Source: an optimization exercise on an open RTL-to-GDS flow (aim: small area). Production flows keep margins and buffers that such runs may drop. Where RTL was checked, it was by simulation tests only, not by an equivalence proof against the original. Not every run is shown, and edits may drop behaviour that the tests do not exercise. No functional check of the RTL was part of runs 2 to 4. Power is estimated from default activity; no workload was simulated.

### Signal metal coverage by tile, run 1

Scale: 2 px per um. The die is cut into 39 by 39 equal tiles; dark blue is low, red is high, scaled to the fullest tile. Values are wire area over tile area, all layers added.
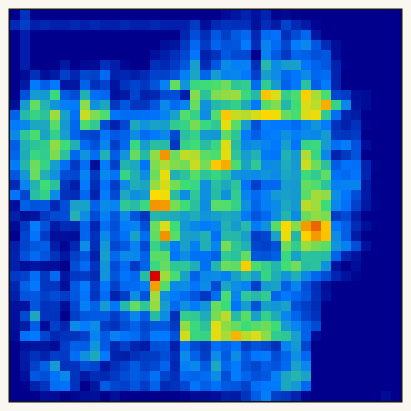
### Layout detail, run 1

Region (85, 124) to (110, 149) um. Cells in grey, sequential cells in the stronger grey; small squares are vias.
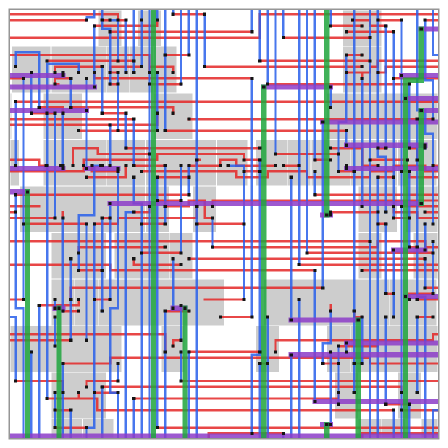
### Congestion heat map, run 1

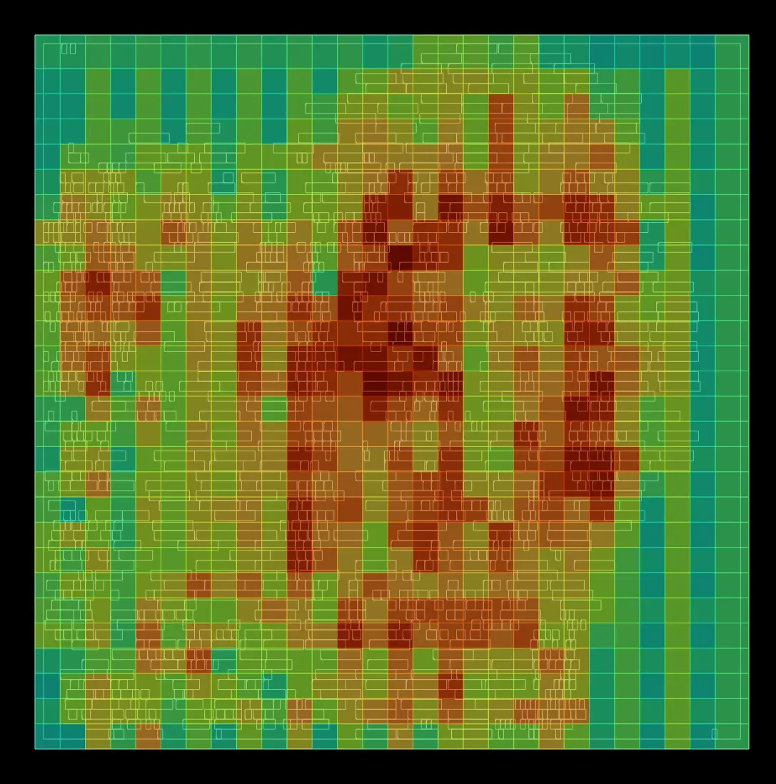
### Met2 routing, run 1

Scale: 2 px per um.
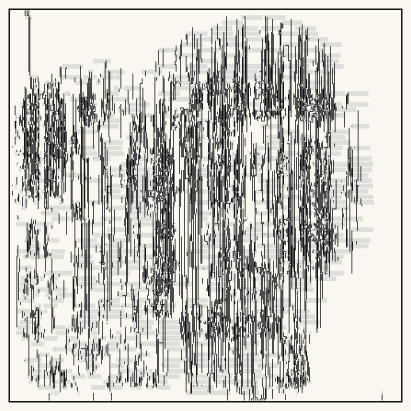
--- flow/design.v ---
module FullAdd(input logic a, b, c, output logic s, co);
    assign s = a ^ b ^ c;
    assign co = (a & b) | (a & c) | (b & c);
endmodule
module ALU(input logic [7:0] a, b, output logic [7:0] sum);
    logic [6:0] c;
    assign sum[0] = a[0] ^ b[0];
    assign c[0] = a[0] & b[0];
    for (genvar i = 1; i < 7; i++) begin : stage
        FullAdd fa(a[i], b[i], c[i-1], sum[i], c[i]);
    end
    assign sum[7] = a[7] ^ b[7] ^ c[6];
endmodule
module SelPair(input logic d0, s0, d1, s1, output logic y);
    assign y = ~((d0 | s0) & (d1 | s1));
endmodule
module Nor8(input logic [7:0] a, output logic y);
    assign y = ~|a;
endmodule
module Sel16(input logic [15:0] d, input logic [15:0] sn, output logic y);
    logic [7:0] p;
    for (genvar i = 0; i < 8; i++) begin : pair
        SelPair sp(d[2*i], sn[2*i], d[2*i+1], sn[2*i+1], p[i]);
    end
    Nor8 n(p, y);
endmodule
module Predecode4(input logic [1:0] a, output logic [3:0] y);
    assign y = {a[1] & a[0], a[1] & ~a[0], ~a[1] & a[0], ~a[1] & ~a[0]};
endmodule
module Nand2(input logic a, b, output logic y);
    assign y = ~(a & b);
endmodule
module Decode16(input logic [3:0] a, output logic [15:0] sn);
    logic [3:0] lo, hi;
    Predecode4 pl(a[1:0], lo);
    Predecode4 ph(a[3:2], hi);
    for (genvar w = 0; w < 16; w++) begin : word
        Nand2 n(hi[w / 4], lo[w % 4], sn[w]);
    end
endmodule
module Nor2(input logic a, b, output logic y);
    assign y = ~(a | b);
endmodule
module WriteDecode(
    input logic [3:0] wa,
    input logic weR, weM, clr,
    output logic [15:0] deR, deM);
    logic [3:0] hiN, loRN, loMN;
    always_comb
        for (int i = 0; i < 4; i++) begin
            hiN[i]  = ~clr & (wa[3:2] != i);
            loRN[i] = ~clr & ~(weR & (wa[1:0] == i));
            loMN[i] = ~clr & ~(weM & (wa[1:0] == i));
        end
    for (genvar w = 0; w < 16; w++) begin : word
        Nor2 nr(hiN[w / 4], loRN[w % 4], deR[w]);
        Nor2 nm(hiN[w / 4], loMN[w % 4], deM[w]);
    end
endmodule
module RegisterFile(
    input logic clk,
    input logic [15:0] de,
    input logic [7:0] d,
    output logic [127:0] q);
    logic [7:0] m [15:0];
    always_ff @(posedge clk)
        for (int w = 0; w < 16; w++)
            if (de[w])
                m[w] <= d;
    always_comb
        for (int w = 0; w < 16; w++)
            q[8*w +: 8] = m[w];
endmodule
module ReadPort(input logic [127:0] q, input logic [15:0] sn, output logic [7:0] y);
    for (genvar b = 0; b < 8; b++) begin : bit_
        logic [15:0] col;
        for (genvar w = 0; w < 16; w++) begin : word
            assign col[w] = q[8*w + b];
        end
        Sel16 sel(col, sn, y[b]);
    end
endmodule
module Debouncer #(parameter DEBOUNCE_CYCLES = 250)
(input logic clk, input logic rst, input logic button, output logic pulse);
logic [7:0] t;
always_ff @(posedge clk)
    if (rst || t == 8'b01101000) t <= 8'd0;
    else if (t == 8'd0) t <= {7'd0, button};
    else t <= {t[6:0], t[7]^t[5]^t[4]^t[3]};
assign pulse = (t == 8'd1);
endmodule
module SevenSegmentDisplay(
    input logic clk,
    input logic rst,
    input logic [3:0] addr,
    input logic [7:0] data,
    output logic [6:0] seg,
    output logic [3:0] an);
    logic [9:0] count;
    logic [7:0] pre;
    logic z7;
    assign z7 = (pre[6:0] == 7'd0);
    always_ff @(posedge clk)
        if (rst) begin
            pre <= 8'd0;
            count[9:8] <= 2'd0;
        end else begin
            pre <= {pre[6:0], pre[7] ^ pre[5] ^ pre[4] ^ pre[3] ^ z7};
            if (z7 & pre[7])
                count[9:8] <= count[9:8] + 2'd1;
        end
    assign count[7:0] = pre;
    logic [3:0] nib;
    always_comb begin
        case (count[9:8])
            2'b00: begin nib = data[3:0]; an = 4'b1110; end
            2'b01: begin nib = data[7:4]; an = 4'b1101; end
            2'b10: begin nib = 4'd0;      an = 4'b1011; end
            default: begin nib = addr;    an = 4'b0111; end
        endcase
        if (count[9:8] == 2'b10)
            seg = 7'b0111111;
        else
            case (nib)
                4'd0 : seg = 7'b1000000;
                4'd1 : seg = 7'b1111001;
                4'd2 : seg = 7'b0100100;
                4'd3 : seg = 7'b0110000;
                4'd4 : seg = 7'b0011001;
                4'd5 : seg = 7'b0010010;
                4'd6 : seg = 7'b0000010;
                4'd7 : seg = 7'b1111000;
                4'd8 : seg = 7'b0000000;
                4'd9 : seg = 7'b0010000;
                4'd10: seg = 7'b0001000;
                4'd11: seg = 7'b0000011;
                4'd12: seg = 7'b1000110;
                4'd13: seg = 7'b0100001;
                4'd14: seg = 7'b0000110;
                default: seg = 7'b0001110;
            endcase
    end
endmodule
module InstructionMemory(
    input logic [4:0] readAddress,
    input logic fromRom,
    input logic [15:0] swIns,
    output logic [15:0] fetched, readData2);
    function automatic logic [15:0] rom0(input logic [4:0] a);
        case (a)
            5'd0: rom0 = 16'h2000;
            5'd1: rom0 = 16'h2011;
            5'd2: rom0 = 16'h3200;
            5'd3: rom0 = 16'h3300;
            5'd4: rom0 = 16'h3401;
            5'd5: rom0 = 16'ha921;
            5'd6: rom0 = 16'h4330;
            5'd7: rom0 = 16'h4224;
            5'd8: rom0 = 16'ha500;
            5'd9: rom0 = 16'h0033;
            5'd10: rom0 = 16'h0022;
            5'd11: rom0 = 16'h0033;
            5'd12: rom0 = 16'h4501;
            5'd13: rom0 = 16'h4612;
            5'd14: rom0 = 16'h4723;
            5'd15: rom0 = 16'h4834;
            5'd16: rom0 = 16'h4801;
            5'd17: rom0 = 16'h4923;
            5'd18: rom0 = 16'h4a45;
            5'd19: rom0 = 16'h4b67;
            5'd20: rom0 = 16'h4c89;
            5'd21: rom0 = 16'h4dab;
            5'd22: rom0 = 16'ha000;
            5'd23: rom0 = 16'ha000;
            5'd24: rom0 = 16'ha000;
            5'd25: rom0 = 16'ha000;
            5'd26: rom0 = 16'ha68d;
            5'd27: rom0 = 16'ha29b;
            5'd28: rom0 = 16'h6000;
            5'd29: rom0 = 16'h8000;
            5'd30: rom0 = 16'ha000;
            5'd31: rom0 = 16'he000;
        endcase
    endfunction
    function automatic logic [15:0] rom1(input logic [4:0] a);
        case (a)
            5'd0: rom1 = 16'h2011;
            5'd1: rom1 = 16'h3200;
            5'd2: rom1 = 16'h3300;
            5'd3: rom1 = 16'h3401;
            5'd4: rom1 = 16'ha921;
            5'd5: rom1 = 16'h4330;
            5'd6: rom1 = 16'h4224;
            5'd7: rom1 = 16'ha500;
            5'd8: rom1 = 16'h0033;
            5'd9: rom1 = 16'h0022;
            5'd10: rom1 = 16'h0033;
            5'd11: rom1 = 16'h4501;
            5'd12: rom1 = 16'h4612;
            5'd13: rom1 = 16'h4723;
            5'd14: rom1 = 16'h4834;
            5'd15: rom1 = 16'h4801;
            5'd16: rom1 = 16'h4923;
            5'd17: rom1 = 16'h4a45;
            5'd18: rom1 = 16'h4b67;
            5'd19: rom1 = 16'h4c89;
            5'd20: rom1 = 16'h4dab;
            5'd21: rom1 = 16'ha000;
            5'd22: rom1 = 16'ha000;
            5'd23: rom1 = 16'ha000;
            5'd24: rom1 = 16'ha000;
            5'd25: rom1 = 16'ha68d;
            5'd26: rom1 = 16'ha29b;
            5'd27: rom1 = 16'h6000;
            5'd28: rom1 = 16'h8000;
            5'd29: rom1 = 16'ha000;
            5'd30: rom1 = 16'he000;
            5'd31: rom1 = 16'h2000;
        endcase
    endfunction
    assign fetched = fromRom ? rom0(readAddress) : swIns;
    assign readData2 = rom1(readAddress);
endmodule
module TopDesign
    (
    input logic clk,
    input logic rst,
    input logic [15:0] swIns,
    input logic [4:0] debouncer,
    output logic [15:0] insLed,
    output logic [6:0] seg,
    output logic dp,
    output logic [3:0] an
    );
    logic up, centre, left, right, down;
    Debouncer upButton    (clk, rst, debouncer[1], up);
    Debouncer centerButton(clk, rst, debouncer[0], centre);
    Debouncer rightButton (clk, rst, debouncer[3], right);
    Debouncer leftButton  (clk, rst, debouncer[2], left);
    Debouncer downButton  (clk, rst, debouncer[4], down);
    logic [4:0] pc;
    logic [3:0] memoryAddress;
    logic [15:0] ir;        
    logic irValid;          
    logic [2:0] op;
    logic clr, run, isStore, isLoad, isAdd, isBranch, stop;
    assign op = ir[15:13];
    assign clr = rst | up;
    assign run = irValid & ~clr;
    assign isStore  = run & (op == 3'b000);
    assign isLoad   = run & (op == 3'b001);
    assign isAdd    = run & (op == 3'b010);
    assign isBranch = run & (op == 3'b101);
    assign stop     = run & (op == 3'b111);
    logic [7:0] regA, regB, memP, memD;
    logic [3:0] wAddr;
    logic [7:0] sum;
    ALU alu(regA, regB, sum);
    logic [7:0] wData;
    assign wAddr = (ir[12] | op[1]) ? ir[11:8] : ir[7:4];
    always_comb
        if (op[1])
            wData = sum;
        else if (ir[12])
            wData = ir[7:0];
        else if (op[0])
            wData = memP;
        else
            wData = regA;
    logic [127:0] regQ, memQ;
    logic [15:0] selA, selB, selD;
    logic [15:0] deR, deM;
    logic [7:0] dIn;
    assign dIn = wData & {8{~clr}};
    WriteDecode writeDecode(wAddr, isLoad | isAdd, isStore, clr, deR, deM);
    RegisterFile registerFile(clk, deR, dIn, regQ);
    RegisterFile memory(clk, deM, dIn, memQ);
    Decode16 decodeA(ir[3:0], selA);
    Decode16 decodeB(ir[7:4], selB);
    Decode16 decodeD(memoryAddress, selD);
    ReadPort readA(regQ, selA, regA);
    ReadPort readB(regQ, selB, regB);
    ReadPort readP(memQ, selA, memP);
    ReadPort readD(memQ, selD, memD);
    logic load;
    logic [4:0] pcNext;
    logic [15:0] romWord;
    assign load = (down | centre) & ~left & ~right;
    always_comb
        for (int i = 0; i < 5; i++)
            pcNext[i] = pc[i] ^ (&(pc | ~(5'h1f >> (5 - i))));
    logic [3:0] addrStep, flip;
    assign flip = memoryAddress ^ {4{left}};
    always_comb
        for (int i = 0; i < 4; i++)
            addrStep[i] = memoryAddress[i] ^ (&(flip | ~(4'hf >> (4 - i))));
    InstructionMemory instructions(pc, down, swIns, romWord, insLed);
    always_ff @(posedge clk) begin
        if (rst) begin
            pc <= 5'd0;
            memoryAddress <= 4'd0;
            irValid <= 1'b0;
        end else if (up) begin
            pc <= 5'd0;
        end else if (!stop) begin
            irValid <= load;
            if (left || right)
                memoryAddress <= addrStep;
            else if (down)
                pc <= pcNext;
            else if (!centre && isBranch && (regA[0] == regB[0]))
                pc <= ir[12:8];
        end
        if (!clr && !stop && load)
            ir <= romWord;
    end
    SevenSegmentDisplay display(clk, rst, memoryAddress, memD, seg, an);
    assign dp = 1'b1;
endmodule
--- flow/flow/run.sh ---
#!/bin/bash
# Layout flow: the standard flow (standard.sh) with these changes.
#  Synthesis: ORFS's synth.tcl with two edits, made here with sed:
#   - Yosys's extract_fa (half/full adder extraction) only runs on the
#     FullAdd module, so the rest of the logic is left to ABC;
#   - ABC uses flow/abc_area.script (area-oriented mapping) instead of
#     ORFS's speed script.
#   Everything else (synth_recipe.tcl's -nofsm -noshare, flatten and renames,
#   the register mapping) is unchanged, so the registers are the standard
#   synthesis's.
#  Placement: port buffers use the smallest buffer cell, buf_1.
#  CTS: clkbuf_16 leaf clusters of up to 28 sinks, no dummy loads.
set -euo pipefail
W=$PWD
sed -e 's|^  extract_fa {\*}\[dont_use_extract_fa_args\]$|  extract_fa {*}[dont_use_extract_fa_args] FullAdd|' \
    -e 's|^  log_cmd abc {\*}\$abc_args$|  lset abc_args 1 '"$W"'/flow/abc_area.script\n  log_cmd abc {*}$abc_args|' \
    "$FLOW_HOME/scripts/synth.tcl" > own_synth.tcl
grep -q 'extract_fa {\*}\[dont_use_extract_fa_args\] FullAdd' own_synth.tcl
grep -q 'flow/abc_area.script' own_synth.tcl
sed -e "s|^source \$::env(SCRIPTS_DIR)/synth.tcl$|source $W/own_synth.tcl|" synth_recipe.tcl > own_synth_recipe.tcl
grep -q own_synth.tcl own_synth_recipe.tcl
sed -e "s|SYNTH_SCRIPT=[^ ]*|SYNTH_SCRIPT=$W/own_synth_recipe.tcl|" standard.sh > own_standard.sh
grep -q own_synth_recipe.tcl own_standard.sh
bash own_standard.sh \
  "BUFFER_PORTS_ARGS=-buffer_cell sky130_fd_sc_hd__buf_1" \
  "CTS_ARGS=-sink_clustering_enable -repair_clock_nets -sink_clustering_size 28 -sink_clustering_max_diameter 60 -buf_list sky130_fd_sc_hd__clkbuf_16 -dont_use_dummy_load" \
  finish > standard.log 2>&1
--- flow/flow/abc_area.script ---
&get -n
&st
&dch
&nf -R 1000
&st
&syn2
&dch
&nf -R 1000
&put
topo
stime -c
dnsize -c
--- flow/standard.sh ---
#!/bin/bash
# synth_recipe.tcl (not shown) runs the flow's synth.tcl, then flattens the netlist and writes it again
# the make line also repeats each setting of config.mk as NAME=value (left out here)
make -C /OpenROAD-flow-scripts/flow DESIGN_CONFIG=/design/flow/config.mk WORK_HOME=/design/flow/orfs CLKGATE_MAP_FILE= SYNTH_SCRIPT=/design/flow/synth_recipe.tcl "${@:-finish}"
--- flow/config.mk ---
export PLATFORM = sky130hd
export DESIGN_NAME = TopDesign
export DESIGN_NICKNAME = TopDesign
export VERILOG_FILES = /design/flow/design.v
export SDC_FILE = /design/flow/constraint.sdc
export NUM_CORES = 4
export LEC_CHECK = 0
export CAP_MARGIN = 20
export CORE_MARGIN = 2
export CORE_UTILIZATION = 40
export SLEW_MARGIN = 20
export SYNTH_HIERARCHICAL = 1
--- flow/constraint.sdc ---
create_clock -name core_clock -period 10.0 [get_ports {clk}]
set_input_delay 2.0000 -clock core_clock [delete_from_list [all_inputs] [get_ports {clk}]]
set_output_delay 2.0000 -clock core_clock [all_outputs]
set_load 0.01 [all_outputs]
==> impl_metrics.json, run 1 <==
{
  "async_flop_share_pct": 0,
  "timing.fmax_ghz": 0.173,
  "area_growth_pct": 10.8,
  "final.setup.tns_ps": 0,
  "cts_tree": "done",
  "final_common_cell": "edfxtp_1",
  "cts_hold_buf": 0,
  "clk_latency_ps": 610,
  "crit_arrival_ps": 6170,
  "synth_cell_types": 54,
  "finClkSkew_ps": 103,
  "first_pass_iters": 9,
  "drive_gt1_share_pct": 3.77,
  "cp_common_cell": "fa_1",
  "cts-root-buf": "clkbuf_16",
  "crit_required_ps": 10410,
  "initial_core_util_pct": 40.4,
  "grt_first_pass_wirelength_mm": 67.7,
  "avgViaCountPerCell": 6.40,
  "post_cts_resized": 0,
  "fin_crit_ps": 5770,
  "hold_viol": 0,
  "synth_edf_count": 272,
  "rsz0062_at_grt": "false",
  "h-tree-depth": 1,
  "die_y_um": 195,
  "die_area_um2": 38200,
  "yosysWarnings": 14,
  "p_leak_nw": 5.68,
  "cellPowerDensity_nw_per_um2": 198,
  "setup_violations": 0,
  "postCtsSetupBuffers": 0,
  "syn_area_per_cell_um2": 11.9,
  "hold_path.class": "reg -> reg",
  "fp.dieW_um": 195,
  "min_period_over_period_pct": 57.7,
  "antenna_found_initial": 0,
  "path_max_fanout": 17,
  "clkTransAtPathRegs_ps": 100,
  "synthCells": 1236,
  "run_status": "finished clean",
  "cts_buffers": 28,
  "portBuffers": 49,
  "slew_violations": 0,
  "timing.hold.ws_ps": 410,
  "fin_area_um2": 16200,
  "cts.sinks": 332,
  "end_kind": "flop"
}
About 'Signal metal coverage by tile':
11% of the tiles are over half the peak. 22% of the tiles are nearly empty. The densest ninth of the die: centre. The emptiest ninth of the die: lower right.
Vias: 11500
drt wl/cell: 25.1 um
Routed WL: 45.0 mm
gr usage total: 23.3%

About 'Layout detail':
M3: shown in purple. M4: shown in green. M1: shown in red. M2: shown in blue.
Most frequent: nor2_1 (10), o22ai_1 (7). Sequential cells in the window: 0. 44 logic cells have their middle in the window.

About 'Congestion heat map':
met2 usage: 37.6%
met1 usage: 31.1%
Final Core Density: 44.7%
GRT Max-Usage Layer: met2
GR Util met3: 4.63%

About 'Met2 routing':
The longest straight run is 77.9 um. The layer carries 20.7 mm of wire. 1173 nets have wire on it.

-- run 1: path summary, 6_finish.rpt --
path	start	to	depth (start not counted)
worst min-delay path	upButton.t[2]	upButton.t[3]	1
worst min register to register	upButton.t[2]	upButton.t[3]	1
worst max-delay path	ir[2]	memory.m[9][7]	16
worst max register to register	ir[2]	memory.m[9][7]	16
-- run 1: kinds of logic (layout without fill, tap and decap cells) --
logic type | count (synthesis) | in the layout | share of synthesized area [%]
adders and majority gates | 6 | 6 | 0.819
and+or+nand+nor | 457 | 457 | 15.8
xor gates and xnor gates | 30 | 30 | 1.79
AOI/OAI and AO/OA | 382 | 382 | 16.6
DFF | 332 | 332 | 63.9
buffers and inverters | 21 | 110 | 0.589
muxes | 7 | 7 | 0.529
other | 1 | 1 | 0.0256
-- run 1: Yosys stat by module, one instance, submodules excluded, a selection --
module | flip-flops and latches | times used | area, um2 | cells
WriteDecode | 0 | 1 | 83.8 | 17
Predecode4 | 0 | 6 | 22.5 | 4
Nor8 | 0 | 32 | 18.8 | 3
RegisterFile | 128 | 2 | 3840 | 128
SevenSegmentDisplay | 10 | 1 | 601 | 86
FullAdd | 0 | 6 | 20.0 | 1
Nor2 | 0 | 32 | 3.75 | 1
InstructionMemory | 0 | 1 | 788 | 144
Debouncer | 8 | 5 | 283 | 27
Nand2 | 0 | 48 | 3.75 | 1
SelPair | 0 | 256 | 6.26 | 1
ALU | 0 | 1 | 31.3 | 5
-- run 1: report_power, final --
part | leakage (nW) | switching, W | total, W | internal, W
Sequential | 3.19 | 0.000109 | 0.00181 | 0.00170
Combinational | 2.15 | 0.000328 | 0.000474 | 0.000146
Clock | 0.345 | 0.000447 | 0.000935 | 0.000488
-- run 1: worst reg2reg max path, delay by kind of cell, from the launching register on --
family / cells / cell delay, ps
adders and majority gates: 6 / 2370
AOI/OAI and AO/OA: 2 / 440
buffers and inverters: 1 / 350
xor gates and xnor gates: 1 / 180
and+or+nand+nor: 6 / 1870
DFF: 1 / 400
-- run 1: through the flow --
stage	total power (W)	cells	setup slack (ps)	util [%]
2_1_floorplan	0.00208	1236	4860	-
3_3_place_gp	0.00232	1765	4530	42.8
3_5_place_dp	0.00230	1765	4250	42.8
4_1_cts	0.00323	1793	4240	44.7
5_1_grt	0.00334	1793	3920	44.7
6_report	0.00322	1793	4230	44.7
-- run 1: cell usage after synthesis (all sizes together) (3+ instances only) --
| library cell | n | share of area (%) |
|---|---|---|
| and2 | 45 | 1.9 |
| nor3 | 18 | 0.61 |
| nor2b | 38 | 1.6 |
| o221ai | 4 | 0.24 |
| xnor2 | 15 | 0.90 |
| nand3 | 24 | 0.82 |
| o32ai | 3 | 0.18 |
| edfxtp | 272 | 56 |
| xor2 | 15 | 0.90 |
| nand2 | 106 | 2.7 |
| nor2 | 127 | 3.3 |
| fa | 6 | 0.82 |
| a21oi | 40 | 1.4 |
| mux2 | 6 | 0.46 |
| and3 | 11 | 0.47 |
| nor4 | 8 | 0.34 |
| or4 | 64 | 3.3 |
| nand2b | 5 | 0.21 |
| or3 | 3 | 0.13 |
| a31oi | 8 | 0.34 |
| a221oi | 6 | 0.36 |
| o22ai | 261 | 11 |
| o21ai | 23 | 0.78 |
| dfxtp | 60 | 8.2 |
| a22oi | 3 | 0.15 |
| clkinv | 19 | 0.49 |
| o211ai | 5 | 0.26 |
| a41o | 5 | 0.34 |
-- run 1: area by class of cell --
type	instances	share of cell area, %
flip-flops and latches	332	57.7
repair buffers	63	1.78
well taps	468	3.60
multi-input cells	883	32.2
inverters	19	0.439
clock buffers	28	4.31
-- run 1: routing by layer --
layer | up-vias | global-route usage, % | part of all wire [%]
li1 | 5148 | - | -
met1 | 5473 | 31.1 | 41
met2 | 707 | 37.6 | 46
met3 | 148 | 4.63 | 8.9
met4 | 0 | 8.76 | 4.0
met5 | - | 0 | 0
-- run 1: sequential cells by signal, summed over array words and instances (netlist names) --
register / flops
leftButton.t: 8
rightButton.t: 8
memory.m: 128
downButton.t: 8
display.pre: 8
irValid: 1
display.count: 2
memoryAddress: 4
registerFile.m: 128
pc: 5
upButton.t: 8
ir: 16
centerButton.t: 8
### Met4 routing, run 1

Scale: 2 px per um. Supply wires on this layer in grey.
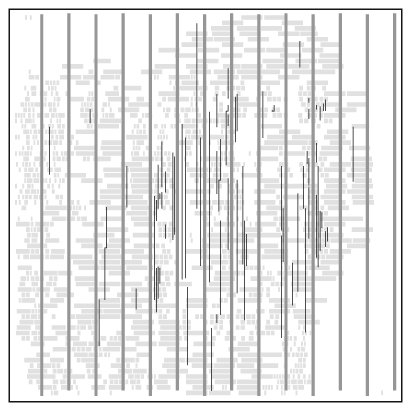

## Run 2: what changed since run 1
--- a/flow/design.v
+++ b/flow/design.v
@@ -84,8 +84,14 @@
 (input logic clk, input logic rst, input logic button, output logic pulse);
-logic [7:0] t;
-always_ff @(posedge clk)
-    if (rst || t == 8'b01101000) t <= 8'd0;
-    else if (t == 8'd0) t <= {7'd0, button};
-    else t <= {t[6:0], t[7]^t[5]^t[4]^t[3]};
+localparam logic [7:0] INV = 8'hAA;
+localparam logic [7:0] LAST = 8'b01101000;   
+logic [7:0] u, t, tn;
+logic idle, kill, fb;
+assign t = u ^ INV;
+assign idle = (t == 8'd0);
 assign pulse = (t == 8'd1);
+assign kill = rst | (t == LAST);
+assign fb = t[7] ^ t[5] ^ t[4] ^ t[3];
+assign tn = kill ? 8'd0 : {t[6:0], fb | (idle & button)};
+always_ff @(posedge clk)
+    u <= tn ^ INV;
 endmodule
--- a/flow/flow/run.sh
+++ b/flow/flow/run.sh
@@ -25,3 +25,3 @@
   "BUFFER_PORTS_ARGS=-buffer_cell sky130_fd_sc_hd__buf_1" \
-  "CTS_ARGS=-sink_clustering_enable -repair_clock_nets -sink_clustering_size 28 -sink_clustering_max_diameter 60 -buf_list sky130_fd_sc_hd__clkbuf_16 -dont_use_dummy_load" \
+  "CTS_ARGS=-sink_clustering_enable -repair_clock_nets -dont_use_dummy_load -sink_clustering_size 20 -sink_clustering_max_diameter 50 -buf_list sky130_fd_sc_hd__clkbuf_8" \
   finish > standard.log 2>&1
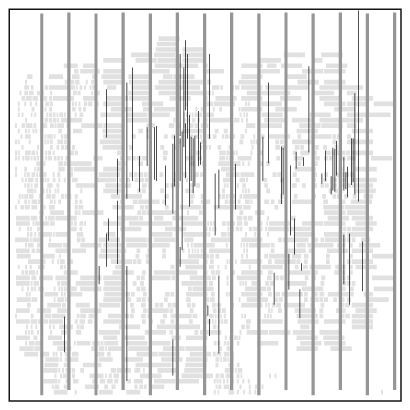
*Met4 routing, run 2*
Scale: 2 px per um. Supply wires on this layer in grey.
The longest straight run is 95.2 um. 52 nets have wire on it.
Vias: 11700
Routed WL: 46.2 mm

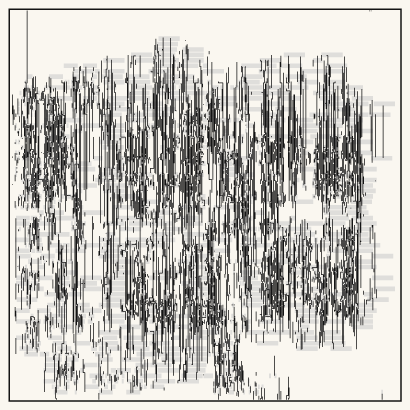
*Met2 routing, run 2*
Scale: 2 px per um.
met2 usage: 40.2%

==> run 2 against run 1 <==
Still clean on timing, DRC and antenna. Via count rose by 2.1%. Fmax shrank 2.1%. Register-to-register slack worse by 120 ps. Count of clock-buffer cells in the layout grew 6. Global-route usage rose by 0.76 points. Power increased by 0.29%. First-iteration DRC count grew 0.71%. Critical path type unchanged. Critical endpoint is now registerFile.m[9][7]. Largest cell class unchanged.
==> impl_metrics.json, run 2 <==
{
  "run_status": "finished clean",
  "clk_latency_ps": 600,
  "final_common_cell": "edfxtp_1",
  "reg_top3": "memory.m x128, registerFile.m x128, ir x16",
  "h-tree-depth": 2,
  "setup_slack_ps": 4110,
  "area_growth_pct": 9.20,
  "antenna_found_initial": 1,
  "cts-root-buf": "clkbuf_8",
  "hold_viol": 0,
  "routed.top_layer": "met4",
  "final.setup.tns_ps": 0,
  "synth.area.top_cells": "edfxtp_1 (56%), o22ai_1 (11%), dfxtp_1 (8.2%)",
  "p_leak_nw": 5.49,
  "place_ws_ps": 4200,
  "path_max_fanout": 17,
  "rsz0062_at_grt": "false",
  "post_drt_wl_per_cell_um": 25.6,
  "crit_arrival_ps": 6240,
  "die_area_um2": 38100,
  "min_period_over_period_pct": 58.9,
  "cts.sinks": 332,
  "initial_core_util_pct": 40.3,
  "portBuffers": 49,
  "fin_crit_ps": 5890,
  "synthCells": 1241,
  "finClkSkew_ps": 92.2,
  "die_y_um": 195,
  "cellPowerDensity_nw_per_um2": 202,
  "synth_most_common_cell": "edfxtp_1",
  "hold_path.class": "reg -> reg",
  "fin_area_um2": 16000,
  "post-route-util_pct": 44.0,
  "grt_first_pass_wirelength_mm": 68.8,
  "synth_cell_types": 55,
  "synth_common_cells": "edfxtp_1 (272), o22ai_1 (261), nor2_1 (147)",
  "cts_tree": "done",
  "cp_common_cell": "fa_1",
  "synth_edf_count": 272,
  "track_usage_pct": 24.0,
  "clkTransAtPathRegs_ps": 90,
  "end_kind": "flop",
  "wl_met3_mm": 3.94,
  "slew_violations": 0,
  "post_cts_resized": 0,
  "drive_gt1_share_pct": 4.12,
  "setup_violations": 0,
  "avgViaCountPerCell": 6.50,
  "synth_top_area_share_pct": 55.9,
  "timing.fmax_ghz": 0.170,
  "postCtsSetupBuffers": 0,
  "cts_hold_buf": 0,
  "met2_length_mm": 22.1,
  "crit_required_ps": 10350
}
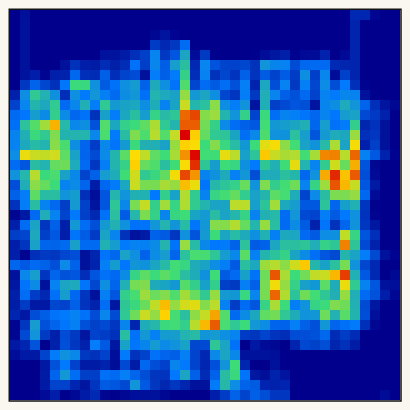
*Signal metal coverage by tile, run 2*
Scale: 2 px per um. The die is cut into 39 by 39 equal tiles; dark blue is low, red is high, scaled to the fullest tile. Values are wire area over tile area, all layers added.
The emptiest ninth of the die: upper right. The fullest tile reaches 0.81. The densest ninth of the die: centre. The mean over all tiles is 0.20.

==> run 2: cell count changes after synthesis, sizes merged, moves of 10 or more <==
| cell | delta |
|---|---|
| and2 | -35 |
| nand2 | +15 |
| nand3 | +10 |
| nor2 | +20 |
==> run 2: worst paths after layout <==
check	start	endpoint	slack (ps)	depth (start not counted)
worst min-delay path	upButton.u[2]	upButton.u[3]	380	1
worst max-delay path	ir[0]	registerFile.m[9][7]	4110	16
worst min register to register	upButton.u[2]	upButton.u[3]	380	1
worst max register to register	ir[0]	registerFile.m[9][7]	4110	16
==> run 2: Yosys stat by module (local to each module, per instance), a selection <==
module               cell area (um2)  flops+latches
Predecode4                      22.5              0
ALU                             31.3              0
Nor2                            3.75              0
FullAdd                         20.0              0
WriteDecode                     83.8              0
Nor8                            18.8              0
Nand2                           3.75              0
TopDesign                       1310             26
RegisterFile                    3840            128
Debouncer                        273              8
SevenSegmentDisplay              601             10
SelPair                         6.26              0
InstructionMemory                788              0
==> run 2: kinds of logic (layout without fill, tap and decap cells) <==
logic type	after synthesis	in the layout	synth area share (%)
AND/OR/NAND/NOR	457	457	15.4
AO/OA/AOI/OAI	382	382	16.6
flip-flops	332	332	64.1
XOR/XNOR	30	30	1.80
buffers and inverters	26	120	0.719
multiplexers	7	7	0.531
adder cells (fa/ha/maj)	6	6	0.822
other	1	1	0.0257
==> run 2: worst reg2reg max path: stages (launching register included) <==
cell	delay, ps
edfxtp_1	450
nor2_1	280
nand2_1	520
o22ai_1	320
or4_1	170
nor2_1	80
and2_0	190
fa_1	400
fa_1	400
fa_1	390
fa_1	390
fa_1	390
fa_1	380
xnor2_1	180
a222oi_1	130
nor2_2	620
buf_4	350
==> run 2: per-layer routing <==
metal / global-route usage (%) / up-vias
met5: 0 / -
met4: 8.62 / 0
met3: 3.78 / 144
met2: 40.2 / 684
met1: 31.8 / 5715
li1: - / 5176
==> run 2: final cells by class <==
class / instances / area (um2)
fill: 3482 / 20300
sequential: 332 / 9370
multi-input combinational: 883 / 5170
tap: 468 / 586
clock buffer: 34 / 468
timing repair buffer: 62 / 282
inverter: 24 / 90.1
==> run 2: where the power goes <==
group | switching (W) | leakage (nW) | internal, W
combinational | 0.000419 | 2.06 | 0.000184
clock | 0.000422 | 0.244 | 0.000304
sequential | 0.000145 | 3.19 | 0.00176
==> run 2: stage by stage <==
step | power, W | cells | hold WS, ps
finish | 0.00323 | 1803 | 383
global route | 0.00337 | 1803 | 413
CTS | 0.00324 | 1803 | 392
floorplan | 0.00222 | 1241 | 367
detailed placement | 0.00252 | 1769 | 383
global placement | 0.00252 | 1769 | 378
## Run 3: what changed since run 2
--- a/flow/flow/run.sh
+++ b/flow/flow/run.sh
@@ -25,3 +25,3 @@
   "BUFFER_PORTS_ARGS=-buffer_cell sky130_fd_sc_hd__buf_1" \
-  "CTS_ARGS=-sink_clustering_enable -repair_clock_nets -dont_use_dummy_load -sink_clustering_size 20 -sink_clustering_max_diameter 50 -buf_list sky130_fd_sc_hd__clkbuf_8" \
+  "CTS_ARGS=-sink_clustering_enable -repair_clock_nets -dont_use_dummy_load -sink_clustering_size 20 -sink_clustering_max_diameter 50 -buf_list sky130_fd_sc_hd__clkbuf_4 -root_buf sky130_fd_sc_hd__clkbuf_8 -sink_clustering_buffer sky130_fd_sc_hd__clkbuf_8" \
   finish > standard.log 2>&1
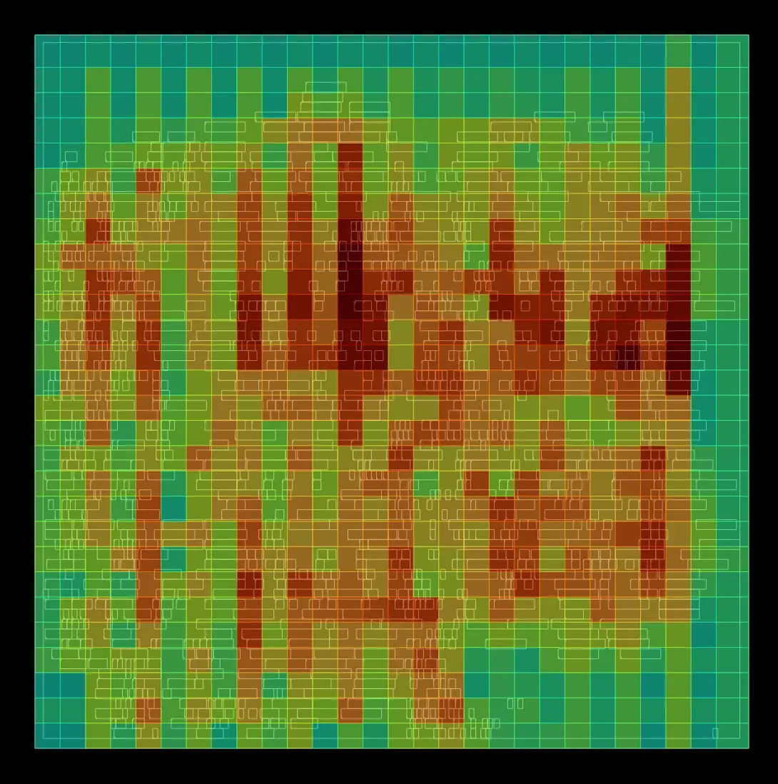
*Congestion heat map, run 3*
gr usage total: 24.0%
GR Util met3: 3.78%
Final Core Density: 44.0%
met1 usage: 31.8%

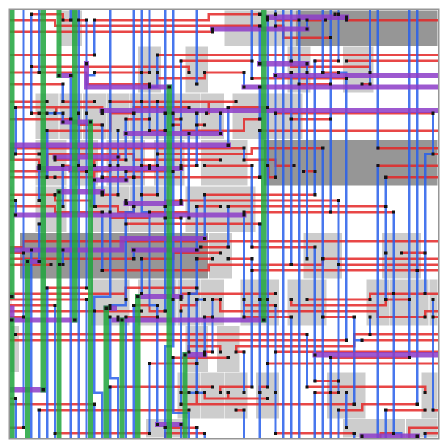
*Layout detail, run 3*
Region (85, 124) to (110, 149) um. Cells in grey, sequential cells in the stronger grey; small squares are vias.
M2: shown in blue. M4: shown in green. M1: shown in red. M3: shown in purple.
Sequential cells in the window: 3. Netlist names of flops here include ir (3). Most frequent: nor2_1 (12), nand2_1 (8), a21oi_1 (5). 45 logic cells have their middle in the window.

==> run 3 against run 2 <==
Sequential power is essentially flat. Worst setup slack stayed put. Flip-flop and latch count is the same. Combinational power barely moved. Area after synthesis unchanged. Still clean. Power unchanged. Cell count unchanged. Clock skew unchanged. First-iteration DRC count unchanged. Clock power about the same. Highest routed layer unchanged. Non-clock buffer count is the same.
==> impl_metrics.json, run 3 <==
{
  "run_status": "finished clean",
  "antenna_found_initial": 1,
  "initial_core_util_pct": 40.3,
  "yosys.area.top_type": "edfxtp_1",
  "fp.dieW_um": 195,
  "clkTransAtPathRegs_ps": 90,
  "timing.hold.ws_ps": 383,
  "grt_first_pass_wirelength_mm": 68.8,
  "min_period_over_period_pct": 58.9,
  "postCtsSetupBuffers": 0,
  "setup_violations": 0,
  "h-tree-depth": 2,
  "wirelength_mm": 46.2,
  "crit_required_ps": 10350,
  "fillers": 3482,
  "cts_tree": "done",
  "final.setup.tns_ps": 0,
  "synth_most_common_cell": "edfxtp_1",
  "via_count": 11700,
  "cts.sinks": 332,
  "cts_buffers": 34,
  "hold_path.class": "reg -> reg",
  "crit_arrival_ps": 6240,
  "cts_hold_buf": 0,
  "die_y_um": 195,
  "synthCells": 1241,
  "end_kind": "flop",
  "cellPowerDensity_nw_per_um2": 202,
  "clk_latency_ps": 600,
  "finClkSkew_ps": 92.2,
  "post_drt_wl_per_cell_um": 25.6,
  "cts-root-buf": "clkbuf_8",
  "timing.fmax_ghz": 0.170
}
-- run 3: cell counts after synthesis --
Identical to the previous run, type by type.
-- run 3: metal layers --
| metal | part of all wire [%] | wire length, um | up-vias | global-route usage, % |
|---|---|---|---|---|
| li1 | - | - | 5176 | - |
| met1 | 40 | 18400 | 5715 | 31.8 |
| met2 | 48 | 22100 | 684 | 40.2 |
| met3 | 8.5 | 3940 | 144 | 3.78 |
| met4 | 3.8 | 1760 | 0 | 8.62 |
| met5 | 0 | 0 | - | 0 |
-- run 3: final cells by class --
cell class | count | area [um2] | share of cell area, %
clock buffer | 34 | 468 | 2.93
multi-input combinational | 883 | 5170 | 32.4
timing repair buffer | 62 | 282 | 1.76
sequential | 332 | 9370 | 58.7
inverter | 24 | 90.1 | 0.564
tap | 468 | 586 | 3.67
-- run 3: per-module statistics from Yosys, one instance, submodules excluded, excerpt --
module / cell area [um2] / cells inside / flops+latches / copies in the design
ALU: 31.3 / 5 / 0 / 1
Debouncer: 273 / 28 / 8 / 5
Nand2: 3.75 / 1 / 0 / 48
Nor2: 3.75 / 1 / 0 / 32
Predecode4: 22.5 / 4 / 0 / 6
RegisterFile: 3840 / 128 / 128 / 2
SelPair: 6.26 / 1 / 0 / 256
SevenSegmentDisplay: 601 / 86 / 10 / 1
TopDesign: 1310 / 131 / 26 / 1
WriteDecode: 83.8 / 17 / 0 / 1
-- run 3: kinds of logic after synthesis --
group / Yosys count / share of synthesized area (%)
flops: 332 / 64.1
other cells: 1 / 0.0257
xor+xnor: 30 / 1.80
buf+inv: 26 / 0.719
mux: 7 / 0.531
compound gates: 382 / 16.6
fa+ha+maj: 6 / 0.822
simple gates: 457 / 15.4
-- run 3: through the flow --
| stage | utilization [%] | instances | power, W | setup WS [ps] |
|---|---|---|---|---|
| finish | 44.0 | 1803 | 0.00323 | 4110 |
| global route | 44.0 | 1803 | 0.00337 | 3930 |
| CTS | 44.0 | 1803 | 0.00324 | 4160 |
| detailed placement | 42.7 | 1769 | 0.00252 | 4200 |
| global placement | 42.7 | 1769 | 0.00252 | 4360 |
| floorplan | - | 1241 | 0.00222 | 4860 |
-- run 3: worst paths after layout --
check	startpoint	to	slack [ps]	depth (start not counted)
setup reg to reg	ir[0]	registerFile.m[9][7]	4110	16
setup / recovery	ir[0]	registerFile.m[9][7]	4110	16
hold / removal	upButton.u[2]	upButton.u[3]	380	1
hold reg to reg	upButton.u[2]	upButton.u[3]	380	1
-- run 3: where the power goes --
part / switching [W] / internal (W)
sequential: 0.000145 / 0.00176
clock: 0.000422 / 0.000304
combinational: 0.000419 / 0.000184
total: 0.000986 / 0.00225
## Run 4: what changed since run 3
--- a/flow/design.v
+++ b/flow/design.v
@@ -4,6 +4,6 @@
 endmodule
-module ALU(input logic [7:0] a, b, output logic [7:0] sum);
+module ALU(input logic [7:0] a, b, output logic [7:0] sum);   
     logic [6:0] c;
-    assign sum[0] = a[0] ^ b[0];
-    assign c[0] = a[0] & b[0];
+    assign sum[0] = ~(a[0] ^ b[0]);
+    assign c[0] = a[0] | b[0];
     for (genvar i = 1; i < 7; i++) begin : stage
@@ -16,6 +16,6 @@
 endmodule
-module Nor8(input logic [7:0] a, output logic y);
-    assign y = ~|a;
+module Or8(input logic [7:0] a, output logic y);
+    assign y = |a;
 endmodule
-module Sel16(input logic [15:0] d, input logic [15:0] sn, output logic y);
+module Sel16(input logic [15:0] d, input logic [15:0] sn, output logic yn);
     logic [7:0] p;
@@ -24,3 +24,3 @@
     end
-    Nor8 n(p, y);
+    Or8 n(p, yn);
 endmodule
@@ -73,3 +73,3 @@
 endmodule
-module ReadPort(input logic [127:0] q, input logic [15:0] sn, output logic [7:0] y);
+module ReadPort(input logic [127:0] q, input logic [15:0] sn, output logic [7:0] yn);
     for (genvar b = 0; b < 8; b++) begin : bit_
@@ -79,3 +79,3 @@
         end
-        Sel16 sel(col, sn, y[b]);
+        Sel16 sel(col, sn, yn[b]);
     end
@@ -101,3 +101,3 @@
     input logic [3:0] addr,
-    input logic [7:0] data,
+    input logic [7:0] dataN,       
     output logic [6:0] seg,
@@ -121,4 +121,4 @@
         case (count[9:8])
-            2'b00: begin nib = data[3:0]; an = 4'b1110; end
-            2'b01: begin nib = data[7:4]; an = 4'b1101; end
+            2'b00: begin nib = ~dataN[3:0]; an = 4'b1110; end
+            2'b01: begin nib = ~dataN[7:4]; an = 4'b1101; end
             2'b10: begin nib = 4'd0;      an = 4'b1011; end
@@ -254,3 +254,3 @@
     assign clr = rst | up;
-    assign run = irValid & ~clr;
+    assign run = irValid;
     assign isStore  = run & (op == 3'b000);
@@ -260,6 +260,11 @@
     assign stop     = run & (op == 3'b111);
-    logic [7:0] regA, regB, memP, memD;
+    logic [7:0] regAN, regBN, memPN, memDN, regA, regB, memP, memD;
+    assign regA = ~regAN;
+    assign regB = ~regBN;
+    assign memP = ~memPN;
+    assign memD = ~memDN;
     logic [3:0] wAddr;
-    logic [7:0] sum;
-    ALU alu(regA, regB, sum);
+    logic [7:0] sum, sumN;
+    ALU alu(regAN, regBN, sumN);
+    assign sum = ~sumN;
     logic [7:0] wData;
@@ -286,6 +291,6 @@
     Decode16 decodeD(memoryAddress, selD);
-    ReadPort readA(regQ, selA, regA);
-    ReadPort readB(regQ, selB, regB);
-    ReadPort readP(memQ, selA, memP);
-    ReadPort readD(memQ, selD, memD);
+    ReadPort readA(regQ, selA, regAN);
+    ReadPort readB(regQ, selB, regBN);
+    ReadPort readP(memQ, selA, memPN);
+    ReadPort readD(memQ, selD, memDN);
     logic load;
@@ -322,3 +327,3 @@
     end
-    SevenSegmentDisplay display(clk, rst, memoryAddress, memD, seg, an);
+    SevenSegmentDisplay display(clk, rst, memoryAddress, memDN, seg, an);
     assign dp = 1'b1;
--- a/flow/flow/run.sh
+++ b/flow/flow/run.sh
@@ -25,3 +25,3 @@
   "BUFFER_PORTS_ARGS=-buffer_cell sky130_fd_sc_hd__buf_1" \
-  "CTS_ARGS=-sink_clustering_enable -repair_clock_nets -dont_use_dummy_load -sink_clustering_size 20 -sink_clustering_max_diameter 50 -buf_list sky130_fd_sc_hd__clkbuf_4 -root_buf sky130_fd_sc_hd__clkbuf_8 -sink_clustering_buffer sky130_fd_sc_hd__clkbuf_8" \
+  "CTS_ARGS=-sink_clustering_enable -repair_clock_nets -dont_use_dummy_load -sink_clustering_size 10 -sink_clustering_max_diameter 35 -buf_list sky130_fd_sc_hd__clkbuf_4" \
   finish > standard.log 2>&1
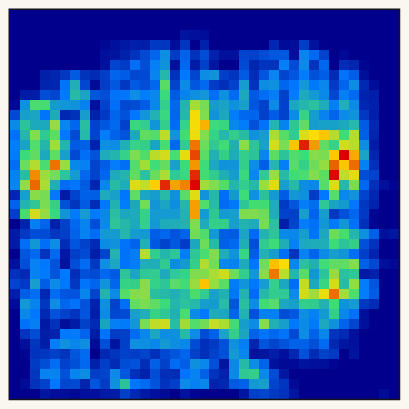
*Signal metal coverage by tile, run 4*
Scale: 2 px per um. The die is cut into 39 by 39 equal tiles; dark blue is low, red is high, scaled to the fullest tile. Values are wire area over tile area, all layers added.
The emptiest ninth of the die: upper left. 13% of the tiles are over half the peak. The densest ninth of the die: centre. The mean over all tiles is 0.20.
Routed WL: 46.4 mm
Vias: 11600
drt wl/cell: 25.8 um

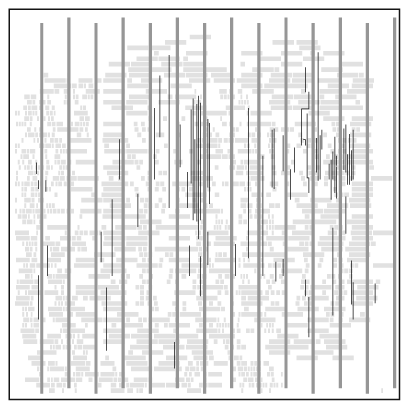
*Met4 routing, run 4*
Scale: 2 px per um. Supply wires on this layer in grey.
50 nets have wire on it. The layer holds 3.5% of the routed length. The layer carries 1640 um of wire.

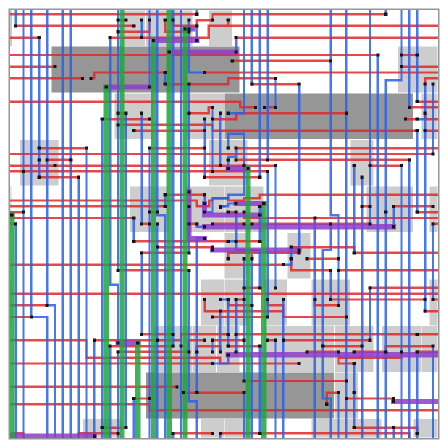
*Layout detail, run 4*
Region (85, 124) to (110, 149) um. Cells in grey, sequential cells in the stronger grey; small squares are vias.
M4: shown in green. M2: shown in blue. M3: shown in purple. M1: shown in red.
31 logic cells have their middle in the window. Sequential cells in the window: 3. Most frequent: nor2_1 (7), nand2_1 (6), o22ai_1 (6). Netlist names of flops here include ir (3).

==> run 4 against run 3 <==
Area after synthesis decreased by 0.83%. Synthesized cell count down 1.4%. Power fell by 0.92%. Register-to-register slack got worse by 470 ps. Routed wire length grew 0.58%. Count of clock-buffer cells in the layout up 22. Combinational power shrank 2%. Via count decreased by 0.98%. Final area shrank 0.95%. Core utilization rose by 0.32 points. Flip-flop and latch count is the same.
==> impl_metrics.json, run 4 <==
{
  "run_status": "finished clean",
  "clockPowerShare_pct": 21.3,
  "finClkSkew_ps": 126,
  "slew_violations": 0,
  "portBuffers": 49,
  "p_leak_nw": 5.27,
  "p_sw_w": 0.000999,
  "post_cts_resized": 0,
  "die_area_um2": 37800,
  "min_period_over_period_pct": 63.5,
  "hold_viol": 0,
  "post-route-util_pct": 44.3,
  "power_frac_comb_pct": 18.4,
  "place_ws_ps": 3860,
  "clkTransAtPathRegs_ps": 80,
  "power_switching_share_pct": 31.2,
  "fillers": 3359,
  "h-tree-depth": 2,
  "timing.fmax_ghz": 0.157,
  "synth_edf_count": 272,
  "initial_core_util_pct": 40.7,
  "synth_top_area_share_pct": 56.3,
  "cts_tree": "done",
  "cts_hold_buf": 0,
  "cts-root-buf": "clkbuf_4",
  "fin_crit_ps": 6350,
  "first_pass_iters": 6,
  "power_frac_seq_pct": 60.2,
  "crit_required_ps": 10360,
  "path_max_fanout": 32,
  "setup_violations": 0,
  "cp_common_cell": "fa_1",
  "end_kind": "flop",
  "final.setup.tns_ps": 0,
  "cts_buffers": 56,
  "rsz0062_at_grt": "false"
}
## run 4: path summary, 6_finish.rpt
path                                to  slack (ps)  cells after the start          start
setup reg to reg  registerFile.m[2][7]        3650                     17          ir[2]
hold reg to reg          upButton.u[1]         390                      1  upButton.u[0]
setup / recovery  registerFile.m[2][7]        3650                     17          ir[2]
hold / removal           upButton.u[1]         390                      1  upButton.u[0]
## run 4: cell type report
class	instances	share of cell area [%]
multi-input combinational	873	32.2
sequential	332	59.3
clock buffer	56	2.66
inverter	17	0.404
antenna	1	0.0158
timing repair buffer	62	1.78
tap	461	3.65
## run 4: routing by layer
layer | global-route usage (%) | wire [um] | vias up
li1 | - | - | 5189
met1 | 31.1 | 18900 | 5621
met2 | 40.6 | 22400 | 656
met3 | 4.22 | 3480 | 138
met4 | 8.72 | 1640 | 0
met5 | 0 | 0 | -
## run 4: worst reg2reg max path, cell delays in order, from the launching register on
cell	delay (ps)
edfxtp_1	440
and2_0	240
nand2_1	500
o22ai_1	180
nor4_1	520
nand2_1	200
or2_0	290
fa_1	400
fa_1	390
fa_1	390
fa_1	390
fa_1	400
fa_1	390
xnor2_1	190
xnor2_1	90
a21oi_1	120
o21ai_0	150
a21oi_4	650
## run 4: logic make-up (layout without fill, tap and decap cells)
kind of cell / after synthesis / in the layout / share of synthesized area [%]
AO/OA/AOI/OAI: 403 / 403 / 17.3
XOR/XNOR: 30 / 30 / 1.81
adder cells (fa/ha/maj): 6 / 6 / 0.829
buffers and inverters: 19 / 135 / 0.544
flip-flops: 332 / 332 / 64.6
multiplexers: 13 / 13 / 1.00
other: 1 / 2 / 0.0259
AND/OR/NAND/NOR: 420 / 420 / 13.9
## run 4: power by group through the flow
stage	registers [W]	clock network (W)	logic, W
after floorplan	0.00188	0	0.000357
after global placement	0.00196	0	0.000576
after detailed placement	0.00195	0	0.000583
after CTS	0.00192	0.000709	0.000582
after global routing	0.00194	0.000768	0.000645
final	0.00193	0.000682	0.000591
## run 4: per-module statistics from Yosys, one instance, submodules excluded, a selection
module        cell area [um2]  times used  flip-flops and latches
Nand2                    3.75          48                       0
Nor2                     3.75          32                       0
TopDesign                1290           1                      26
RegisterFile             3840           2                     128
Predecode4               22.5           6                       0
WriteDecode              83.8           1                       0
## run 4: metrics by stage
stage | total power, W | std cells | area [um2]
finish | 0.00320 | 1802 | 15800
global route | 0.00335 | 1802 | 15800
CTS | 0.00321 | 1801 | 15800
detailed placement | 0.00253 | 1745 | 15400
global placement | 0.00253 | 1745 | 15400
floorplan | 0.00224 | 1224 | 14500
### Met2 routing, run 4

Scale: 2 px per um.
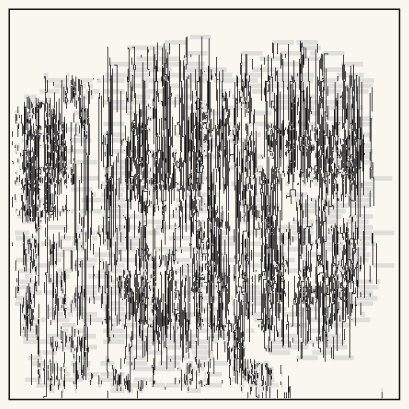

## Run 5: what changed since run 4
--- a/flow/design.v
+++ b/flow/design.v
@@ -85,11 +85,11 @@
 localparam logic [7:0] INV = 8'hAA;
-localparam logic [7:0] LAST = 8'b01101000;   
+localparam logic [7:0] SEED = 8'b00010001;
 logic [7:0] u, t, tn;
-logic idle, kill, fb;
+logic z7, start, fb;
 assign t = u ^ INV;
-assign idle = (t == 8'd0);
-assign pulse = (t == 8'd1);
-assign kill = rst | (t == LAST);
-assign fb = t[7] ^ t[5] ^ t[4] ^ t[3];
-assign tn = kill ? 8'd0 : {t[6:0], fb | (idle & button)};
+assign z7 = (t[6:0] == 7'd0);                    
+assign start = z7 & ~t[7] & button;              
+assign fb = (t[7] ^ t[5] ^ t[4] ^ t[3]) & ~z7;
+assign tn = rst ? 8'd0 : {t[6:4], t[3] | start, t[2:0], fb | start};
+assign pulse = (t == SEED);
 always_ff @(posedge clk)
--- a/flow/config.mk
+++ b/flow/config.mk
@@ -9,3 +9,3 @@
 export CORE_MARGIN = 2
-export CORE_UTILIZATION = 40
+export CORE_UTILIZATION = 65
 export SLEW_MARGIN = 20
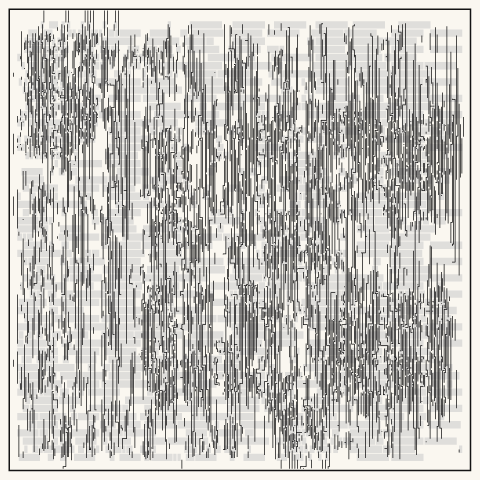
*Met2 routing, run 5*
Scale: 3 px per um.
The layer holds 47% of the routed length. 1205 nets have wire on it. The wires run mostly vertical. The layer carries 20.0 mm of wire.
met2 usage: 58.5%
Vias: 11900

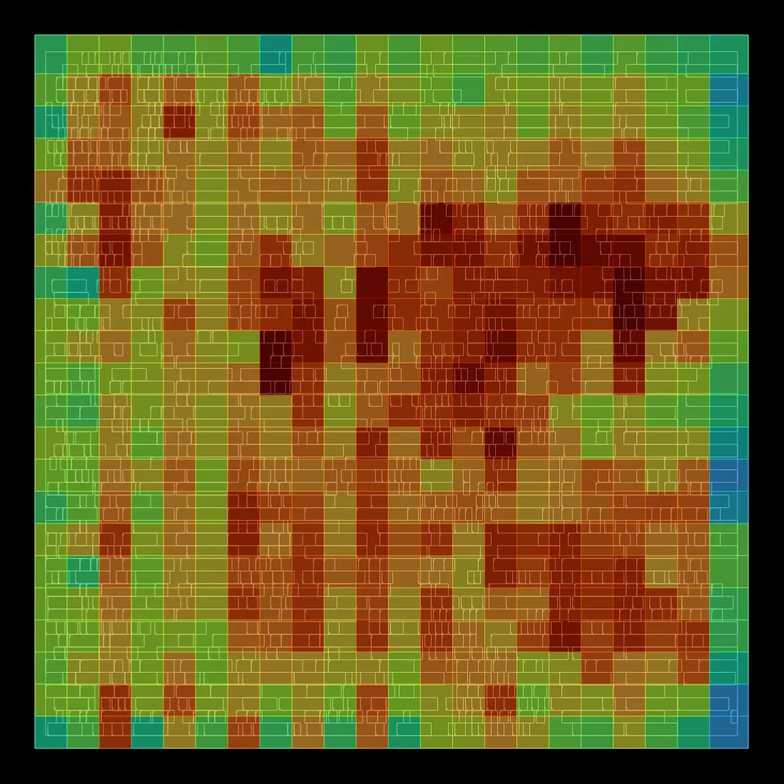
*Congestion heat map, run 5*
gr usage total: 36.0%
GR Util met3: 7.20%

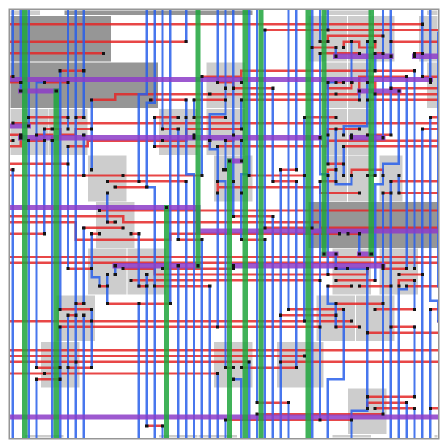
*Layout detail, run 5*
Region (64, 95) to (89, 120) um. Cells in grey, sequential cells in the stronger grey; small squares are vias.

==> run 5 against run 4 <==
Count of clock-buffer cells in the layout shrank 11. Routed wire length shrank 7.2%. Area after synthesis down 0.17%. Core utilization rose by 26 points. Fmax rose by 1.2%. First-iteration DRC count up 70%. Clock skew increased by 3.2 ps. Cell count decreased by 11%. Critical path type unchanged.
==> impl_metrics.json, run 5 <==
{
  "post_drt_wl_per_cell_um": 27.0,
  "path_max_fanout": 32,
  "rsz0062_at_grt": "false",
  "place_area_um2": 15100,
  "hold_path.class": "reg -> reg",
  "final.setup.tns_ps": 0,
  "antenna_found_initial": 2,
  "initial_core_util_pct": 66.3,
  "end_kind": "flop",
  "cts.sinks": 332,
  "dp_cells": 1551,
  "reg_top3": "memory.m x128, registerFile.m x128, ir x16",
  "synthCells": 1214,
  "portBuffers": 49,
  "crit_arrival_ps": 6580,
  "finClkSkew_ps": 129,
  "synth.area.top_cells": "edfxtp_1 (56%), o22ai_1 (11%), dfxtp_1 (8.3%)",
  "first_pass_iters": 8,
  "setup_slack_ps": 3720,
  "fp.dieW_um": 153,
  "max_stage_delay_ps": 620,
  "final_common_cell": "edfxtp_1",
  "cts_buffers": 45,
  "synth_common_cells": "edfxtp_1 (272), o22ai_1 (264), nand2_1 (130)",
  "post-route-util_pct": 70.8,
  "run_status": "finished clean",
  "postCtsSetupBuffers": 0,
  "slew_violations": 0,
  "cp_common_cell": "fa_1",
  "setup_violations": 0,
  "yosysWarnings": 14,
  "synth_edf_count": 272,
  "fin_crit_ps": 6280,
  "cts_hold_buf": 0,
  "min_period_over_period_pct": 62.8,
  "crit_required_ps": 10300,
  "syn_area_per_cell_um2": 11.9,
  "relSlewSlack_pct": 29.6,
  "synth_cell_types": 50,
  "die_y_um": 153,
  "cts-root-buf": "clkbuf_4",
  "h-tree-depth": 2,
  "grt_first_pass_wirelength_mm": 64.4,
  "drive_gt1_share_pct": 5.09,
  "fin_area_um2": 15500,
  "synth_top_area_share_pct": 56.4,
  "place_ws_ps": 3630,
  "avgViaCountPerCell": 7.44,
  "hold_viol": 0,
  "area_growth_pct": 6.79,
  "final-instance-count-excl-fill": 1597,
  "clk_latency_ps": 700,
  "die_area_um2": 23500,
  "timing.fmax_ghz": 0.159,
  "cts_tree": "done",
  "yosys.area.top_type": "edfxtp_1",
  "p_leak_nw": 5.10
}
-- run 5: changes by cell type after synthesis, moves of 10 or more --
cell,change
and4_1,+10
nand2_1,-10
nand3_1,-10
nand2b_1,+20
-- run 5: worst paths after layout --
| kind | start | endpoint | slack (ps) | depth (start not counted) |
|---|---|---|---|---|
| setup / recovery | ir[2] | registerFile.m[11][7] | 3720 | 17 |
| hold / removal | centerButton.u[2] | centerButton.u[3] | 320 | 1 |
| setup reg to reg | ir[2] | registerFile.m[11][7] | 3720 | 17 |
| hold reg to reg | centerButton.u[2] | centerButton.u[3] | 320 | 1 |
-- run 5: layout make-up --
| class | count | area, um2 |
|---|---|---|
| timing repair buffer | 59 | 260 |
| sequential | 332 | 9370 |
| clock buffer | 45 | 338 |
| inverter | 12 | 45.0 |
| antenna | 1 | 2.50 |
| fill | 1544 | 6370 |
| multi-input combinational | 868 | 5090 |
| tap | 280 | 350 |
-- run 5: cells by family (layout without fill, tap and decap cells) --
family | count (synthesis) | in the layout | share of synthesized area (%)
and+or+nand+nor | 415 | 415 | 14.0
AOI/OAI and AO/OA | 403 | 403 | 17.2
DFF | 332 | 332 | 64.7
xor gates and xnor gates | 30 | 30 | 1.82
buffers and inverters | 14 | 116 | 0.415
muxes | 13 | 13 | 1.00
adders and majority gates | 6 | 6 | 0.830
other | 1 | 2 | 0.0259
-- run 5: stage by stage --
stage | total power [W] | hold slack [ps]
2_1_floorplan | 0.00194 | 370
3_3_place_gp | 0.00209 | 374
3_5_place_dp | 0.00210 | 382
4_1_cts | 0.00268 | 336
5_1_grt | 0.00278 | 352
6_report | 0.00269 | 319
-- run 5: Yosys stat by module, one instance, submodules excluded, a selection --
module               area, um2  flip-flops and latches  cells
SelPair                   6.26                       0      1
RegisterFile              3840                     128    128
Nor2                      3.75                       0      1
ALU                       31.3                       0      5
SevenSegmentDisplay        574                      10     75
Or8                       16.3                       0      3
TopDesign                 1290                      26    125
InstructionMemory          788                       0    144
Predecode4                22.5                       0      4
Debouncer                  268                       8     26
WriteDecode               83.8                       0     17
Nand2                     3.75                       0      1
FullAdd                   20.0                       0      1
-- run 5: power by group --
part / total (W) / switching [W] / internal, W
clock network: 0.000604 / 0.000397 / 0.000207
registers: 0.00175 / 0.0000900 / 0.00166
logic: 0.000337 / 0.000235 / 0.000102
-- run 5: layer usage --
metal	track usage [%]	wire (um)	share of wire (%)	up-vias
met5	0	0	0	-
met4	15.7	2420	5.6	0
met3	7.20	5070	12	222
met2	58.5	20000	47	988
met1	47.9	15500	36	5542
li1	-	-	-	5122
### Signal metal coverage by tile, run 5

Scale: 2 px per um. The die is cut into 31 by 31 equal tiles; dark blue is low, red is high, scaled to the fullest tile. Values are wire area over tile area, all layers added.
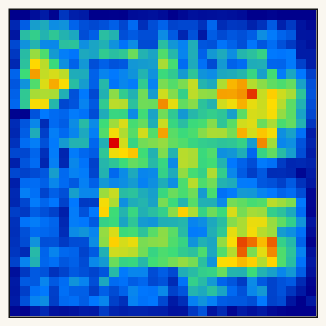

## Run 6: what changed since run 5
--- a/flow/flow/run.sh
+++ b/flow/flow/run.sh
@@ -11,3 +11,4 @@
 #  Placement: port buffers use the smallest buffer cell, buf_1.
-#  CTS: clkbuf_16 leaf clusters of up to 28 sinks, no dummy loads.
+#  CTS: clkbuf_4 clock buffers, leaf clusters of up to 10 sinks within
+#   35 um, no dummy loads.
 set -euo pipefail
--- a/flow/config.mk
+++ b/flow/config.mk
@@ -9,3 +9,3 @@
 export CORE_MARGIN = 2
-export CORE_UTILIZATION = 65
+export CORE_UTILIZATION = 75
 export SLEW_MARGIN = 20
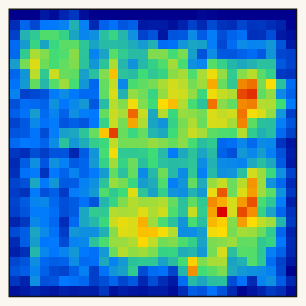
*Signal metal coverage by tile, run 6*
Scale: 2 px per um. The die is cut into 29 by 29 equal tiles; dark blue is low, red is high, scaled to the fullest tile. Values are wire area over tile area, all layers added.
The mean over all tiles is 0.39. The fullest tile reaches 1.1. 31% of the tiles are over half the peak.
Routed WL: 43.4 mm
Vias: 12300
gr usage total: 43.6%
drt wl/cell: 27.5 um

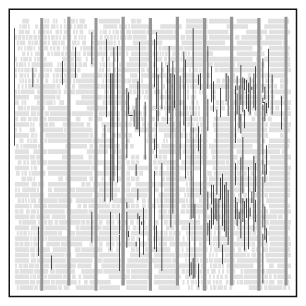
*Met4 routing, run 6*
Scale: 2 px per um. Supply wires on this layer in grey.
The layer holds 6.4% of the routed length. 120 nets have wire on it.

==> run 6 against run 5 <==
First-iteration DRC count rose by 10%. Clock power barely moved. Flip-flop and latch count did not move. Register-to-register slack improved by 40 ps. Highest routed layer unchanged. Core utilization rose by 11 points. Sequential share of layout area barely moved. Power rose by 0.40%. Via count rose by 3.3%. Synthesized cell count did not move. Global-route usage rose by 7.5 points. Final area did not move. Still clean on timing, DRC and antenna. Combinational power rose by 4%.
==> impl_metrics.json, run 6 <==
{
  "reg2reg_to": "registerFile.m[8][7]",
  "crit_required_ps": 10310,
  "regToRegStartpoint": "ir[2]",
  "timing.fmax_ghz": 0.160,
  "place_ws_ps": 3690,
  "synthCells": 1214,
  "area_growth_pct": 6.79,
  "synth_most_common_cell": "edfxtp_1",
  "yosys.area.top_type": "edfxtp_1",
  "final_common_cell": "edfxtp_1",
  "synth_common_cells": "edfxtp_1 (272), o22ai_1 (264), nand2_1 (130)",
  "holdPathEnd": "leftButton.u[3]",
  "relSlewSlack_pct": 29.3,
  "avgViaCountPerCell": 7.77,
  "setup_slack_ps": 3770,
  "cts_tree": "done",
  "rrSetupSlack_ps": 3770,
  "postCtsSetupBuffers": 0,
  "crit_arrival_ps": 6540,
  "wl_met1_mm": 14.6,
  "path_max_fanout": 32,
  "cts-root-buf": "clkbuf_4",
  "drive_gt1_share_pct": 5.09,
  "wl_met3_mm": 7.01,
  "fin_crit_ps": 6230,
  "fin_area_um2": 15500,
  "post_cts_resized": 0,
  "max_stage_delay_ps": 650,
  "initial_core_util_pct": 76.9,
  "timing.hold.ws_ps": 393,
  "synth_cell_types": 50,
  "min_from": "leftButton.u[2]",
  "syn_area_per_cell_um2": 11.9,
  "run_status": "finished clean",
  "cp_common_cell": "fa_1",
  "rsz0062_at_grt": "false",
  "synth.area.top_cells": "edfxtp_1 (56%), o22ai_1 (11%), dfxtp_1 (8.3%)",
  "die_y_um": 143,
  "grt_first_pass_wirelength_mm": 65.8,
  "met2_length_mm": 19.0,
  "fillers": 1066,
  "ff2ff_path_depth": 17,
  "h-tree-depth": 2,
  "post-route-util_pct": 82.1,
  "final.setup.tns_ps": 0,
  "cellPowerDensity_nw_per_um2": 175,
  "first_pass_iters": 19,
  "cts_hold_buf": 0,
  "setup_violations": 0,
  "hold_depth": 1,
  "synth_edf_count": 272,
  "clkTransAtPathRegs_ps": 100,
  "fp.dieW_um": 143,
  "min_period_over_period_pct": 62.3,
  "yosysWarnings": 14,
  "finClkSkew_ps": 100,
  "async_flop_share_pct": 0
}
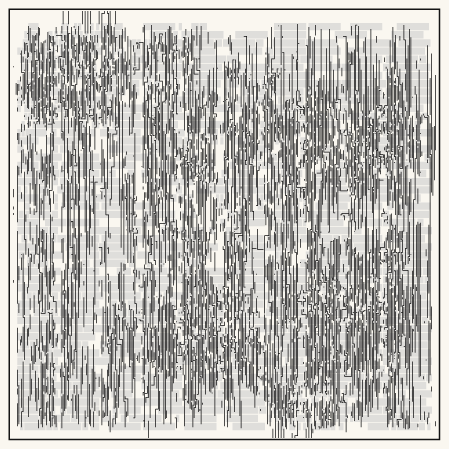
*Met2 routing, run 6*
Scale: 3 px per um.
The layer holds 44% of the routed length. The longest straight run is 59.5 um. The wires run mostly vertical.

[run 6: worst max-delay path by stage]
| stage | startpoint | endpoint |
|---|---|---|
| global placement | ir[0] | registerFile.m[11][7] |
| floorplan | ir[2] | memory.m[0][7] |
| detailed placement | ir[0] | memory.m[3][7] |
| global route | memoryAddress[1] | seg[1] |
| CTS | ir[3] | registerFile.m[15][7] |
| finish | ir[2] | registerFile.m[8][7] |
[run 6: report_power, final]
group | switching (W) | total, W | internal, W
clock | 0.000400 | 0.000603 | 0.000202
sequential | 0.0000902 | 0.00175 | 0.00166
combinational | 0.000245 | 0.000349 | 0.000104
total | 0.000736 | 0.00270 | 0.00196
[run 6: modules after synthesis (local to each module, per instance), a selection]
module               flops+latches  times used  cell area, um2  cells
TopDesign                       26           1            1290    125
InstructionMemory                0           1             788    144
SelPair                          0         256            6.26      1
RegisterFile                   128           2            3840    128
Debouncer                        8           5             268     26
FullAdd                          0           6            20.0      1
Or8                              0          32            16.3      3
WriteDecode                      0           1            83.8     17
SevenSegmentDisplay             10           1             574     75
Nor2                             0          32            3.75      1
ALU                              0           1            31.3      5
[run 6: kinds of logic after synthesis]
group                    after synthesis  synth area share [%]
adder cells (fa/ha/maj)                6                 0.830
buffers and inverters                 14                 0.415
AO/OA/AOI/OAI                        403                  17.2
flip-flops                           332                  64.7
multiplexers                          13                  1.00
XOR/XNOR                              30                  1.82
AND/OR/NAND/NOR                      415                  14.0
other                                  1                0.0259
[run 6: per-layer routing]
| layer | GRT usage [%] | vias up |
|---|---|---|
| met2 | 64.9 | 1249 |
| met3 | 16.7 | 282 |
| met5 | 1.50 | - |
| li1 | - | 5126 |
| met1 | 57.5 | 5605 |
| met4 | 19.1 | 0 |
[run 6: worst max-delay path, delay by kind of cell (launching register included)]
family / cells / cell delay [ps]
compound gates: 4 / 1150
xor+xnor: 2 / 280
fa+ha+maj: 6 / 2400
flops: 1 / 470
simple gates: 5 / 1550
[run 6: final cells by class]
type | instances | area (um2) | share of cell area (%)
flip-flops and latches | 332 | 9370 | 60.6
inverters | 12 | 45.0 | 0.291
clock buffers | 44 | 330 | 2.14
diodes | 1 | 2.50 | 0.0162
multi-input cells | 868 | 5100 | 33.0
well taps | 260 | 325 | 2.11
repair buffers | 61 | 279 | 1.81
[run 6: through the flow]
| step | cells | total power [W] |
|---|---|---|
| floorplan | 1214 | 0.00194 |
| global placement | 1532 | 0.00208 |
| detailed placement | 1532 | 0.00210 |
| CTS | 1576 | 0.00267 |
| global route | 1578 | 0.00279 |
| finish | 1578 | 0.00270 |
### Congestion heat map, run 6

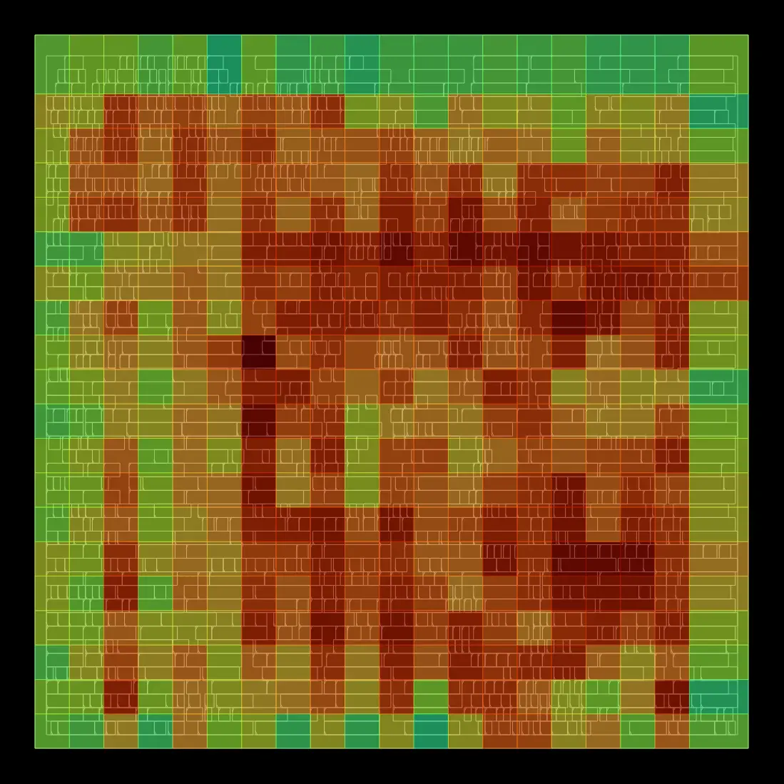

## Run 7: what changed since run 6
--- a/flow/config.mk
+++ b/flow/config.mk
@@ -9,3 +9,3 @@
 export CORE_MARGIN = 2
-export CORE_UTILIZATION = 75
+export CORE_UTILIZATION = 60
 export SLEW_MARGIN = 20
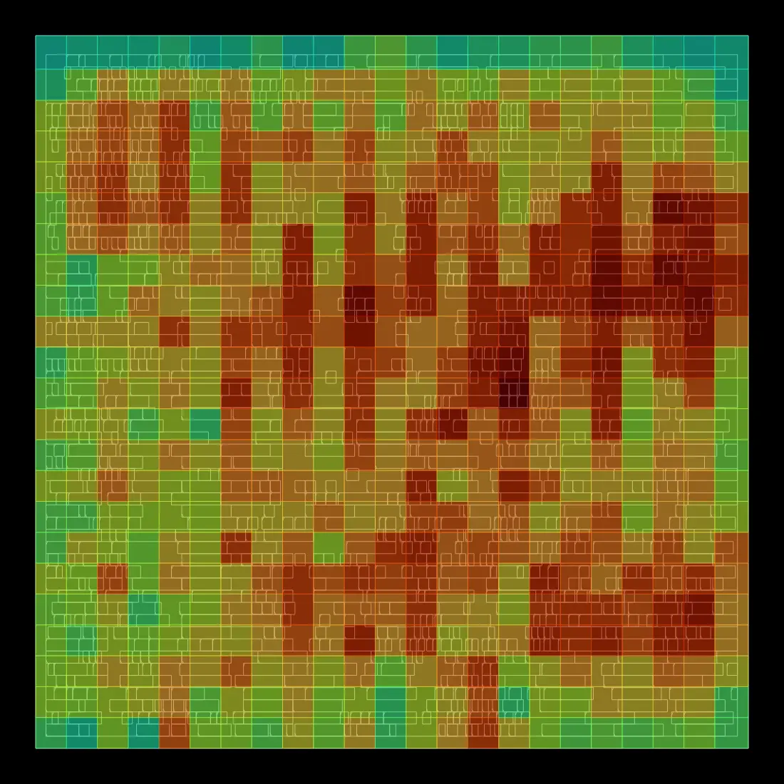
*Congestion heat map, run 7*
Final Core Density: 65.9%
GR Util met3: 5.47%
drt wl/cell: 27.3 um
met1 usage: 47.1%

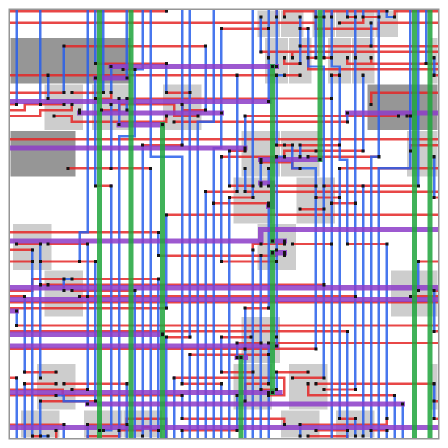
*Layout detail, run 7*
Region (67, 99) to (92, 124) um. Cells in grey, sequential cells in the stronger grey; small squares are vias.

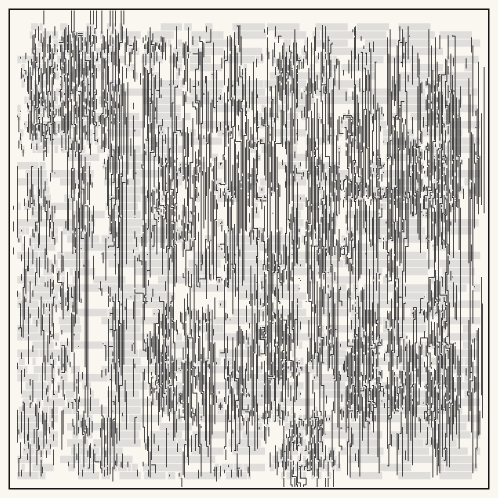
*Met2 routing, run 7*
Scale: 3 px per um.
The wires run mostly vertical. 1202 nets have wire on it. The layer holds 46% of the routed length.
met2 usage: 56.1%
Vias: 11800
Routed WL: 44.8 mm

==> run 7 against run 6 <==
Global-route usage shrank 9.0 points. Non-clock buffer count decreased by 1. Critical path depth down 5. Register-to-register slack improved by 60 ps. Clock skew is 20 ps higher. Via count down 3.9%. Hold slack got worse by 6.4 ps. Count of clock-buffer cells in the layout up 2. Highest routed layer unchanged.
==> impl_metrics.json, run 7 <==
{
  "drive_gt1_share_pct": 5.08,
  "syn_area_per_cell_um2": 11.9,
  "setup_violations": 0,
  "area_growth_pct": 7.27,
  "h-tree-depth": 2,
  "fp.dieW_um": 159,
  "critPathLaunch": "memoryAddress[1]",
  "crit_required_ps": 8000,
  "p_leak_nw": 5.11,
  "endpoint": "seg[1]",
  "final-instance-count-excl-fill": 1639,
  "antenna_found_initial": 1,
  "yosysWarnings": 14,
  "fin_crit_ps": 6250,
  "end_kind": "output pin",
  "rsz0062_at_grt": "false",
  "synth_edf_count": 272,
  "synth_top_area_share_pct": 56.4,
  "cts_buffers": 46,
  "run_status": "finished clean",
  "die_y_um": 159,
  "synth_cell_types": 50,
  "grt_first_pass_wirelength_mm": 66.1,
  "ff2ff_path_depth": 17,
  "finClkSkew_ps": 120,
  "slew_violations": 0,
  "crit_arrival_ps": 4250,
  "cts.sinks": 332,
  "die_area_um2": 25400,
  "reg_top3": "memory.m x128, registerFile.m x128, ir x16",
  "hold_viol": 0,
  "track_usage_pct": 34.6,
  "hold_path.class": "reg -> reg",
  "synthCells": 1214,
  "place_ws_ps": 3950,
  "clk_latency_ps": 730,
  "timing.fmax_ghz": 0.160,
  "cts_hold_buf": 0,
  "cellPowerDensity_nw_per_um2": 174,
  "portBuffers": 49,
  "synth_common_cells": "edfxtp_1 (272), o22ai_1 (264), nand2_1 (130)",
  "regToRegStartpoint": "ir[0]",
  "synth_most_common_cell": "edfxtp_1"
}
run 7: kinds of logic after synthesis:
group                      synth area share (%)
and+or+nand+nor                            14.0
buffers and inverters                     0.415
AOI/OAI and AO/OA                          17.2
DFF                                        64.7
other                                    0.0259
adders and majority gates                 0.830
xor gates and xnor gates                   1.82
muxes                                      1.00
run 7: power by group:
| group | internal [W] | switching, W |
|---|---|---|
| sequential | 0.00166 | 0.0000917 |
| clock | 0.000211 | 0.000403 |
| combinational | 0.000102 | 0.000237 |
| total | 0.00197 | 0.000732 |
run 7: per-layer routing:
metal | GRT usage [%] | wire length (um) | vias up | part of all wire (%)
met5 | 0 | 0 | - | 0
met1 | 47.1 | 16900 | 5615 | 38
li1 | - | - | 5125 | -
met3 | 5.47 | 4930 | 182 | 11
met2 | 56.1 | 20700 | 867 | 46
met4 | 14.1 | 2230 | 0 | 5.0
run 7: how the worst min path moves through the flow:
stage | from | end | slack, ps | cells past startpoint
2_1_floorplan | centerButton.u[6] | centerButton.u[7] | 370 | 1
3_3_place_gp | rightButton.u[2] | rightButton.u[3] | 370 | 1
3_5_place_dp | upButton.u[2] | upButton.u[3] | 380 | 1
4_1_cts | upButton.u[2] | upButton.u[3] | 390 | 1
5_1_grt | upButton.u[2] | upButton.u[3] | 410 | 1
6_report | centerButton.u[6] | centerButton.u[7] | 390 | 1
run 7: final cells by class:
class | instances | area (um2) | share of cell area, %
clock buffers | 46 | 345 | 2.22
inverters | 12 | 45.0 | 0.290
multi-input cells | 868 | 5090 | 32.8
well taps | 319 | 399 | 2.57
flip-flops and latches | 332 | 9370 | 60.4
diodes | 2 | 5.00 | 0.0322
repair buffers | 60 | 268 | 1.72
run 7: worst max-delay path, cell delays in order (launching register included):
cell	delay (ps)
dfxtp_1	550
nor2b_1	390
nand2_1	320
o22ai_1	400
nor4_1	180
nand2_1	100
o22ai_1	60
a31oi_1	550
clkinv_1	250
and3_1	240
o21ai_0	150
o311ai_0	150
buf_1	180
run 7: metrics by stage:
step                      util, %  area [um2]  total power (W)  hold slack [ps]
after floorplan                 -       14500          0.00194              370
after detailed placement     64.5       15200          0.00211              378
final                        65.9       15500          0.00270              386
after global routing         65.9       15500          0.00281              408
after global placement       64.4       15200          0.00210              375
after CTS                    65.9       15500          0.00270              395
run 7: Yosys stat by module (local to each module, per instance), a selection:
module / copies in the design / cells
Or8: 32 / 3
TopDesign: 1 / 125
Nor2: 32 / 1
Debouncer: 5 / 26
WriteDecode: 1 / 17
SelPair: 256 / 1
### Signal metal coverage by tile, run 7

Scale: 2 px per um. The die is cut into 32 by 32 equal tiles; dark blue is low, red is high, scaled to the fullest tile. Values are wire area over tile area, all layers added.
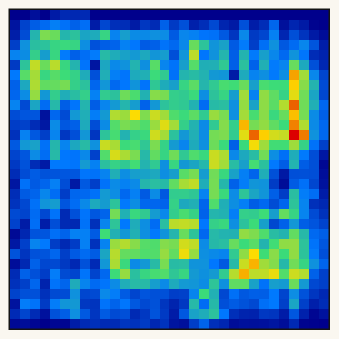

## Run 8: what changed since run 7
--- a/flow/flow/run.sh
+++ b/flow/flow/run.sh
@@ -26,3 +26,3 @@
   "BUFFER_PORTS_ARGS=-buffer_cell sky130_fd_sc_hd__buf_1" \
-  "CTS_ARGS=-sink_clustering_enable -repair_clock_nets -dont_use_dummy_load -sink_clustering_size 10 -sink_clustering_max_diameter 35 -buf_list sky130_fd_sc_hd__clkbuf_4" \
+  "CTS_ARGS=-sink_clustering_enable -repair_clock_nets -dont_use_dummy_load -sink_clustering_size 9 -sink_clustering_max_diameter 60 -buf_list sky130_fd_sc_hd__clkbuf_4" \
   finish > standard.log 2>&1
--- a/flow/config.mk
+++ b/flow/config.mk
@@ -9,3 +9,3 @@
 export CORE_MARGIN = 2
-export CORE_UTILIZATION = 60
+export CORE_UTILIZATION = 65
 export SLEW_MARGIN = 20
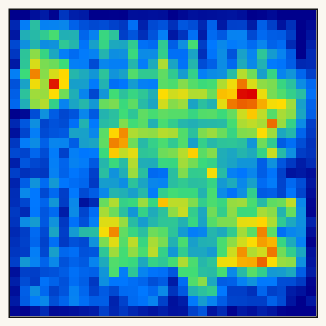
*Signal metal coverage by tile, run 8*
Scale: 2 px per um. The die is cut into 31 by 31 equal tiles; dark blue is low, red is high, scaled to the fullest tile. Values are wire area over tile area, all layers added.
The mean over all tiles is 0.33. 3.5% of the tiles are nearly empty. 23% of the tiles are over half the peak. The densest ninth of the die: centre. The fullest tile reaches 0.96.

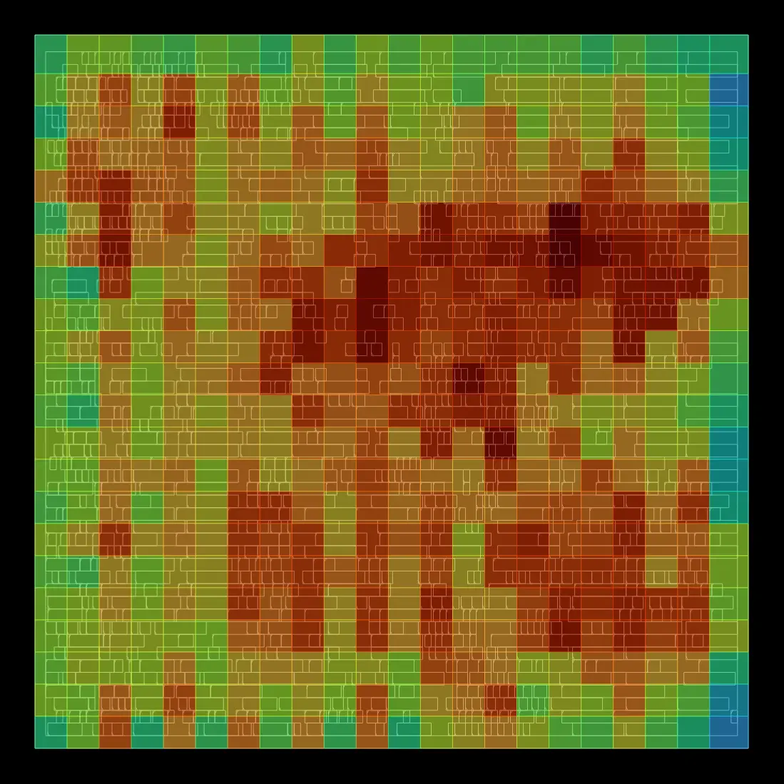
*Congestion heat map, run 8*
met2 usage: 59.1%
drt wl/cell: 27.2 um

==> run 8 against run 7 <==
Worst setup slack improved by 45 ps. Still clean on timing, DRC and antenna. Core utilization increased by 4.8 points. Clock power decreased by 1%. Via count increased by 1.5%. Routed wire length decreased by 2.9%. Power decreased by 0.34%. Clock skew decreased by 65 ps. Critical endpoint is now registerFile.m[6][7]. Largest power group unchanged. Flip-flop and latch count unchanged. Critical path depth increased by 5. Count of clock-buffer cells in the layout decreased by 3. Register-to-register slack got worse by 30 ps. Cell count decreased by 2.7%.
==> impl_metrics.json, run 8 <==
{
  "place_ws_ps": 3630,
  "timing.hold.ws_ps": 336,
  "synth_most_common_cell": "edfxtp_1",
  "synth_edf_count": 272,
  "setup_slack_ps": 3800,
  "rrSetupSlack_ps": 3800,
  "relSlewSlack_pct": 26.6,
  "cts_tree": "done",
  "yosys.area.top_type": "edfxtp_1",
  "die_y_um": 153,
  "dp_cells": 1551,
  "reg2reg_to": "registerFile.m[6][7]",
  "reg_top3": "memory.m x128, registerFile.m x128, ir x16",
  "cellPowerDensity_nw_per_um2": 174,
  "die_area_um2": 23500,
  "ff2ff_path_depth": 17,
  "path_max_fanout": 32,
  "antenna_found_initial": 2,
  "fin_area_um2": 15400,
  "hold_path.class": "reg -> reg",
  "portBuffers": 49,
  "timing.fmax_ghz": 0.161,
  "synth_cell_types": 50,
  "wirelength_mm": 43.5,
  "fp.dieW_um": 153,
  "run_status": "finished clean",
  "clkTransAtPathRegs_ps": 90,
  "async_flop_share_pct": 0,
  "final.setup.tns_ps": 0,
  "crit_arrival_ps": 6530,
  "synthCells": 1214,
  "synth.area.top_cells": "edfxtp_1 (56%), o22ai_1 (11%), dfxtp_1 (8.3%)",
  "slew_violations": 0,
  "post_cts_resized": 0,
  "hold_depth": 1,
  "grt_first_pass_wirelength_mm": 65.0,
  "fin_crit_ps": 6200,
  "cts_buffers": 43,
  "synth_common_cells": "edfxtp_1 (272), o22ai_1 (264), nand2_1 (130)"
}
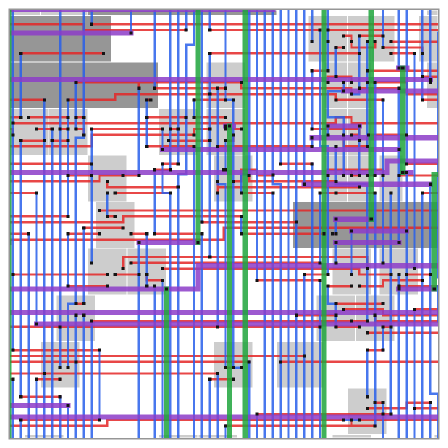
*Layout detail, run 8*
Region (64, 95) to (89, 120) um. Cells in grey, sequential cells in the stronger grey; small squares are vias.

-- run 8: how the worst max path moves through the flow --
| stage | startpoint | end | depth (start not counted) |
|---|---|---|---|
| 2_1_floorplan | ir[2] | memory.m[0][7] | 17 |
| 3_3_place_gp | ir[2] | memory.m[8][7] | 17 |
| 3_5_place_dp | ir[2] | registerFile.m[2][7] | 17 |
| 4_1_cts | ir[2] | registerFile.m[6][7] | 17 |
| 5_1_grt | ir[0] | memory.m[1][7] | 17 |
| 6_report | ir[2] | registerFile.m[6][7] | 17 |
-- run 8: final cells by class --
class,count,area [um2]
flip-flops and latches,332,9370
inverters,12,45.0
multi-input cells,868,5090
well taps,280,350
fillers,1545,6380
clock buffers,43,323
diodes,1,2.50
repair buffers,59,260
-- run 8: per-module statistics from Yosys, one instance, submodules excluded, a selection --
| module | area [um2] | cells | flip-flops and latches |
|---|---|---|---|
| InstructionMemory | 788 | 144 | 0 |
| Or8 | 16.3 | 3 | 0 |
| Predecode4 | 22.5 | 4 | 0 |
| SelPair | 6.26 | 1 | 0 |
| FullAdd | 20.0 | 1 | 0 |
| Nand2 | 3.75 | 1 | 0 |
| Debouncer | 268 | 26 | 8 |
| RegisterFile | 3840 | 128 | 128 |
| ALU | 31.3 | 5 | 0 |
| TopDesign | 1290 | 125 | 26 |
| WriteDecode | 83.8 | 17 | 0 |
| Nor2 | 3.75 | 1 | 0 |
| SevenSegmentDisplay | 574 | 75 | 10 |
-- run 8: metal layers --
| layer | GRT usage (%) | wire [um] | vias to the layer above |
|---|---|---|---|
| li1 | - | - | 5126 |
| met1 | 48.6 | 15600 | 5600 |
| met2 | 59.1 | 20300 | 1019 |
| met3 | 7.40 | 5310 | 225 |
| met4 | 15.4 | 2250 | 0 |
| met5 | 0 | 0 | - |
-- run 8: cells by family (layout without fill, tap and decap cells) --
logic type	count (synthesis)	count (layout)	share of synthesized area [%]
adders and majority gates	6	6	0.830
AOI/OAI and AO/OA	403	403	17.2
and+or+nand+nor	415	415	14.0
xor gates and xnor gates	30	30	1.82
other	1	2	0.0259
buffers and inverters	14	114	0.415
muxes	13	13	1.00
DFF	332	332	64.7
-- run 8: worst max-delay path: stages, from the launching register on --
cell and delay [ps]:
edfxtp_1 460, and2_0 240, nand2_1 540, o22ai_1 190
nor4_1 370, nand2_1 180, or2_0 280, fa_1 400
fa_1 400, fa_1 390, fa_1 390, fa_1 400
fa_1 390, xnor2_1 150, xnor2_1 130, a21oi_1 140
o21ai_0 150, a21oi_4 660
-- run 8: power by group --
part	switching, W	leakage, nW	total, W	internal [W]
logic	0.000236	1.77	0.000338	0.000102
registers	0.0000902	3.13	0.00175	0.00166
clock network	0.000410	0.198	0.000607	0.000198
-- run 8: stage by stage --
step,util (%),power (W)
final,70.7,0.00269
after detailed placement,69.2,0.00210
after CTS,70.7,0.00268
after global placement,69.2,0.00209
after floorplan,-,0.00194
after global routing,70.7,0.00278
### Met4 routing, run 8

Scale: 2 px per um. Supply wires on this layer in grey.
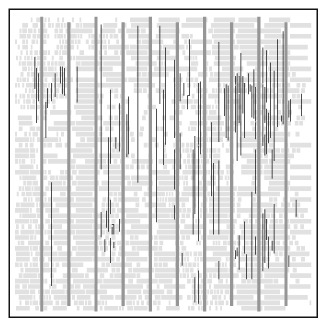

## Run 9: what changed since run 8
--- a/flow/flow/run.sh
+++ b/flow/flow/run.sh
@@ -26,3 +26,3 @@
   "BUFFER_PORTS_ARGS=-buffer_cell sky130_fd_sc_hd__buf_1" \
-  "CTS_ARGS=-sink_clustering_enable -repair_clock_nets -dont_use_dummy_load -sink_clustering_size 9 -sink_clustering_max_diameter 60 -buf_list sky130_fd_sc_hd__clkbuf_4" \
+  "CTS_ARGS=-sink_clustering_enable -repair_clock_nets -dont_use_dummy_load -sink_clustering_size 20 -sink_clustering_max_diameter 40 -buf_list sky130_fd_sc_hd__clkbuf_8" \
   finish > standard.log 2>&1
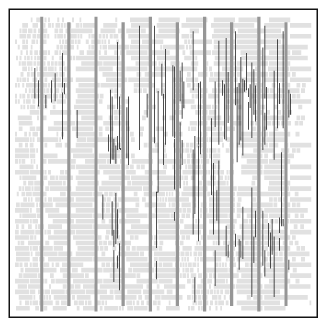
*Met4 routing, run 9*
Scale: 2 px per um. Supply wires on this layer in grey.
The longest straight run is 61.9 um. 98 nets have wire on it. The layer holds 5.8% of the routed length. The wires run mostly vertical.

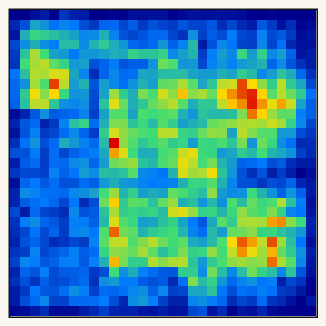
*Signal metal coverage by tile, run 9*
Scale: 2 px per um. The die is cut into 31 by 31 equal tiles; dark blue is low, red is high, scaled to the fullest tile. Values are wire area over tile area, all layers added.
The mean over all tiles is 0.32. The emptiest ninth of the die: lower left. 2.9% of the tiles are nearly empty. The densest ninth of the die: centre. The fullest tile reaches 0.98. 22% of the tiles are over half the peak.
gr usage total: 36.4%
Vias: 11900

==> run 9 against run 8 <==
Combinational power is essentially flat. Non-clock buffer count is the same. Sequential power is essentially flat. Clock power grew 19%. Die area is the same. Area after synthesis is the same. Synthesized cell count is the same. Final area grew 1.0%. Count of clock-buffer cells in the layout shrank 8. Register-to-register slack lost 50 ps. Flip-flop and latch count is the same. Largest power group unchanged. Critical path depth is the same.
==> impl_metrics.json, run 9 <==
{
  "fp.dieW_um": 153,
  "min_period_over_period_pct": 62.5,
  "synth_top_area_share_pct": 56.4,
  "max_stage_delay_ps": 610,
  "post_drt_wl_per_cell_um": 27.3,
  "area_growth_pct": 7.78,
  "p_leak_nw": 5.15,
  "yosysWarnings": 14,
  "final.setup.tns_ps": 0,
  "h-tree-depth": 2,
  "wl_met1_mm": 15.7,
  "timing.critical_path.cells": "and2_0 -> nand2_1 -> o22ai_1 -> nor4_1 -> nand2_1 -> or2_0 -> fa_1 -> fa_1 -> fa_1 -> fa_1 -> fa_1 -> fa_1 -> xnor2_1 -> xnor2_1 -> a21oi_1 -> o21ai_0 -> a21oi_4",
  "ff_latch_area_um2": 9370,
  "p_sw_w": 0.000733,
  "async_flop_share_pct": 0,
  "run_status": "finished clean",
  "fillers": 1509,
  "hold_viol": 0,
  "cpMaxStageDelayCell": "a21oi_4",
  "cts_buffers": 35,
  "drive_gt1_share_pct": 4.36,
  "timing.fmax_ghz": 0.160,
  "first_pass_iters": 9,
  "wl_met3_mm": 5.07,
  "setup_violations": 0,
  "synthCells": 1214,
  "path_max_fanout": 32,
  "fin_crit_ps": 6250,
  "path_depth": 17,
  "power_frac_comb_pct": 12.0,
  "power_frac_seq_pct": 62.3,
  "post_cts_resized": 0,
  "critical_path.top_delay_family": "adder cells",
  "final_common_cell": "edfxtp_1",
  "hold_path.class": "reg -> reg",
  "relSlewSlack_pct": 31.3,
  "power_switching_share_pct": 26.1,
  "cp_common_cell": "fa_1",
  "reg_top3": "memory.m x128, registerFile.m x128, ir x16"
}
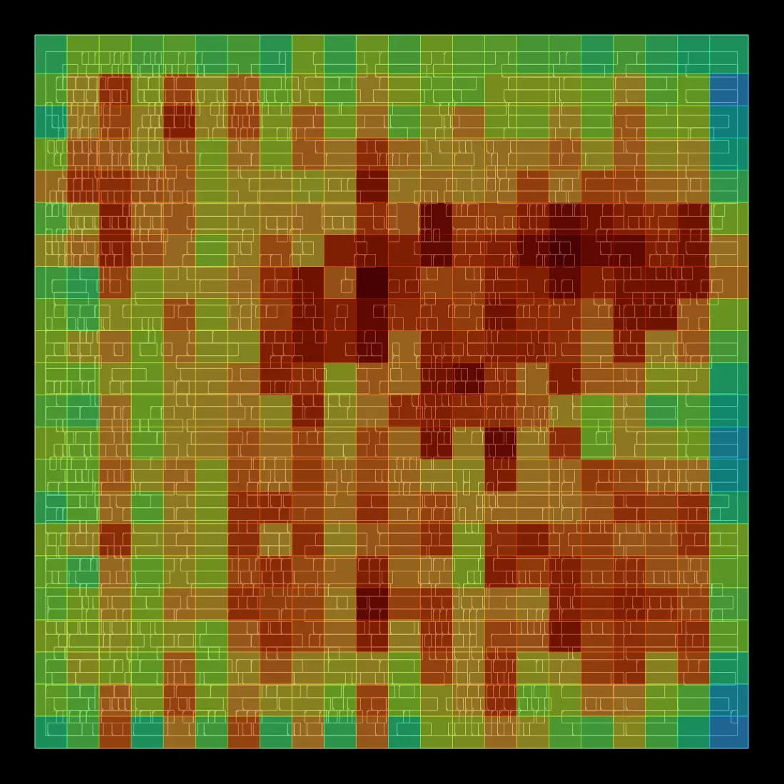
*Congestion heat map, run 9*
Final Core Density: 71.5%
met1 usage: 48.3%
GR Util met3: 7.40%

run 9: changes by cell type in the layout (fill, tap and decap cells not counted):
cell	change
clkbuf_8	+35
clkbuf_4	-43
run 9: path summary, 6_finish.rpt:
| kind | from | to | slack (ps) |
|---|---|---|---|
| worst min register to register | centerButton.u[2] | centerButton.u[3] | 350 |
| worst max-delay path | ir[2] | registerFile.m[8][7] | 3750 |
| worst min-delay path | centerButton.u[2] | centerButton.u[3] | 350 |
| worst max register to register | ir[2] | registerFile.m[8][7] | 3750 |
run 9: Yosys stat by module (local to each module, per instance), a selection:
module	times used	flip-flops and latches
FullAdd	6	0
WriteDecode	1	0
RegisterFile	2	128
Nand2	48	0
TopDesign	1	26
Debouncer	5	8
Predecode4	6	0
SevenSegmentDisplay	1	10
run 9: area by class of cell:
type | instances | area share (%)
Clock buffer | 35 | 3.09
Tap cell | 280 | 2.25
Timing Repair Buffer | 59 | 1.67
Sequential cell | 332 | 60.1
Inverter | 12 | 0.289
Antenna cell | 1 | 0.0160
Multi-Input combinational cell | 868 | 32.6
run 9: cells by family (layout without fill, tap and decap cells):
family,Yosys count,in the layout,share of synthesized area (%)
DFF,332,332,64.7
AOI/OAI and AO/OA,403,403,17.2
buffers and inverters,14,106,0.415
and+or+nand+nor,415,415,14.0
muxes,13,13,1.00
adders and majority gates,6,6,0.830
other,1,2,0.0259
xor gates and xnor gates,30,30,1.82
run 9: through the flow:
step / total power [W] / hold WS (ps) / setup slack [ps] / cell area (um2)
after floorplan: 0.00194 / 370 / 4250 / 14500
after global placement: 0.00209 / 374 / 3870 / 15100
after detailed placement: 0.00210 / 382 / 3630 / 15100
after CTS: 0.00280 / 358 / 3550 / 15600
after global routing: 0.00290 / 374 / 3400 / 15600
final: 0.00280 / 354 / 3750 / 15600
run 9: power by group through the flow:
stage	Combinational, W	Clock, W	Sequential, W
finish	0.000337	0.000720	0.00175
global route	0.000364	0.000780	0.00175
CTS	0.000329	0.000729	0.00174
detailed placement	0.000327	0	0.00177
global placement	0.000318	0	0.00177
floorplan	0.000209	0	0.00173
run 9: routing by layer:
metal  GRT usage, %  vias up
met5              0        -
met4           15.9        0
met3           7.40      233
met2           58.9      969
met1           48.3     5609
li1               -     5072
run 9: worst register-to-register path, stage by stage (launching register included):
cell and delay (ps):
edfxtp_1 450, and2_0 240, nand2_1 570, o22ai_1 190, nor4_1 390, nand2_1 180, or2_0 280, fa_1 400
fa_1 400, fa_1 390, fa_1 390, fa_1 400, fa_1 390, xnor2_1 150, xnor2_1 130, a21oi_1 140
o21ai_0 150, a21oi_4 610
### Layout detail, run 9

Region (64, 95) to (89, 120) um. Cells in grey, sequential cells in the stronger grey; small squares are vias.
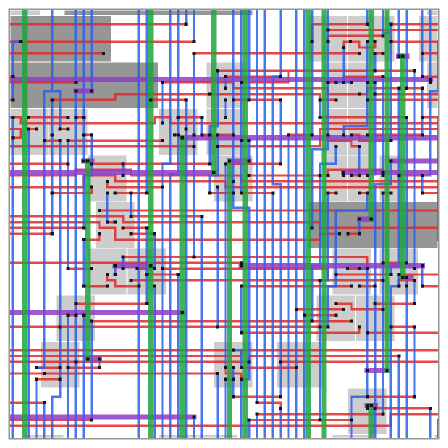

## Run 10: what changed since run 9
--- a/flow/flow/run.sh
+++ b/flow/flow/run.sh
@@ -26,3 +26,3 @@
   "BUFFER_PORTS_ARGS=-buffer_cell sky130_fd_sc_hd__buf_1" \
-  "CTS_ARGS=-sink_clustering_enable -repair_clock_nets -dont_use_dummy_load -sink_clustering_size 20 -sink_clustering_max_diameter 40 -buf_list sky130_fd_sc_hd__clkbuf_8" \
+  "CTS_ARGS=-sink_clustering_enable -repair_clock_nets -dont_use_dummy_load -sink_clustering_size 11 -sink_clustering_max_diameter 30 -buf_list sky130_fd_sc_hd__clkbuf_4" \
   finish > standard.log 2>&1
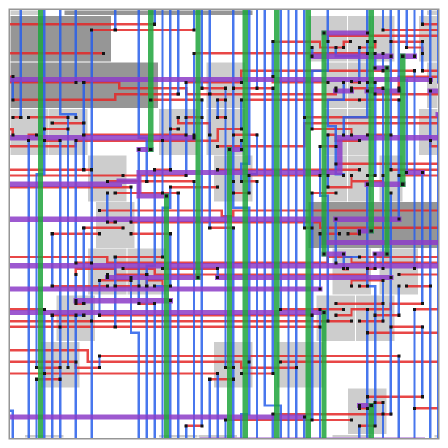
*Layout detail, run 10*
Region (64, 95) to (89, 120) um. Cells in grey, sequential cells in the stronger grey; small squares are vias.
M1: shown in red. M2: shown in blue. M3: shown in purple. M4: shown in green.
Most frequent: o22ai_1 (14), nand2_1 (8), nor4_1 (4). 32 logic cells have their middle in the window. Netlist names of flops here include registerFile.m (2), ir (1). Sequential cells in the window: 3.

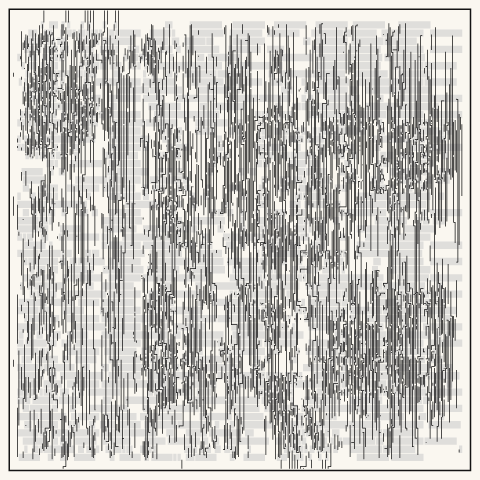
*Met2 routing, run 10*
Scale: 3 px per um.
Vias: 11900
Routed WL: 43.5 mm
met2 usage: 58.6%

==> run 10 against run 9 <==
Sequential share of layout area rose by 0.32 points. Global-route usage rose by 0.10 points. Largest power group unchanged. Worst setup slack got worse by 29 ps. Routed wire length rose by 0.40%. Clock power fell by 9.6%. Highest routed layer unchanged. Largest cell class unchanged.
==> impl_metrics.json, run 10 <==
{
  "run_status": "finished clean",
  "critical_path.top_delay_family": "adder cells",
  "postCtsSetupBuffers": 0,
  "hold_depth": 1,
  "crit_required_ps": 10340,
  "synth_edf_count": 272,
  "area_growth_pct": 7.22,
  "cts_hold_buf": 0,
  "min_period_over_period_pct": 62.7,
  "p_leak_nw": 5.14,
  "cts.sinks": 332,
  "async_flop_share_pct": 0,
  "yosys.area.top_type": "edfxtp_1",
  "initial_core_util_pct": 66.3,
  "crit_arrival_ps": 6620,
  "endpoint": "registerFile.m[7][7]",
  "timing.critical_path.cells": "and2_0 -> nand2_1 -> o22ai_1 -> nor4_1 -> nand2_1 -> or2_0 -> fa_1 -> fa_1 -> fa_1 -> fa_1 -> fa_1 -> fa_1 -> xnor2_1 -> xnor2_1 -> a21oi_1 -> o21ai_0 -> a21oi_4",
  "die_y_um": 153,
  "antenna_found_initial": 2,
  "synth_most_common_cell": "edfxtp_1",
  "place_ws_ps": 3630,
  "timing.fmax_ghz": 0.159,
  "synthCells": 1214,
  "hold_viol": 0,
  "synth_cell_types": 50,
  "final_common_cell": "edfxtp_1",
  "path_max_fanout": 32,
  "die_area_um2": 23500,
  "critPathLaunch": "ir[2]",
  "max_stage_delay_ps": 630,
  "avgViaCountPerCell": 7.43,
  "drive_gt1_share_pct": 5.66,
  "grt_first_pass_wirelength_mm": 65.1,
  "path_buf_inv": 0,
  "synth.area.top_cells": "edfxtp_1 (56%), o22ai_1 (11%), dfxtp_1 (8.3%)",
  "syn_area_per_cell_um2": 11.9,
  "cts-root-buf": "clkbuf_4",
  "reg_top3": "memory.m x128, registerFile.m x128, ir x16",
  "clkTransAtPathRegs_ps": 110,
  "synth_common_cells": "edfxtp_1 (272), o22ai_1 (264), nand2_1 (130)",
  "cts_buffers": 53,
  "finClkSkew_ps": 126,
  "relSlewSlack_pct": 26.4,
  "cellPowerDensity_nw_per_um2": 176,
  "cp_common_cell": "fa_1",
  "slew_violations": 0,
  "h-tree-depth": 2,
  "rrSetupSlack_ps": 3730,
  "yosysWarnings": 14,
  "post_cts_resized": 0,
  "first_pass_iters": 8,
  "clk_latency_ps": 740,
  "reg2reg_to": "registerFile.m[7][7]",
  "portBuffers": 49,
  "rsz0062_at_grt": "false",
  "hold_path.class": "reg -> reg"
}
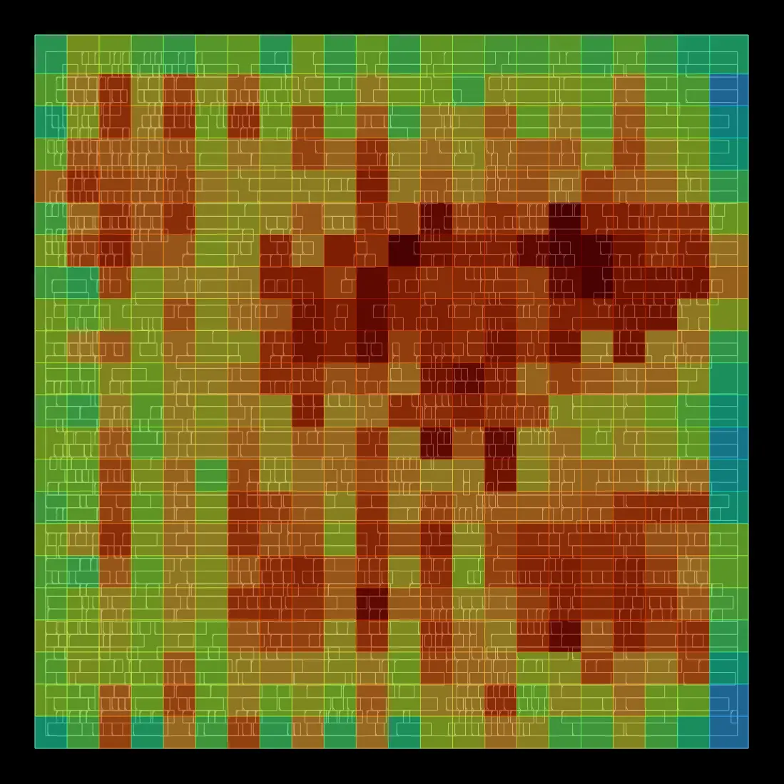
*Congestion heat map, run 10*
Final Core Density: 71.1%
gr usage total: 36.5%
GR Util met3: 7.88%
drt wl/cell: 27.1 um
met1 usage: 47.9%

## run 10: how the worst min path moves through the flow
stage                   endpoint  slack (ps)
3_3_place_gp     leftButton.u[3]         370
2_1_floorplan  centerButton.u[7]         370
4_1_cts        centerButton.u[3]         320
5_1_grt        centerButton.u[3]         360
6_report       centerButton.u[3]         340
3_5_place_dp   centerButton.u[3]         380
## run 10: cell type report
class	instances	area [um2]
fillers	1539	6310
multi-input cells	868	5090
diodes	2	5.00
well taps	280	350
clock buffers	53	398
repair buffers	59	260
inverters	12	45.0
flip-flops and latches	332	9370
## run 10: logic make-up (layout without fill, tap and decap cells)
group	after synthesis	after routing	share of synthesized area, %
compound gates	403	403	17.2
xor+xnor	30	30	1.82
fa+ha+maj	6	6	0.830
buf+inv	14	124	0.415
flops	332	332	64.7
mux	13	13	1.00
other cells	1	3	0.0259
simple gates	415	415	14.0
## run 10: layer usage
| layer | track usage (%) | part of all wire [%] | vias to the layer above |
|---|---|---|---|
| li1 | - | - | 5148 |
| met1 | 47.9 | 35 | 5509 |
| met2 | 58.6 | 47 | 1063 |
| met3 | 7.88 | 13 | 217 |
| met4 | 17.4 | 5.8 | 0 |
| met5 | 0 | 0 | - |
## run 10: Yosys stat by module (local to each module, per instance), excerpt
module | flip-flops and latches | cell area (um2) | cells
Debouncer | 8 | 268 | 26
FullAdd | 0 | 20.0 | 1
Or8 | 0 | 16.3 | 3
TopDesign | 26 | 1290 | 125
Nor2 | 0 | 3.75 | 1
WriteDecode | 0 | 83.8 | 17
Nand2 | 0 | 3.75 | 1
ALU | 0 | 31.3 | 5
SevenSegmentDisplay | 10 | 574 | 75
InstructionMemory | 0 | 788 | 144
SelPair | 0 | 6.26 | 1
RegisterFile | 128 | 3840 | 128
Predecode4 | 0 | 22.5 | 4
## run 10: metrics by stage
step | std cells | hold slack (ps) | power, W | area [um2] | util, %
4_1_cts | 1604 | 320 | 0.00273 | 15500 | 71.0
2_1_floorplan | 1214 | 370 | 0.00194 | 14500 | -
6_report | 1606 | 340 | 0.00274 | 15500 | 71.1
3_3_place_gp | 1551 | 374 | 0.00209 | 15100 | 69.2
3_5_place_dp | 1551 | 382 | 0.00210 | 15100 | 69.2
5_1_grt | 1605 | 360 | 0.00283 | 15500 | 71.1
## run 10: power by group
| group | total [W] | internal, W | leakage (nW) | switching [W] |
|---|---|---|---|---|
| combinational | 0.000337 | 0.000102 | 1.77 | 0.000235 |
| clock | 0.000651 | 0.000241 | 0.244 | 0.000410 |
| sequential | 0.00175 | 0.00166 | 3.13 | 0.0000903 |
### Met4 routing, run 10

Scale: 2 px per um. Supply wires on this layer in grey.
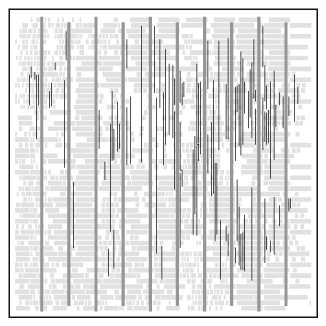

## Run 11: what changed since run 10
--- a/flow/flow/run.sh
+++ b/flow/flow/run.sh
@@ -26,3 +26,3 @@
   "BUFFER_PORTS_ARGS=-buffer_cell sky130_fd_sc_hd__buf_1" \
-  "CTS_ARGS=-sink_clustering_enable -repair_clock_nets -dont_use_dummy_load -sink_clustering_size 11 -sink_clustering_max_diameter 30 -buf_list sky130_fd_sc_hd__clkbuf_4" \
+  "CTS_ARGS=-sink_clustering_enable -repair_clock_nets -dont_use_dummy_load -sink_clustering_size 10 -sink_clustering_max_diameter 50 -buf_list sky130_fd_sc_hd__clkbuf_4" \
   finish > standard.log 2>&1
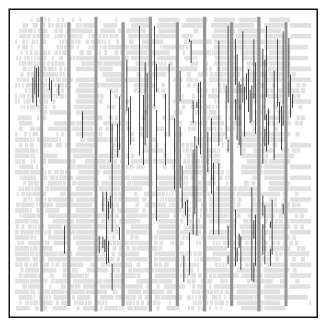
*Met4 routing, run 11*
Scale: 2 px per um. Supply wires on this layer in grey.
The longest straight run is 64.6 um. The layer carries 2380 um of wire. The layer holds 5.5% of the routed length. 96 nets have wire on it.
Vias: 11900
Routed WL: 43.2 mm

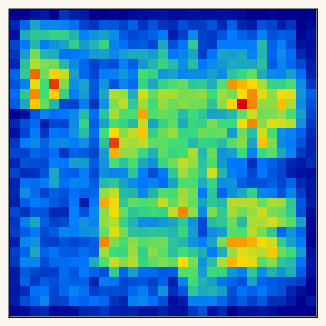
*Signal metal coverage by tile, run 11*
Scale: 2 px per um. The die is cut into 31 by 31 equal tiles; dark blue is low, red is high, scaled to the fullest tile. Values are wire area over tile area, all layers added.
3.1% of the tiles are nearly empty. The mean over all tiles is 0.32. The emptiest ninth of the die: lower left.
drt wl/cell: 27.1 um
gr usage total: 36.1%

==> run 11 against run 10 <==
Power down 2.6%. Clock power down 11%. Combinational power about the same. First-iteration DRC count up 2.4%. Routed wire length down 0.52%. Critical path depth unchanged. Cell count down 0.81%. Critical path type unchanged.
==> impl_metrics.json, run 11 <==
{
  "yosysWarnings": 14,
  "regToRegStartpoint": "ir[2]",
  "async_flop_share_pct": 0,
  "p_leak_nw": 5.08,
  "die_y_um": 153,
  "synth_common_cells": "edfxtp_1 (272), o22ai_1 (264), nand2_1 (130)",
  "ff2ff_path_depth": 17,
  "crit_required_ps": 10290,
  "cts_tree": "done",
  "timing.fmax_ghz": 0.159,
  "run_status": "finished clean",
  "clkTransAtPathRegs_ps": 100,
  "cts-root-buf": "clkbuf_4",
  "hold_path.class": "reg -> reg",
  "clk_latency_ps": 690,
  "relSlewSlack_pct": 27.4,
  "final.setup.tns_ps": 0,
  "die_area_um2": 23500,
  "endpoint": "registerFile.m[8][7]",
  "fp.dieW_um": 153,
  "reg2reg_to": "registerFile.m[8][7]",
  "end_kind": "flop",
  "cts_hold_buf": 0,
  "cts_buffers": 40,
  "post_cts_resized": 0,
  "synth_most_common_cell": "edfxtp_1",
  "power_frac_seq_pct": 65.5,
  "slew_violations": 0,
  "yosys.area.top_type": "edfxtp_1",
  "p_sw_w": 0.000722,
  "timing.hold.ws_ps": 301,
  "antenna_found_initial": 2,
  "p_int_w": 0.00194,
  "drive_gt1_share_pct": 4.73,
  "synth_top_area_share_pct": 56.4,
  "synth.area.top_cells": "edfxtp_1 (56%), o22ai_1 (11%), dfxtp_1 (8.3%)",
  "clockPowerShare_pct": 21.8,
  "synth_cell_types": 50,
  "final_common_cell": "edfxtp_1",
  "crit_arrival_ps": 6580
}
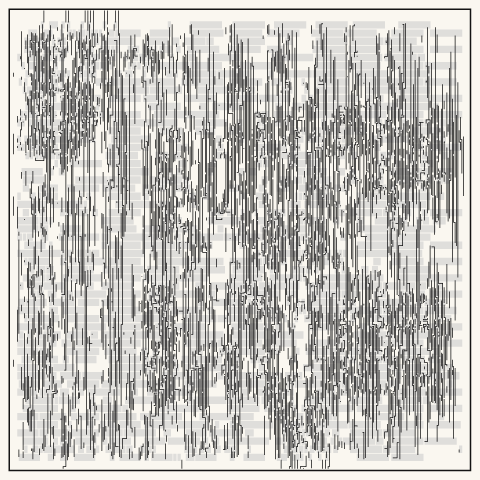
*Met2 routing, run 11*
Scale: 3 px per um.
The layer holds 46% of the routed length. 1213 nets have wire on it. The wires run mostly vertical.

==> run 11: cell types whose count changed in the layout (fill, tap and decap cells not counted) <==
cell / previous run / this run
clkbuf_4: 53 / 40
==> run 11: Yosys stat by module (local to each module, per instance), excerpt <==
module | copies in the design | cells | area [um2] | flip-flops and latches
TopDesign | 1 | 125 | 1290 | 26
RegisterFile | 2 | 128 | 3840 | 128
SevenSegmentDisplay | 1 | 75 | 574 | 10
ALU | 1 | 5 | 31.3 | 0
Nor2 | 32 | 1 | 3.75 | 0
InstructionMemory | 1 | 144 | 788 | 0
FullAdd | 6 | 1 | 20.0 | 0
==> run 11: logic make-up after synthesis <==
logic type | after synthesis | synth area share, %
compound gates | 403 | 17.2
xor+xnor | 30 | 1.82
fa+ha+maj | 6 | 0.830
buf+inv | 14 | 0.415
flops | 332 | 64.7
mux | 13 | 1.00
other cells | 1 | 0.0259
simple gates | 415 | 14.0
==> run 11: power by group through the flow <==
| stage | registers, W | logic, W | clock network (W) |
|---|---|---|---|
| finish | 0.00175 | 0.000339 | 0.000581 |
| floorplan | 0.00173 | 0.000209 | 0 |
| detailed placement | 0.00177 | 0.000327 | 0 |
| global placement | 0.00177 | 0.000318 | 0 |
| global route | 0.00175 | 0.000364 | 0.000638 |
| CTS | 0.00174 | 0.000329 | 0.000588 |
==> run 11: how the worst min path moves through the flow <==
stage / end / start / slack, ps / cells after the start
2_1_floorplan: centerButton.u[7] / centerButton.u[6] / 370 / 1
3_3_place_gp: leftButton.u[3] / leftButton.u[2] / 370 / 1
3_5_place_dp: centerButton.u[3] / centerButton.u[2] / 380 / 1
4_1_cts: centerButton.u[3] / centerButton.u[2] / 310 / 1
5_1_grt: centerButton.u[3] / centerButton.u[2] / 330 / 1
6_report: centerButton.u[3] / centerButton.u[2] / 300 / 1
==> run 11: worst max-delay path: stages (launching register included) <==
cell      delay (ps)
edfxtp_1         480
and2_0           240
nand2_1          550
o22ai_1          200
nor4_1           370
nand2_1          180
or2_0            280
fa_1             400
fa_1             400
fa_1             390
fa_1             390
fa_1             400
fa_1             390
xnor2_1          190
xnor2_1           90
a21oi_1          140
o21ai_0          150
a21oi_4          620
==> run 11: area by class of cell <==
class / count / area, um2
sequential: 332 / 9370
fill: 1561 / 6400
multi-input combinational: 868 / 5090
tap: 280 / 350
clock buffer: 40 / 300
timing repair buffer: 59 / 260
inverter: 12 / 45.0
antenna: 2 / 5.00
==> run 11: metal layers <==
layer	up-vias	GRT usage (%)	wire, um
met5	-	0	0
li1	5118	-	-
met3	216	7.51	5280
met4	0	16.4	2380
met2	1053	58.2	20100
met1	5555	47.8	15500
==> run 11: per-stage QoR <==
| stage | utilization, % | area (um2) | cells | total power (W) | setup slack, ps |
|---|---|---|---|---|---|
| after floorplan | - | 14500 | 1214 | 0.00194 | 4250 |
| final | 70.7 | 15400 | 1593 | 0.00267 | 3710 |
| after global placement | 69.2 | 15100 | 1551 | 0.00209 | 3870 |
| after detailed placement | 69.2 | 15100 | 1551 | 0.00210 | 3630 |
| after global routing | 70.6 | 15400 | 1592 | 0.00275 | 3350 |
| after CTS | 70.6 | 15400 | 1591 | 0.00266 | 3510 |
### Layout detail, run 11

Region (64, 95) to (89, 120) um. Cells in grey, sequential cells in the stronger grey; small squares are vias.
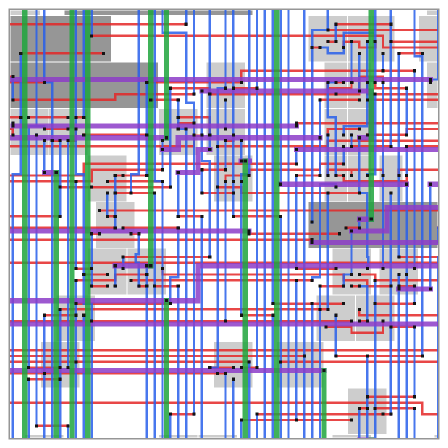

## Run 12: what changed since run 11
--- a/flow/design.v
+++ b/flow/design.v
@@ -104,3 +104,3 @@
     output logic [3:0] an);
-    logic [9:0] count;
+    logic [1:0] digit;
     logic [7:0] pre;
@@ -111,3 +111,3 @@
             pre <= 8'd0;
-            count[9:8] <= 2'd0;
+            digit <= 2'd0;
         end else begin
@@ -115,8 +115,7 @@
             if (z7 & pre[7])
-                count[9:8] <= count[9:8] + 2'd1;
+                digit <= digit + 2'd1;
         end
-    assign count[7:0] = pre;
     logic [3:0] nib;
     always_comb begin
-        case (count[9:8])
+        case (digit)
             2'b00: begin nib = ~dataN[3:0]; an = 4'b1110; end
@@ -126,3 +125,3 @@
         endcase
-        if (count[9:8] == 2'b10)
+        if (digit == 2'b10)
             seg = 7'b0111111;
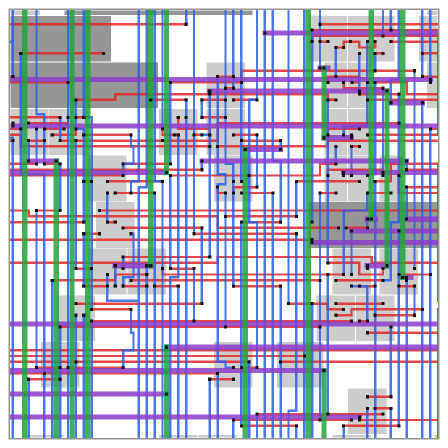
*Layout detail, run 12*
Region (64, 95) to (89, 120) um. Cells in grey, sequential cells in the stronger grey; small squares are vias.
M4: shown in green. M2: shown in blue. M3: shown in purple. M1: shown in red.
Netlist names of flops here include registerFile.m (2), ir (1). Sequential cells in the window: 3. Most frequent: o22ai_1 (14), nand2_1 (8), nor4_1 (4). 32 logic cells have their middle in the window.

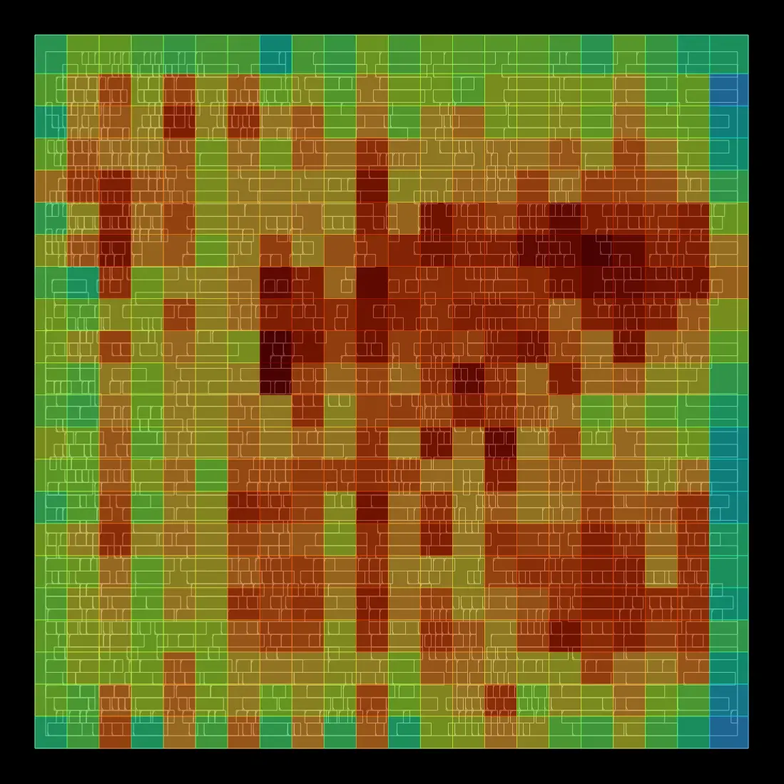
*Congestion heat map, run 12*
Final Core Density: 70.7%
met2 usage: 58.2%
met1 usage: 47.8%

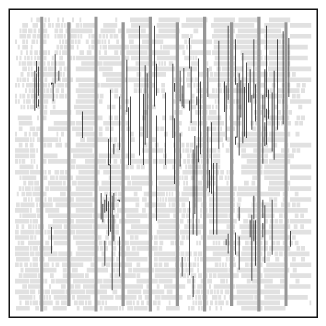
*Met4 routing, run 12*
Scale: 2 px per um. Supply wires on this layer in grey.
The layer carries 2390 um of wire. The longest straight run is 64.6 um.

==> run 12 against run 11 <==
Synthesized cell count did not move. First-iteration DRC count fell by 7.0%. Final area did not move. Count of clock-buffer cells in the layout did not move. Clock skew fell by 8.3 ps. Sequential power barely moved. Routed wire length rose by 0.28%. Combinational power barely moved. Global-route usage did not move. Highest routed layer unchanged. Flip-flop and latch count did not move.
==> impl_metrics.json, run 12 <==
{
  "run_status": "finished clean",
  "cts_hold_buf": 0,
  "crit_arrival_ps": 6540,
  "final.setup.tns_ps": 0,
  "syn_area_per_cell_um2": 11.9,
  "first_pass_iters": 8,
  "cts-root-buf": "clkbuf_4",
  "postCtsSetupBuffers": 0,
  "fin_crit_ps": 6250,
  "final_common_cell": "edfxtp_1",
  "cp_common_cell": "fa_1",
  "cts.sinks": 332,
  "drive_gt1_share_pct": 4.73,
  "ff2ff_path_depth": 17,
  "portBuffers": 49,
  "path_max_fanout": 32,
  "synth_most_common_cell": "edfxtp_1",
  "multi_input_area_um2": 5090,
  "avgViaCountPerCell": 7.51,
  "cpMaxStageDelayCell": "a21oi_4",
  "timing.hold.ws_ps": 315,
  "relSlewSlack_pct": 27.4,
  "fp.dieW_um": 153,
  "hold_depth": 1,
  "antenna_found_initial": 2,
  "cts_tree": "done",
  "min_from": "centerButton.u[2]",
  "hold_viol": 0,
  "p_total_w": 0.00267,
  "area_growth_pct": 6.54
}
## run 12: cell counts after synthesis
No cell type changed its count.
## run 12: where the power goes
group / internal [W] / switching (W) / total [W]
Clock: 0.000185 / 0.000398 / 0.000583
Combinational: 0.000102 / 0.000236 / 0.000339
Sequential: 0.00166 / 0.0000901 / 0.00175
Total: 0.00194 / 0.000724 / 0.00267
## run 12: per-stage QoR
stage	std cells	setup slack [ps]
detailed placement	1551	3630
finish	1593	3750
global route	1592	3350
global placement	1551	3870
floorplan	1214	4250
CTS	1591	3510
## run 12: worst max-delay path, delay by kind of cell, from the launching register on
kind	cells	cell delay, ps
compound gates	4	1100
simple gates	5	1600
flops	1	470
fa+ha+maj	6	2370
xor+xnor	2	280
## run 12: kinds of logic after synthesis
kind of cell | synth area share [%]
and+or+nand+nor | 14.0
AOI/OAI and AO/OA | 17.2
DFF | 64.7
xor gates and xnor gates | 1.82
buffers and inverters | 0.415
muxes | 1.00
adders and majority gates | 0.830
other | 0.0259
## run 12: layout make-up
| class | instances | share of cell area (%) |
|---|---|---|
| Timing Repair Buffer | 59 | 1.69 |
| Inverter | 12 | 0.292 |
| Clock buffer | 40 | 1.95 |
| Antenna cell | 2 | 0.0325 |
| Multi-Input combinational cell | 868 | 33.0 |
| Tap cell | 280 | 2.27 |
| Sequential cell | 332 | 60.8 |
## run 12: how the worst min path moves through the flow
| stage | to | slack (ps) |
|---|---|---|
| 5_1_grt | centerButton.u[3] | 330 |
| 3_3_place_gp | leftButton.u[3] | 370 |
| 3_5_place_dp | centerButton.u[3] | 380 |
| 6_report | centerButton.u[3] | 310 |
| 2_1_floorplan | centerButton.u[7] | 370 |
| 4_1_cts | centerButton.u[3] | 310 |
## run 12: per-module statistics from Yosys, one instance, submodules excluded, excerpt
module	cells inside	area, um2
WriteDecode	17	83.8
SevenSegmentDisplay	75	574
TopDesign	125	1290
SelPair	1	6.26
RegisterFile	128	3840
Nor2	1	3.75
InstructionMemory	144	788
Predecode4	4	22.5
ALU	5	31.3
Debouncer	26	268
Nand2	1	3.75
FullAdd	1	20.0
Or8	3	16.3
## run 12: metal layers
metal  wire length [um]  part of all wire [%]  vias to the layer above  global-route usage (%)
met3               5270                    12                      221                    7.51
met4               2390                   5.5                        0                    16.4
met5                  0                     0                        -                       0
met1              15400                    36                     5602                    47.8
li1                   -                     -                     5108                       -
met2              20300                    47                     1033                    58.2

==> afterwards: timing with drivers on the ports <==
Ports are ideal in the flow. The routed layouts listed here were re-timed in OpenROAD. Step 1: set_driving_cell puts a clkbuf_16 on clk and a buf_2 on each other input, an assumption about the parent block. Step 2 times the ports against the registers' clock, not the clock port: input delays grow and output delays shrink by t, the midpoint of the rising clock arrivals with the driver on. Slacks: ideal / step 1 / step 2; pairs: ideal / step 1.
run	shift t [ns]	slack for setup (ns)	worst setup path at the end	slew at the worst register clock pin (ns)	cell pins on the clock port's net
run 1	0.610	4.235 / 4.205 / 4.235	register to register	0.10 / 0.10	1
run 2	0.602	4.113 / 4.113 / 4.113	register to register	0.11 / 0.11	1
run 3	0.602	4.113 / 4.113 / 4.113	register to register	0.11 / 0.11	1
run 4	0.763	3.647 / 3.647 / 3.647	register to register	0.11 / 0.11	1
run 5	0.678	3.724 / 3.724 / 3.724	register to register	0.11 / 0.11	1
run 6	0.681	3.767 / 3.730 / 3.767	register to register	0.11 / 0.11	1
run 7	0.711	3.754 / 3.712 / 3.832	register to register	0.11 / 0.11	1
run 8	0.688	3.799 / 3.799 / 3.799	register to register	0.11 / 0.11	1
run 9	0.566	3.754 / 3.754 / 3.754	register to register	0.11 / 0.11	1
run 10	0.720	3.726 / 3.726 / 3.726	register to register	0.11 / 0.11	1
run 11	0.680	3.707 / 3.707 / 3.707	register to register	0.11 / 0.11	1
run 12	0.680	3.752 / 3.752 / 3.752	register to register	0.11 / 0.11	1
After both steps setup and hold are still met in every run listed.
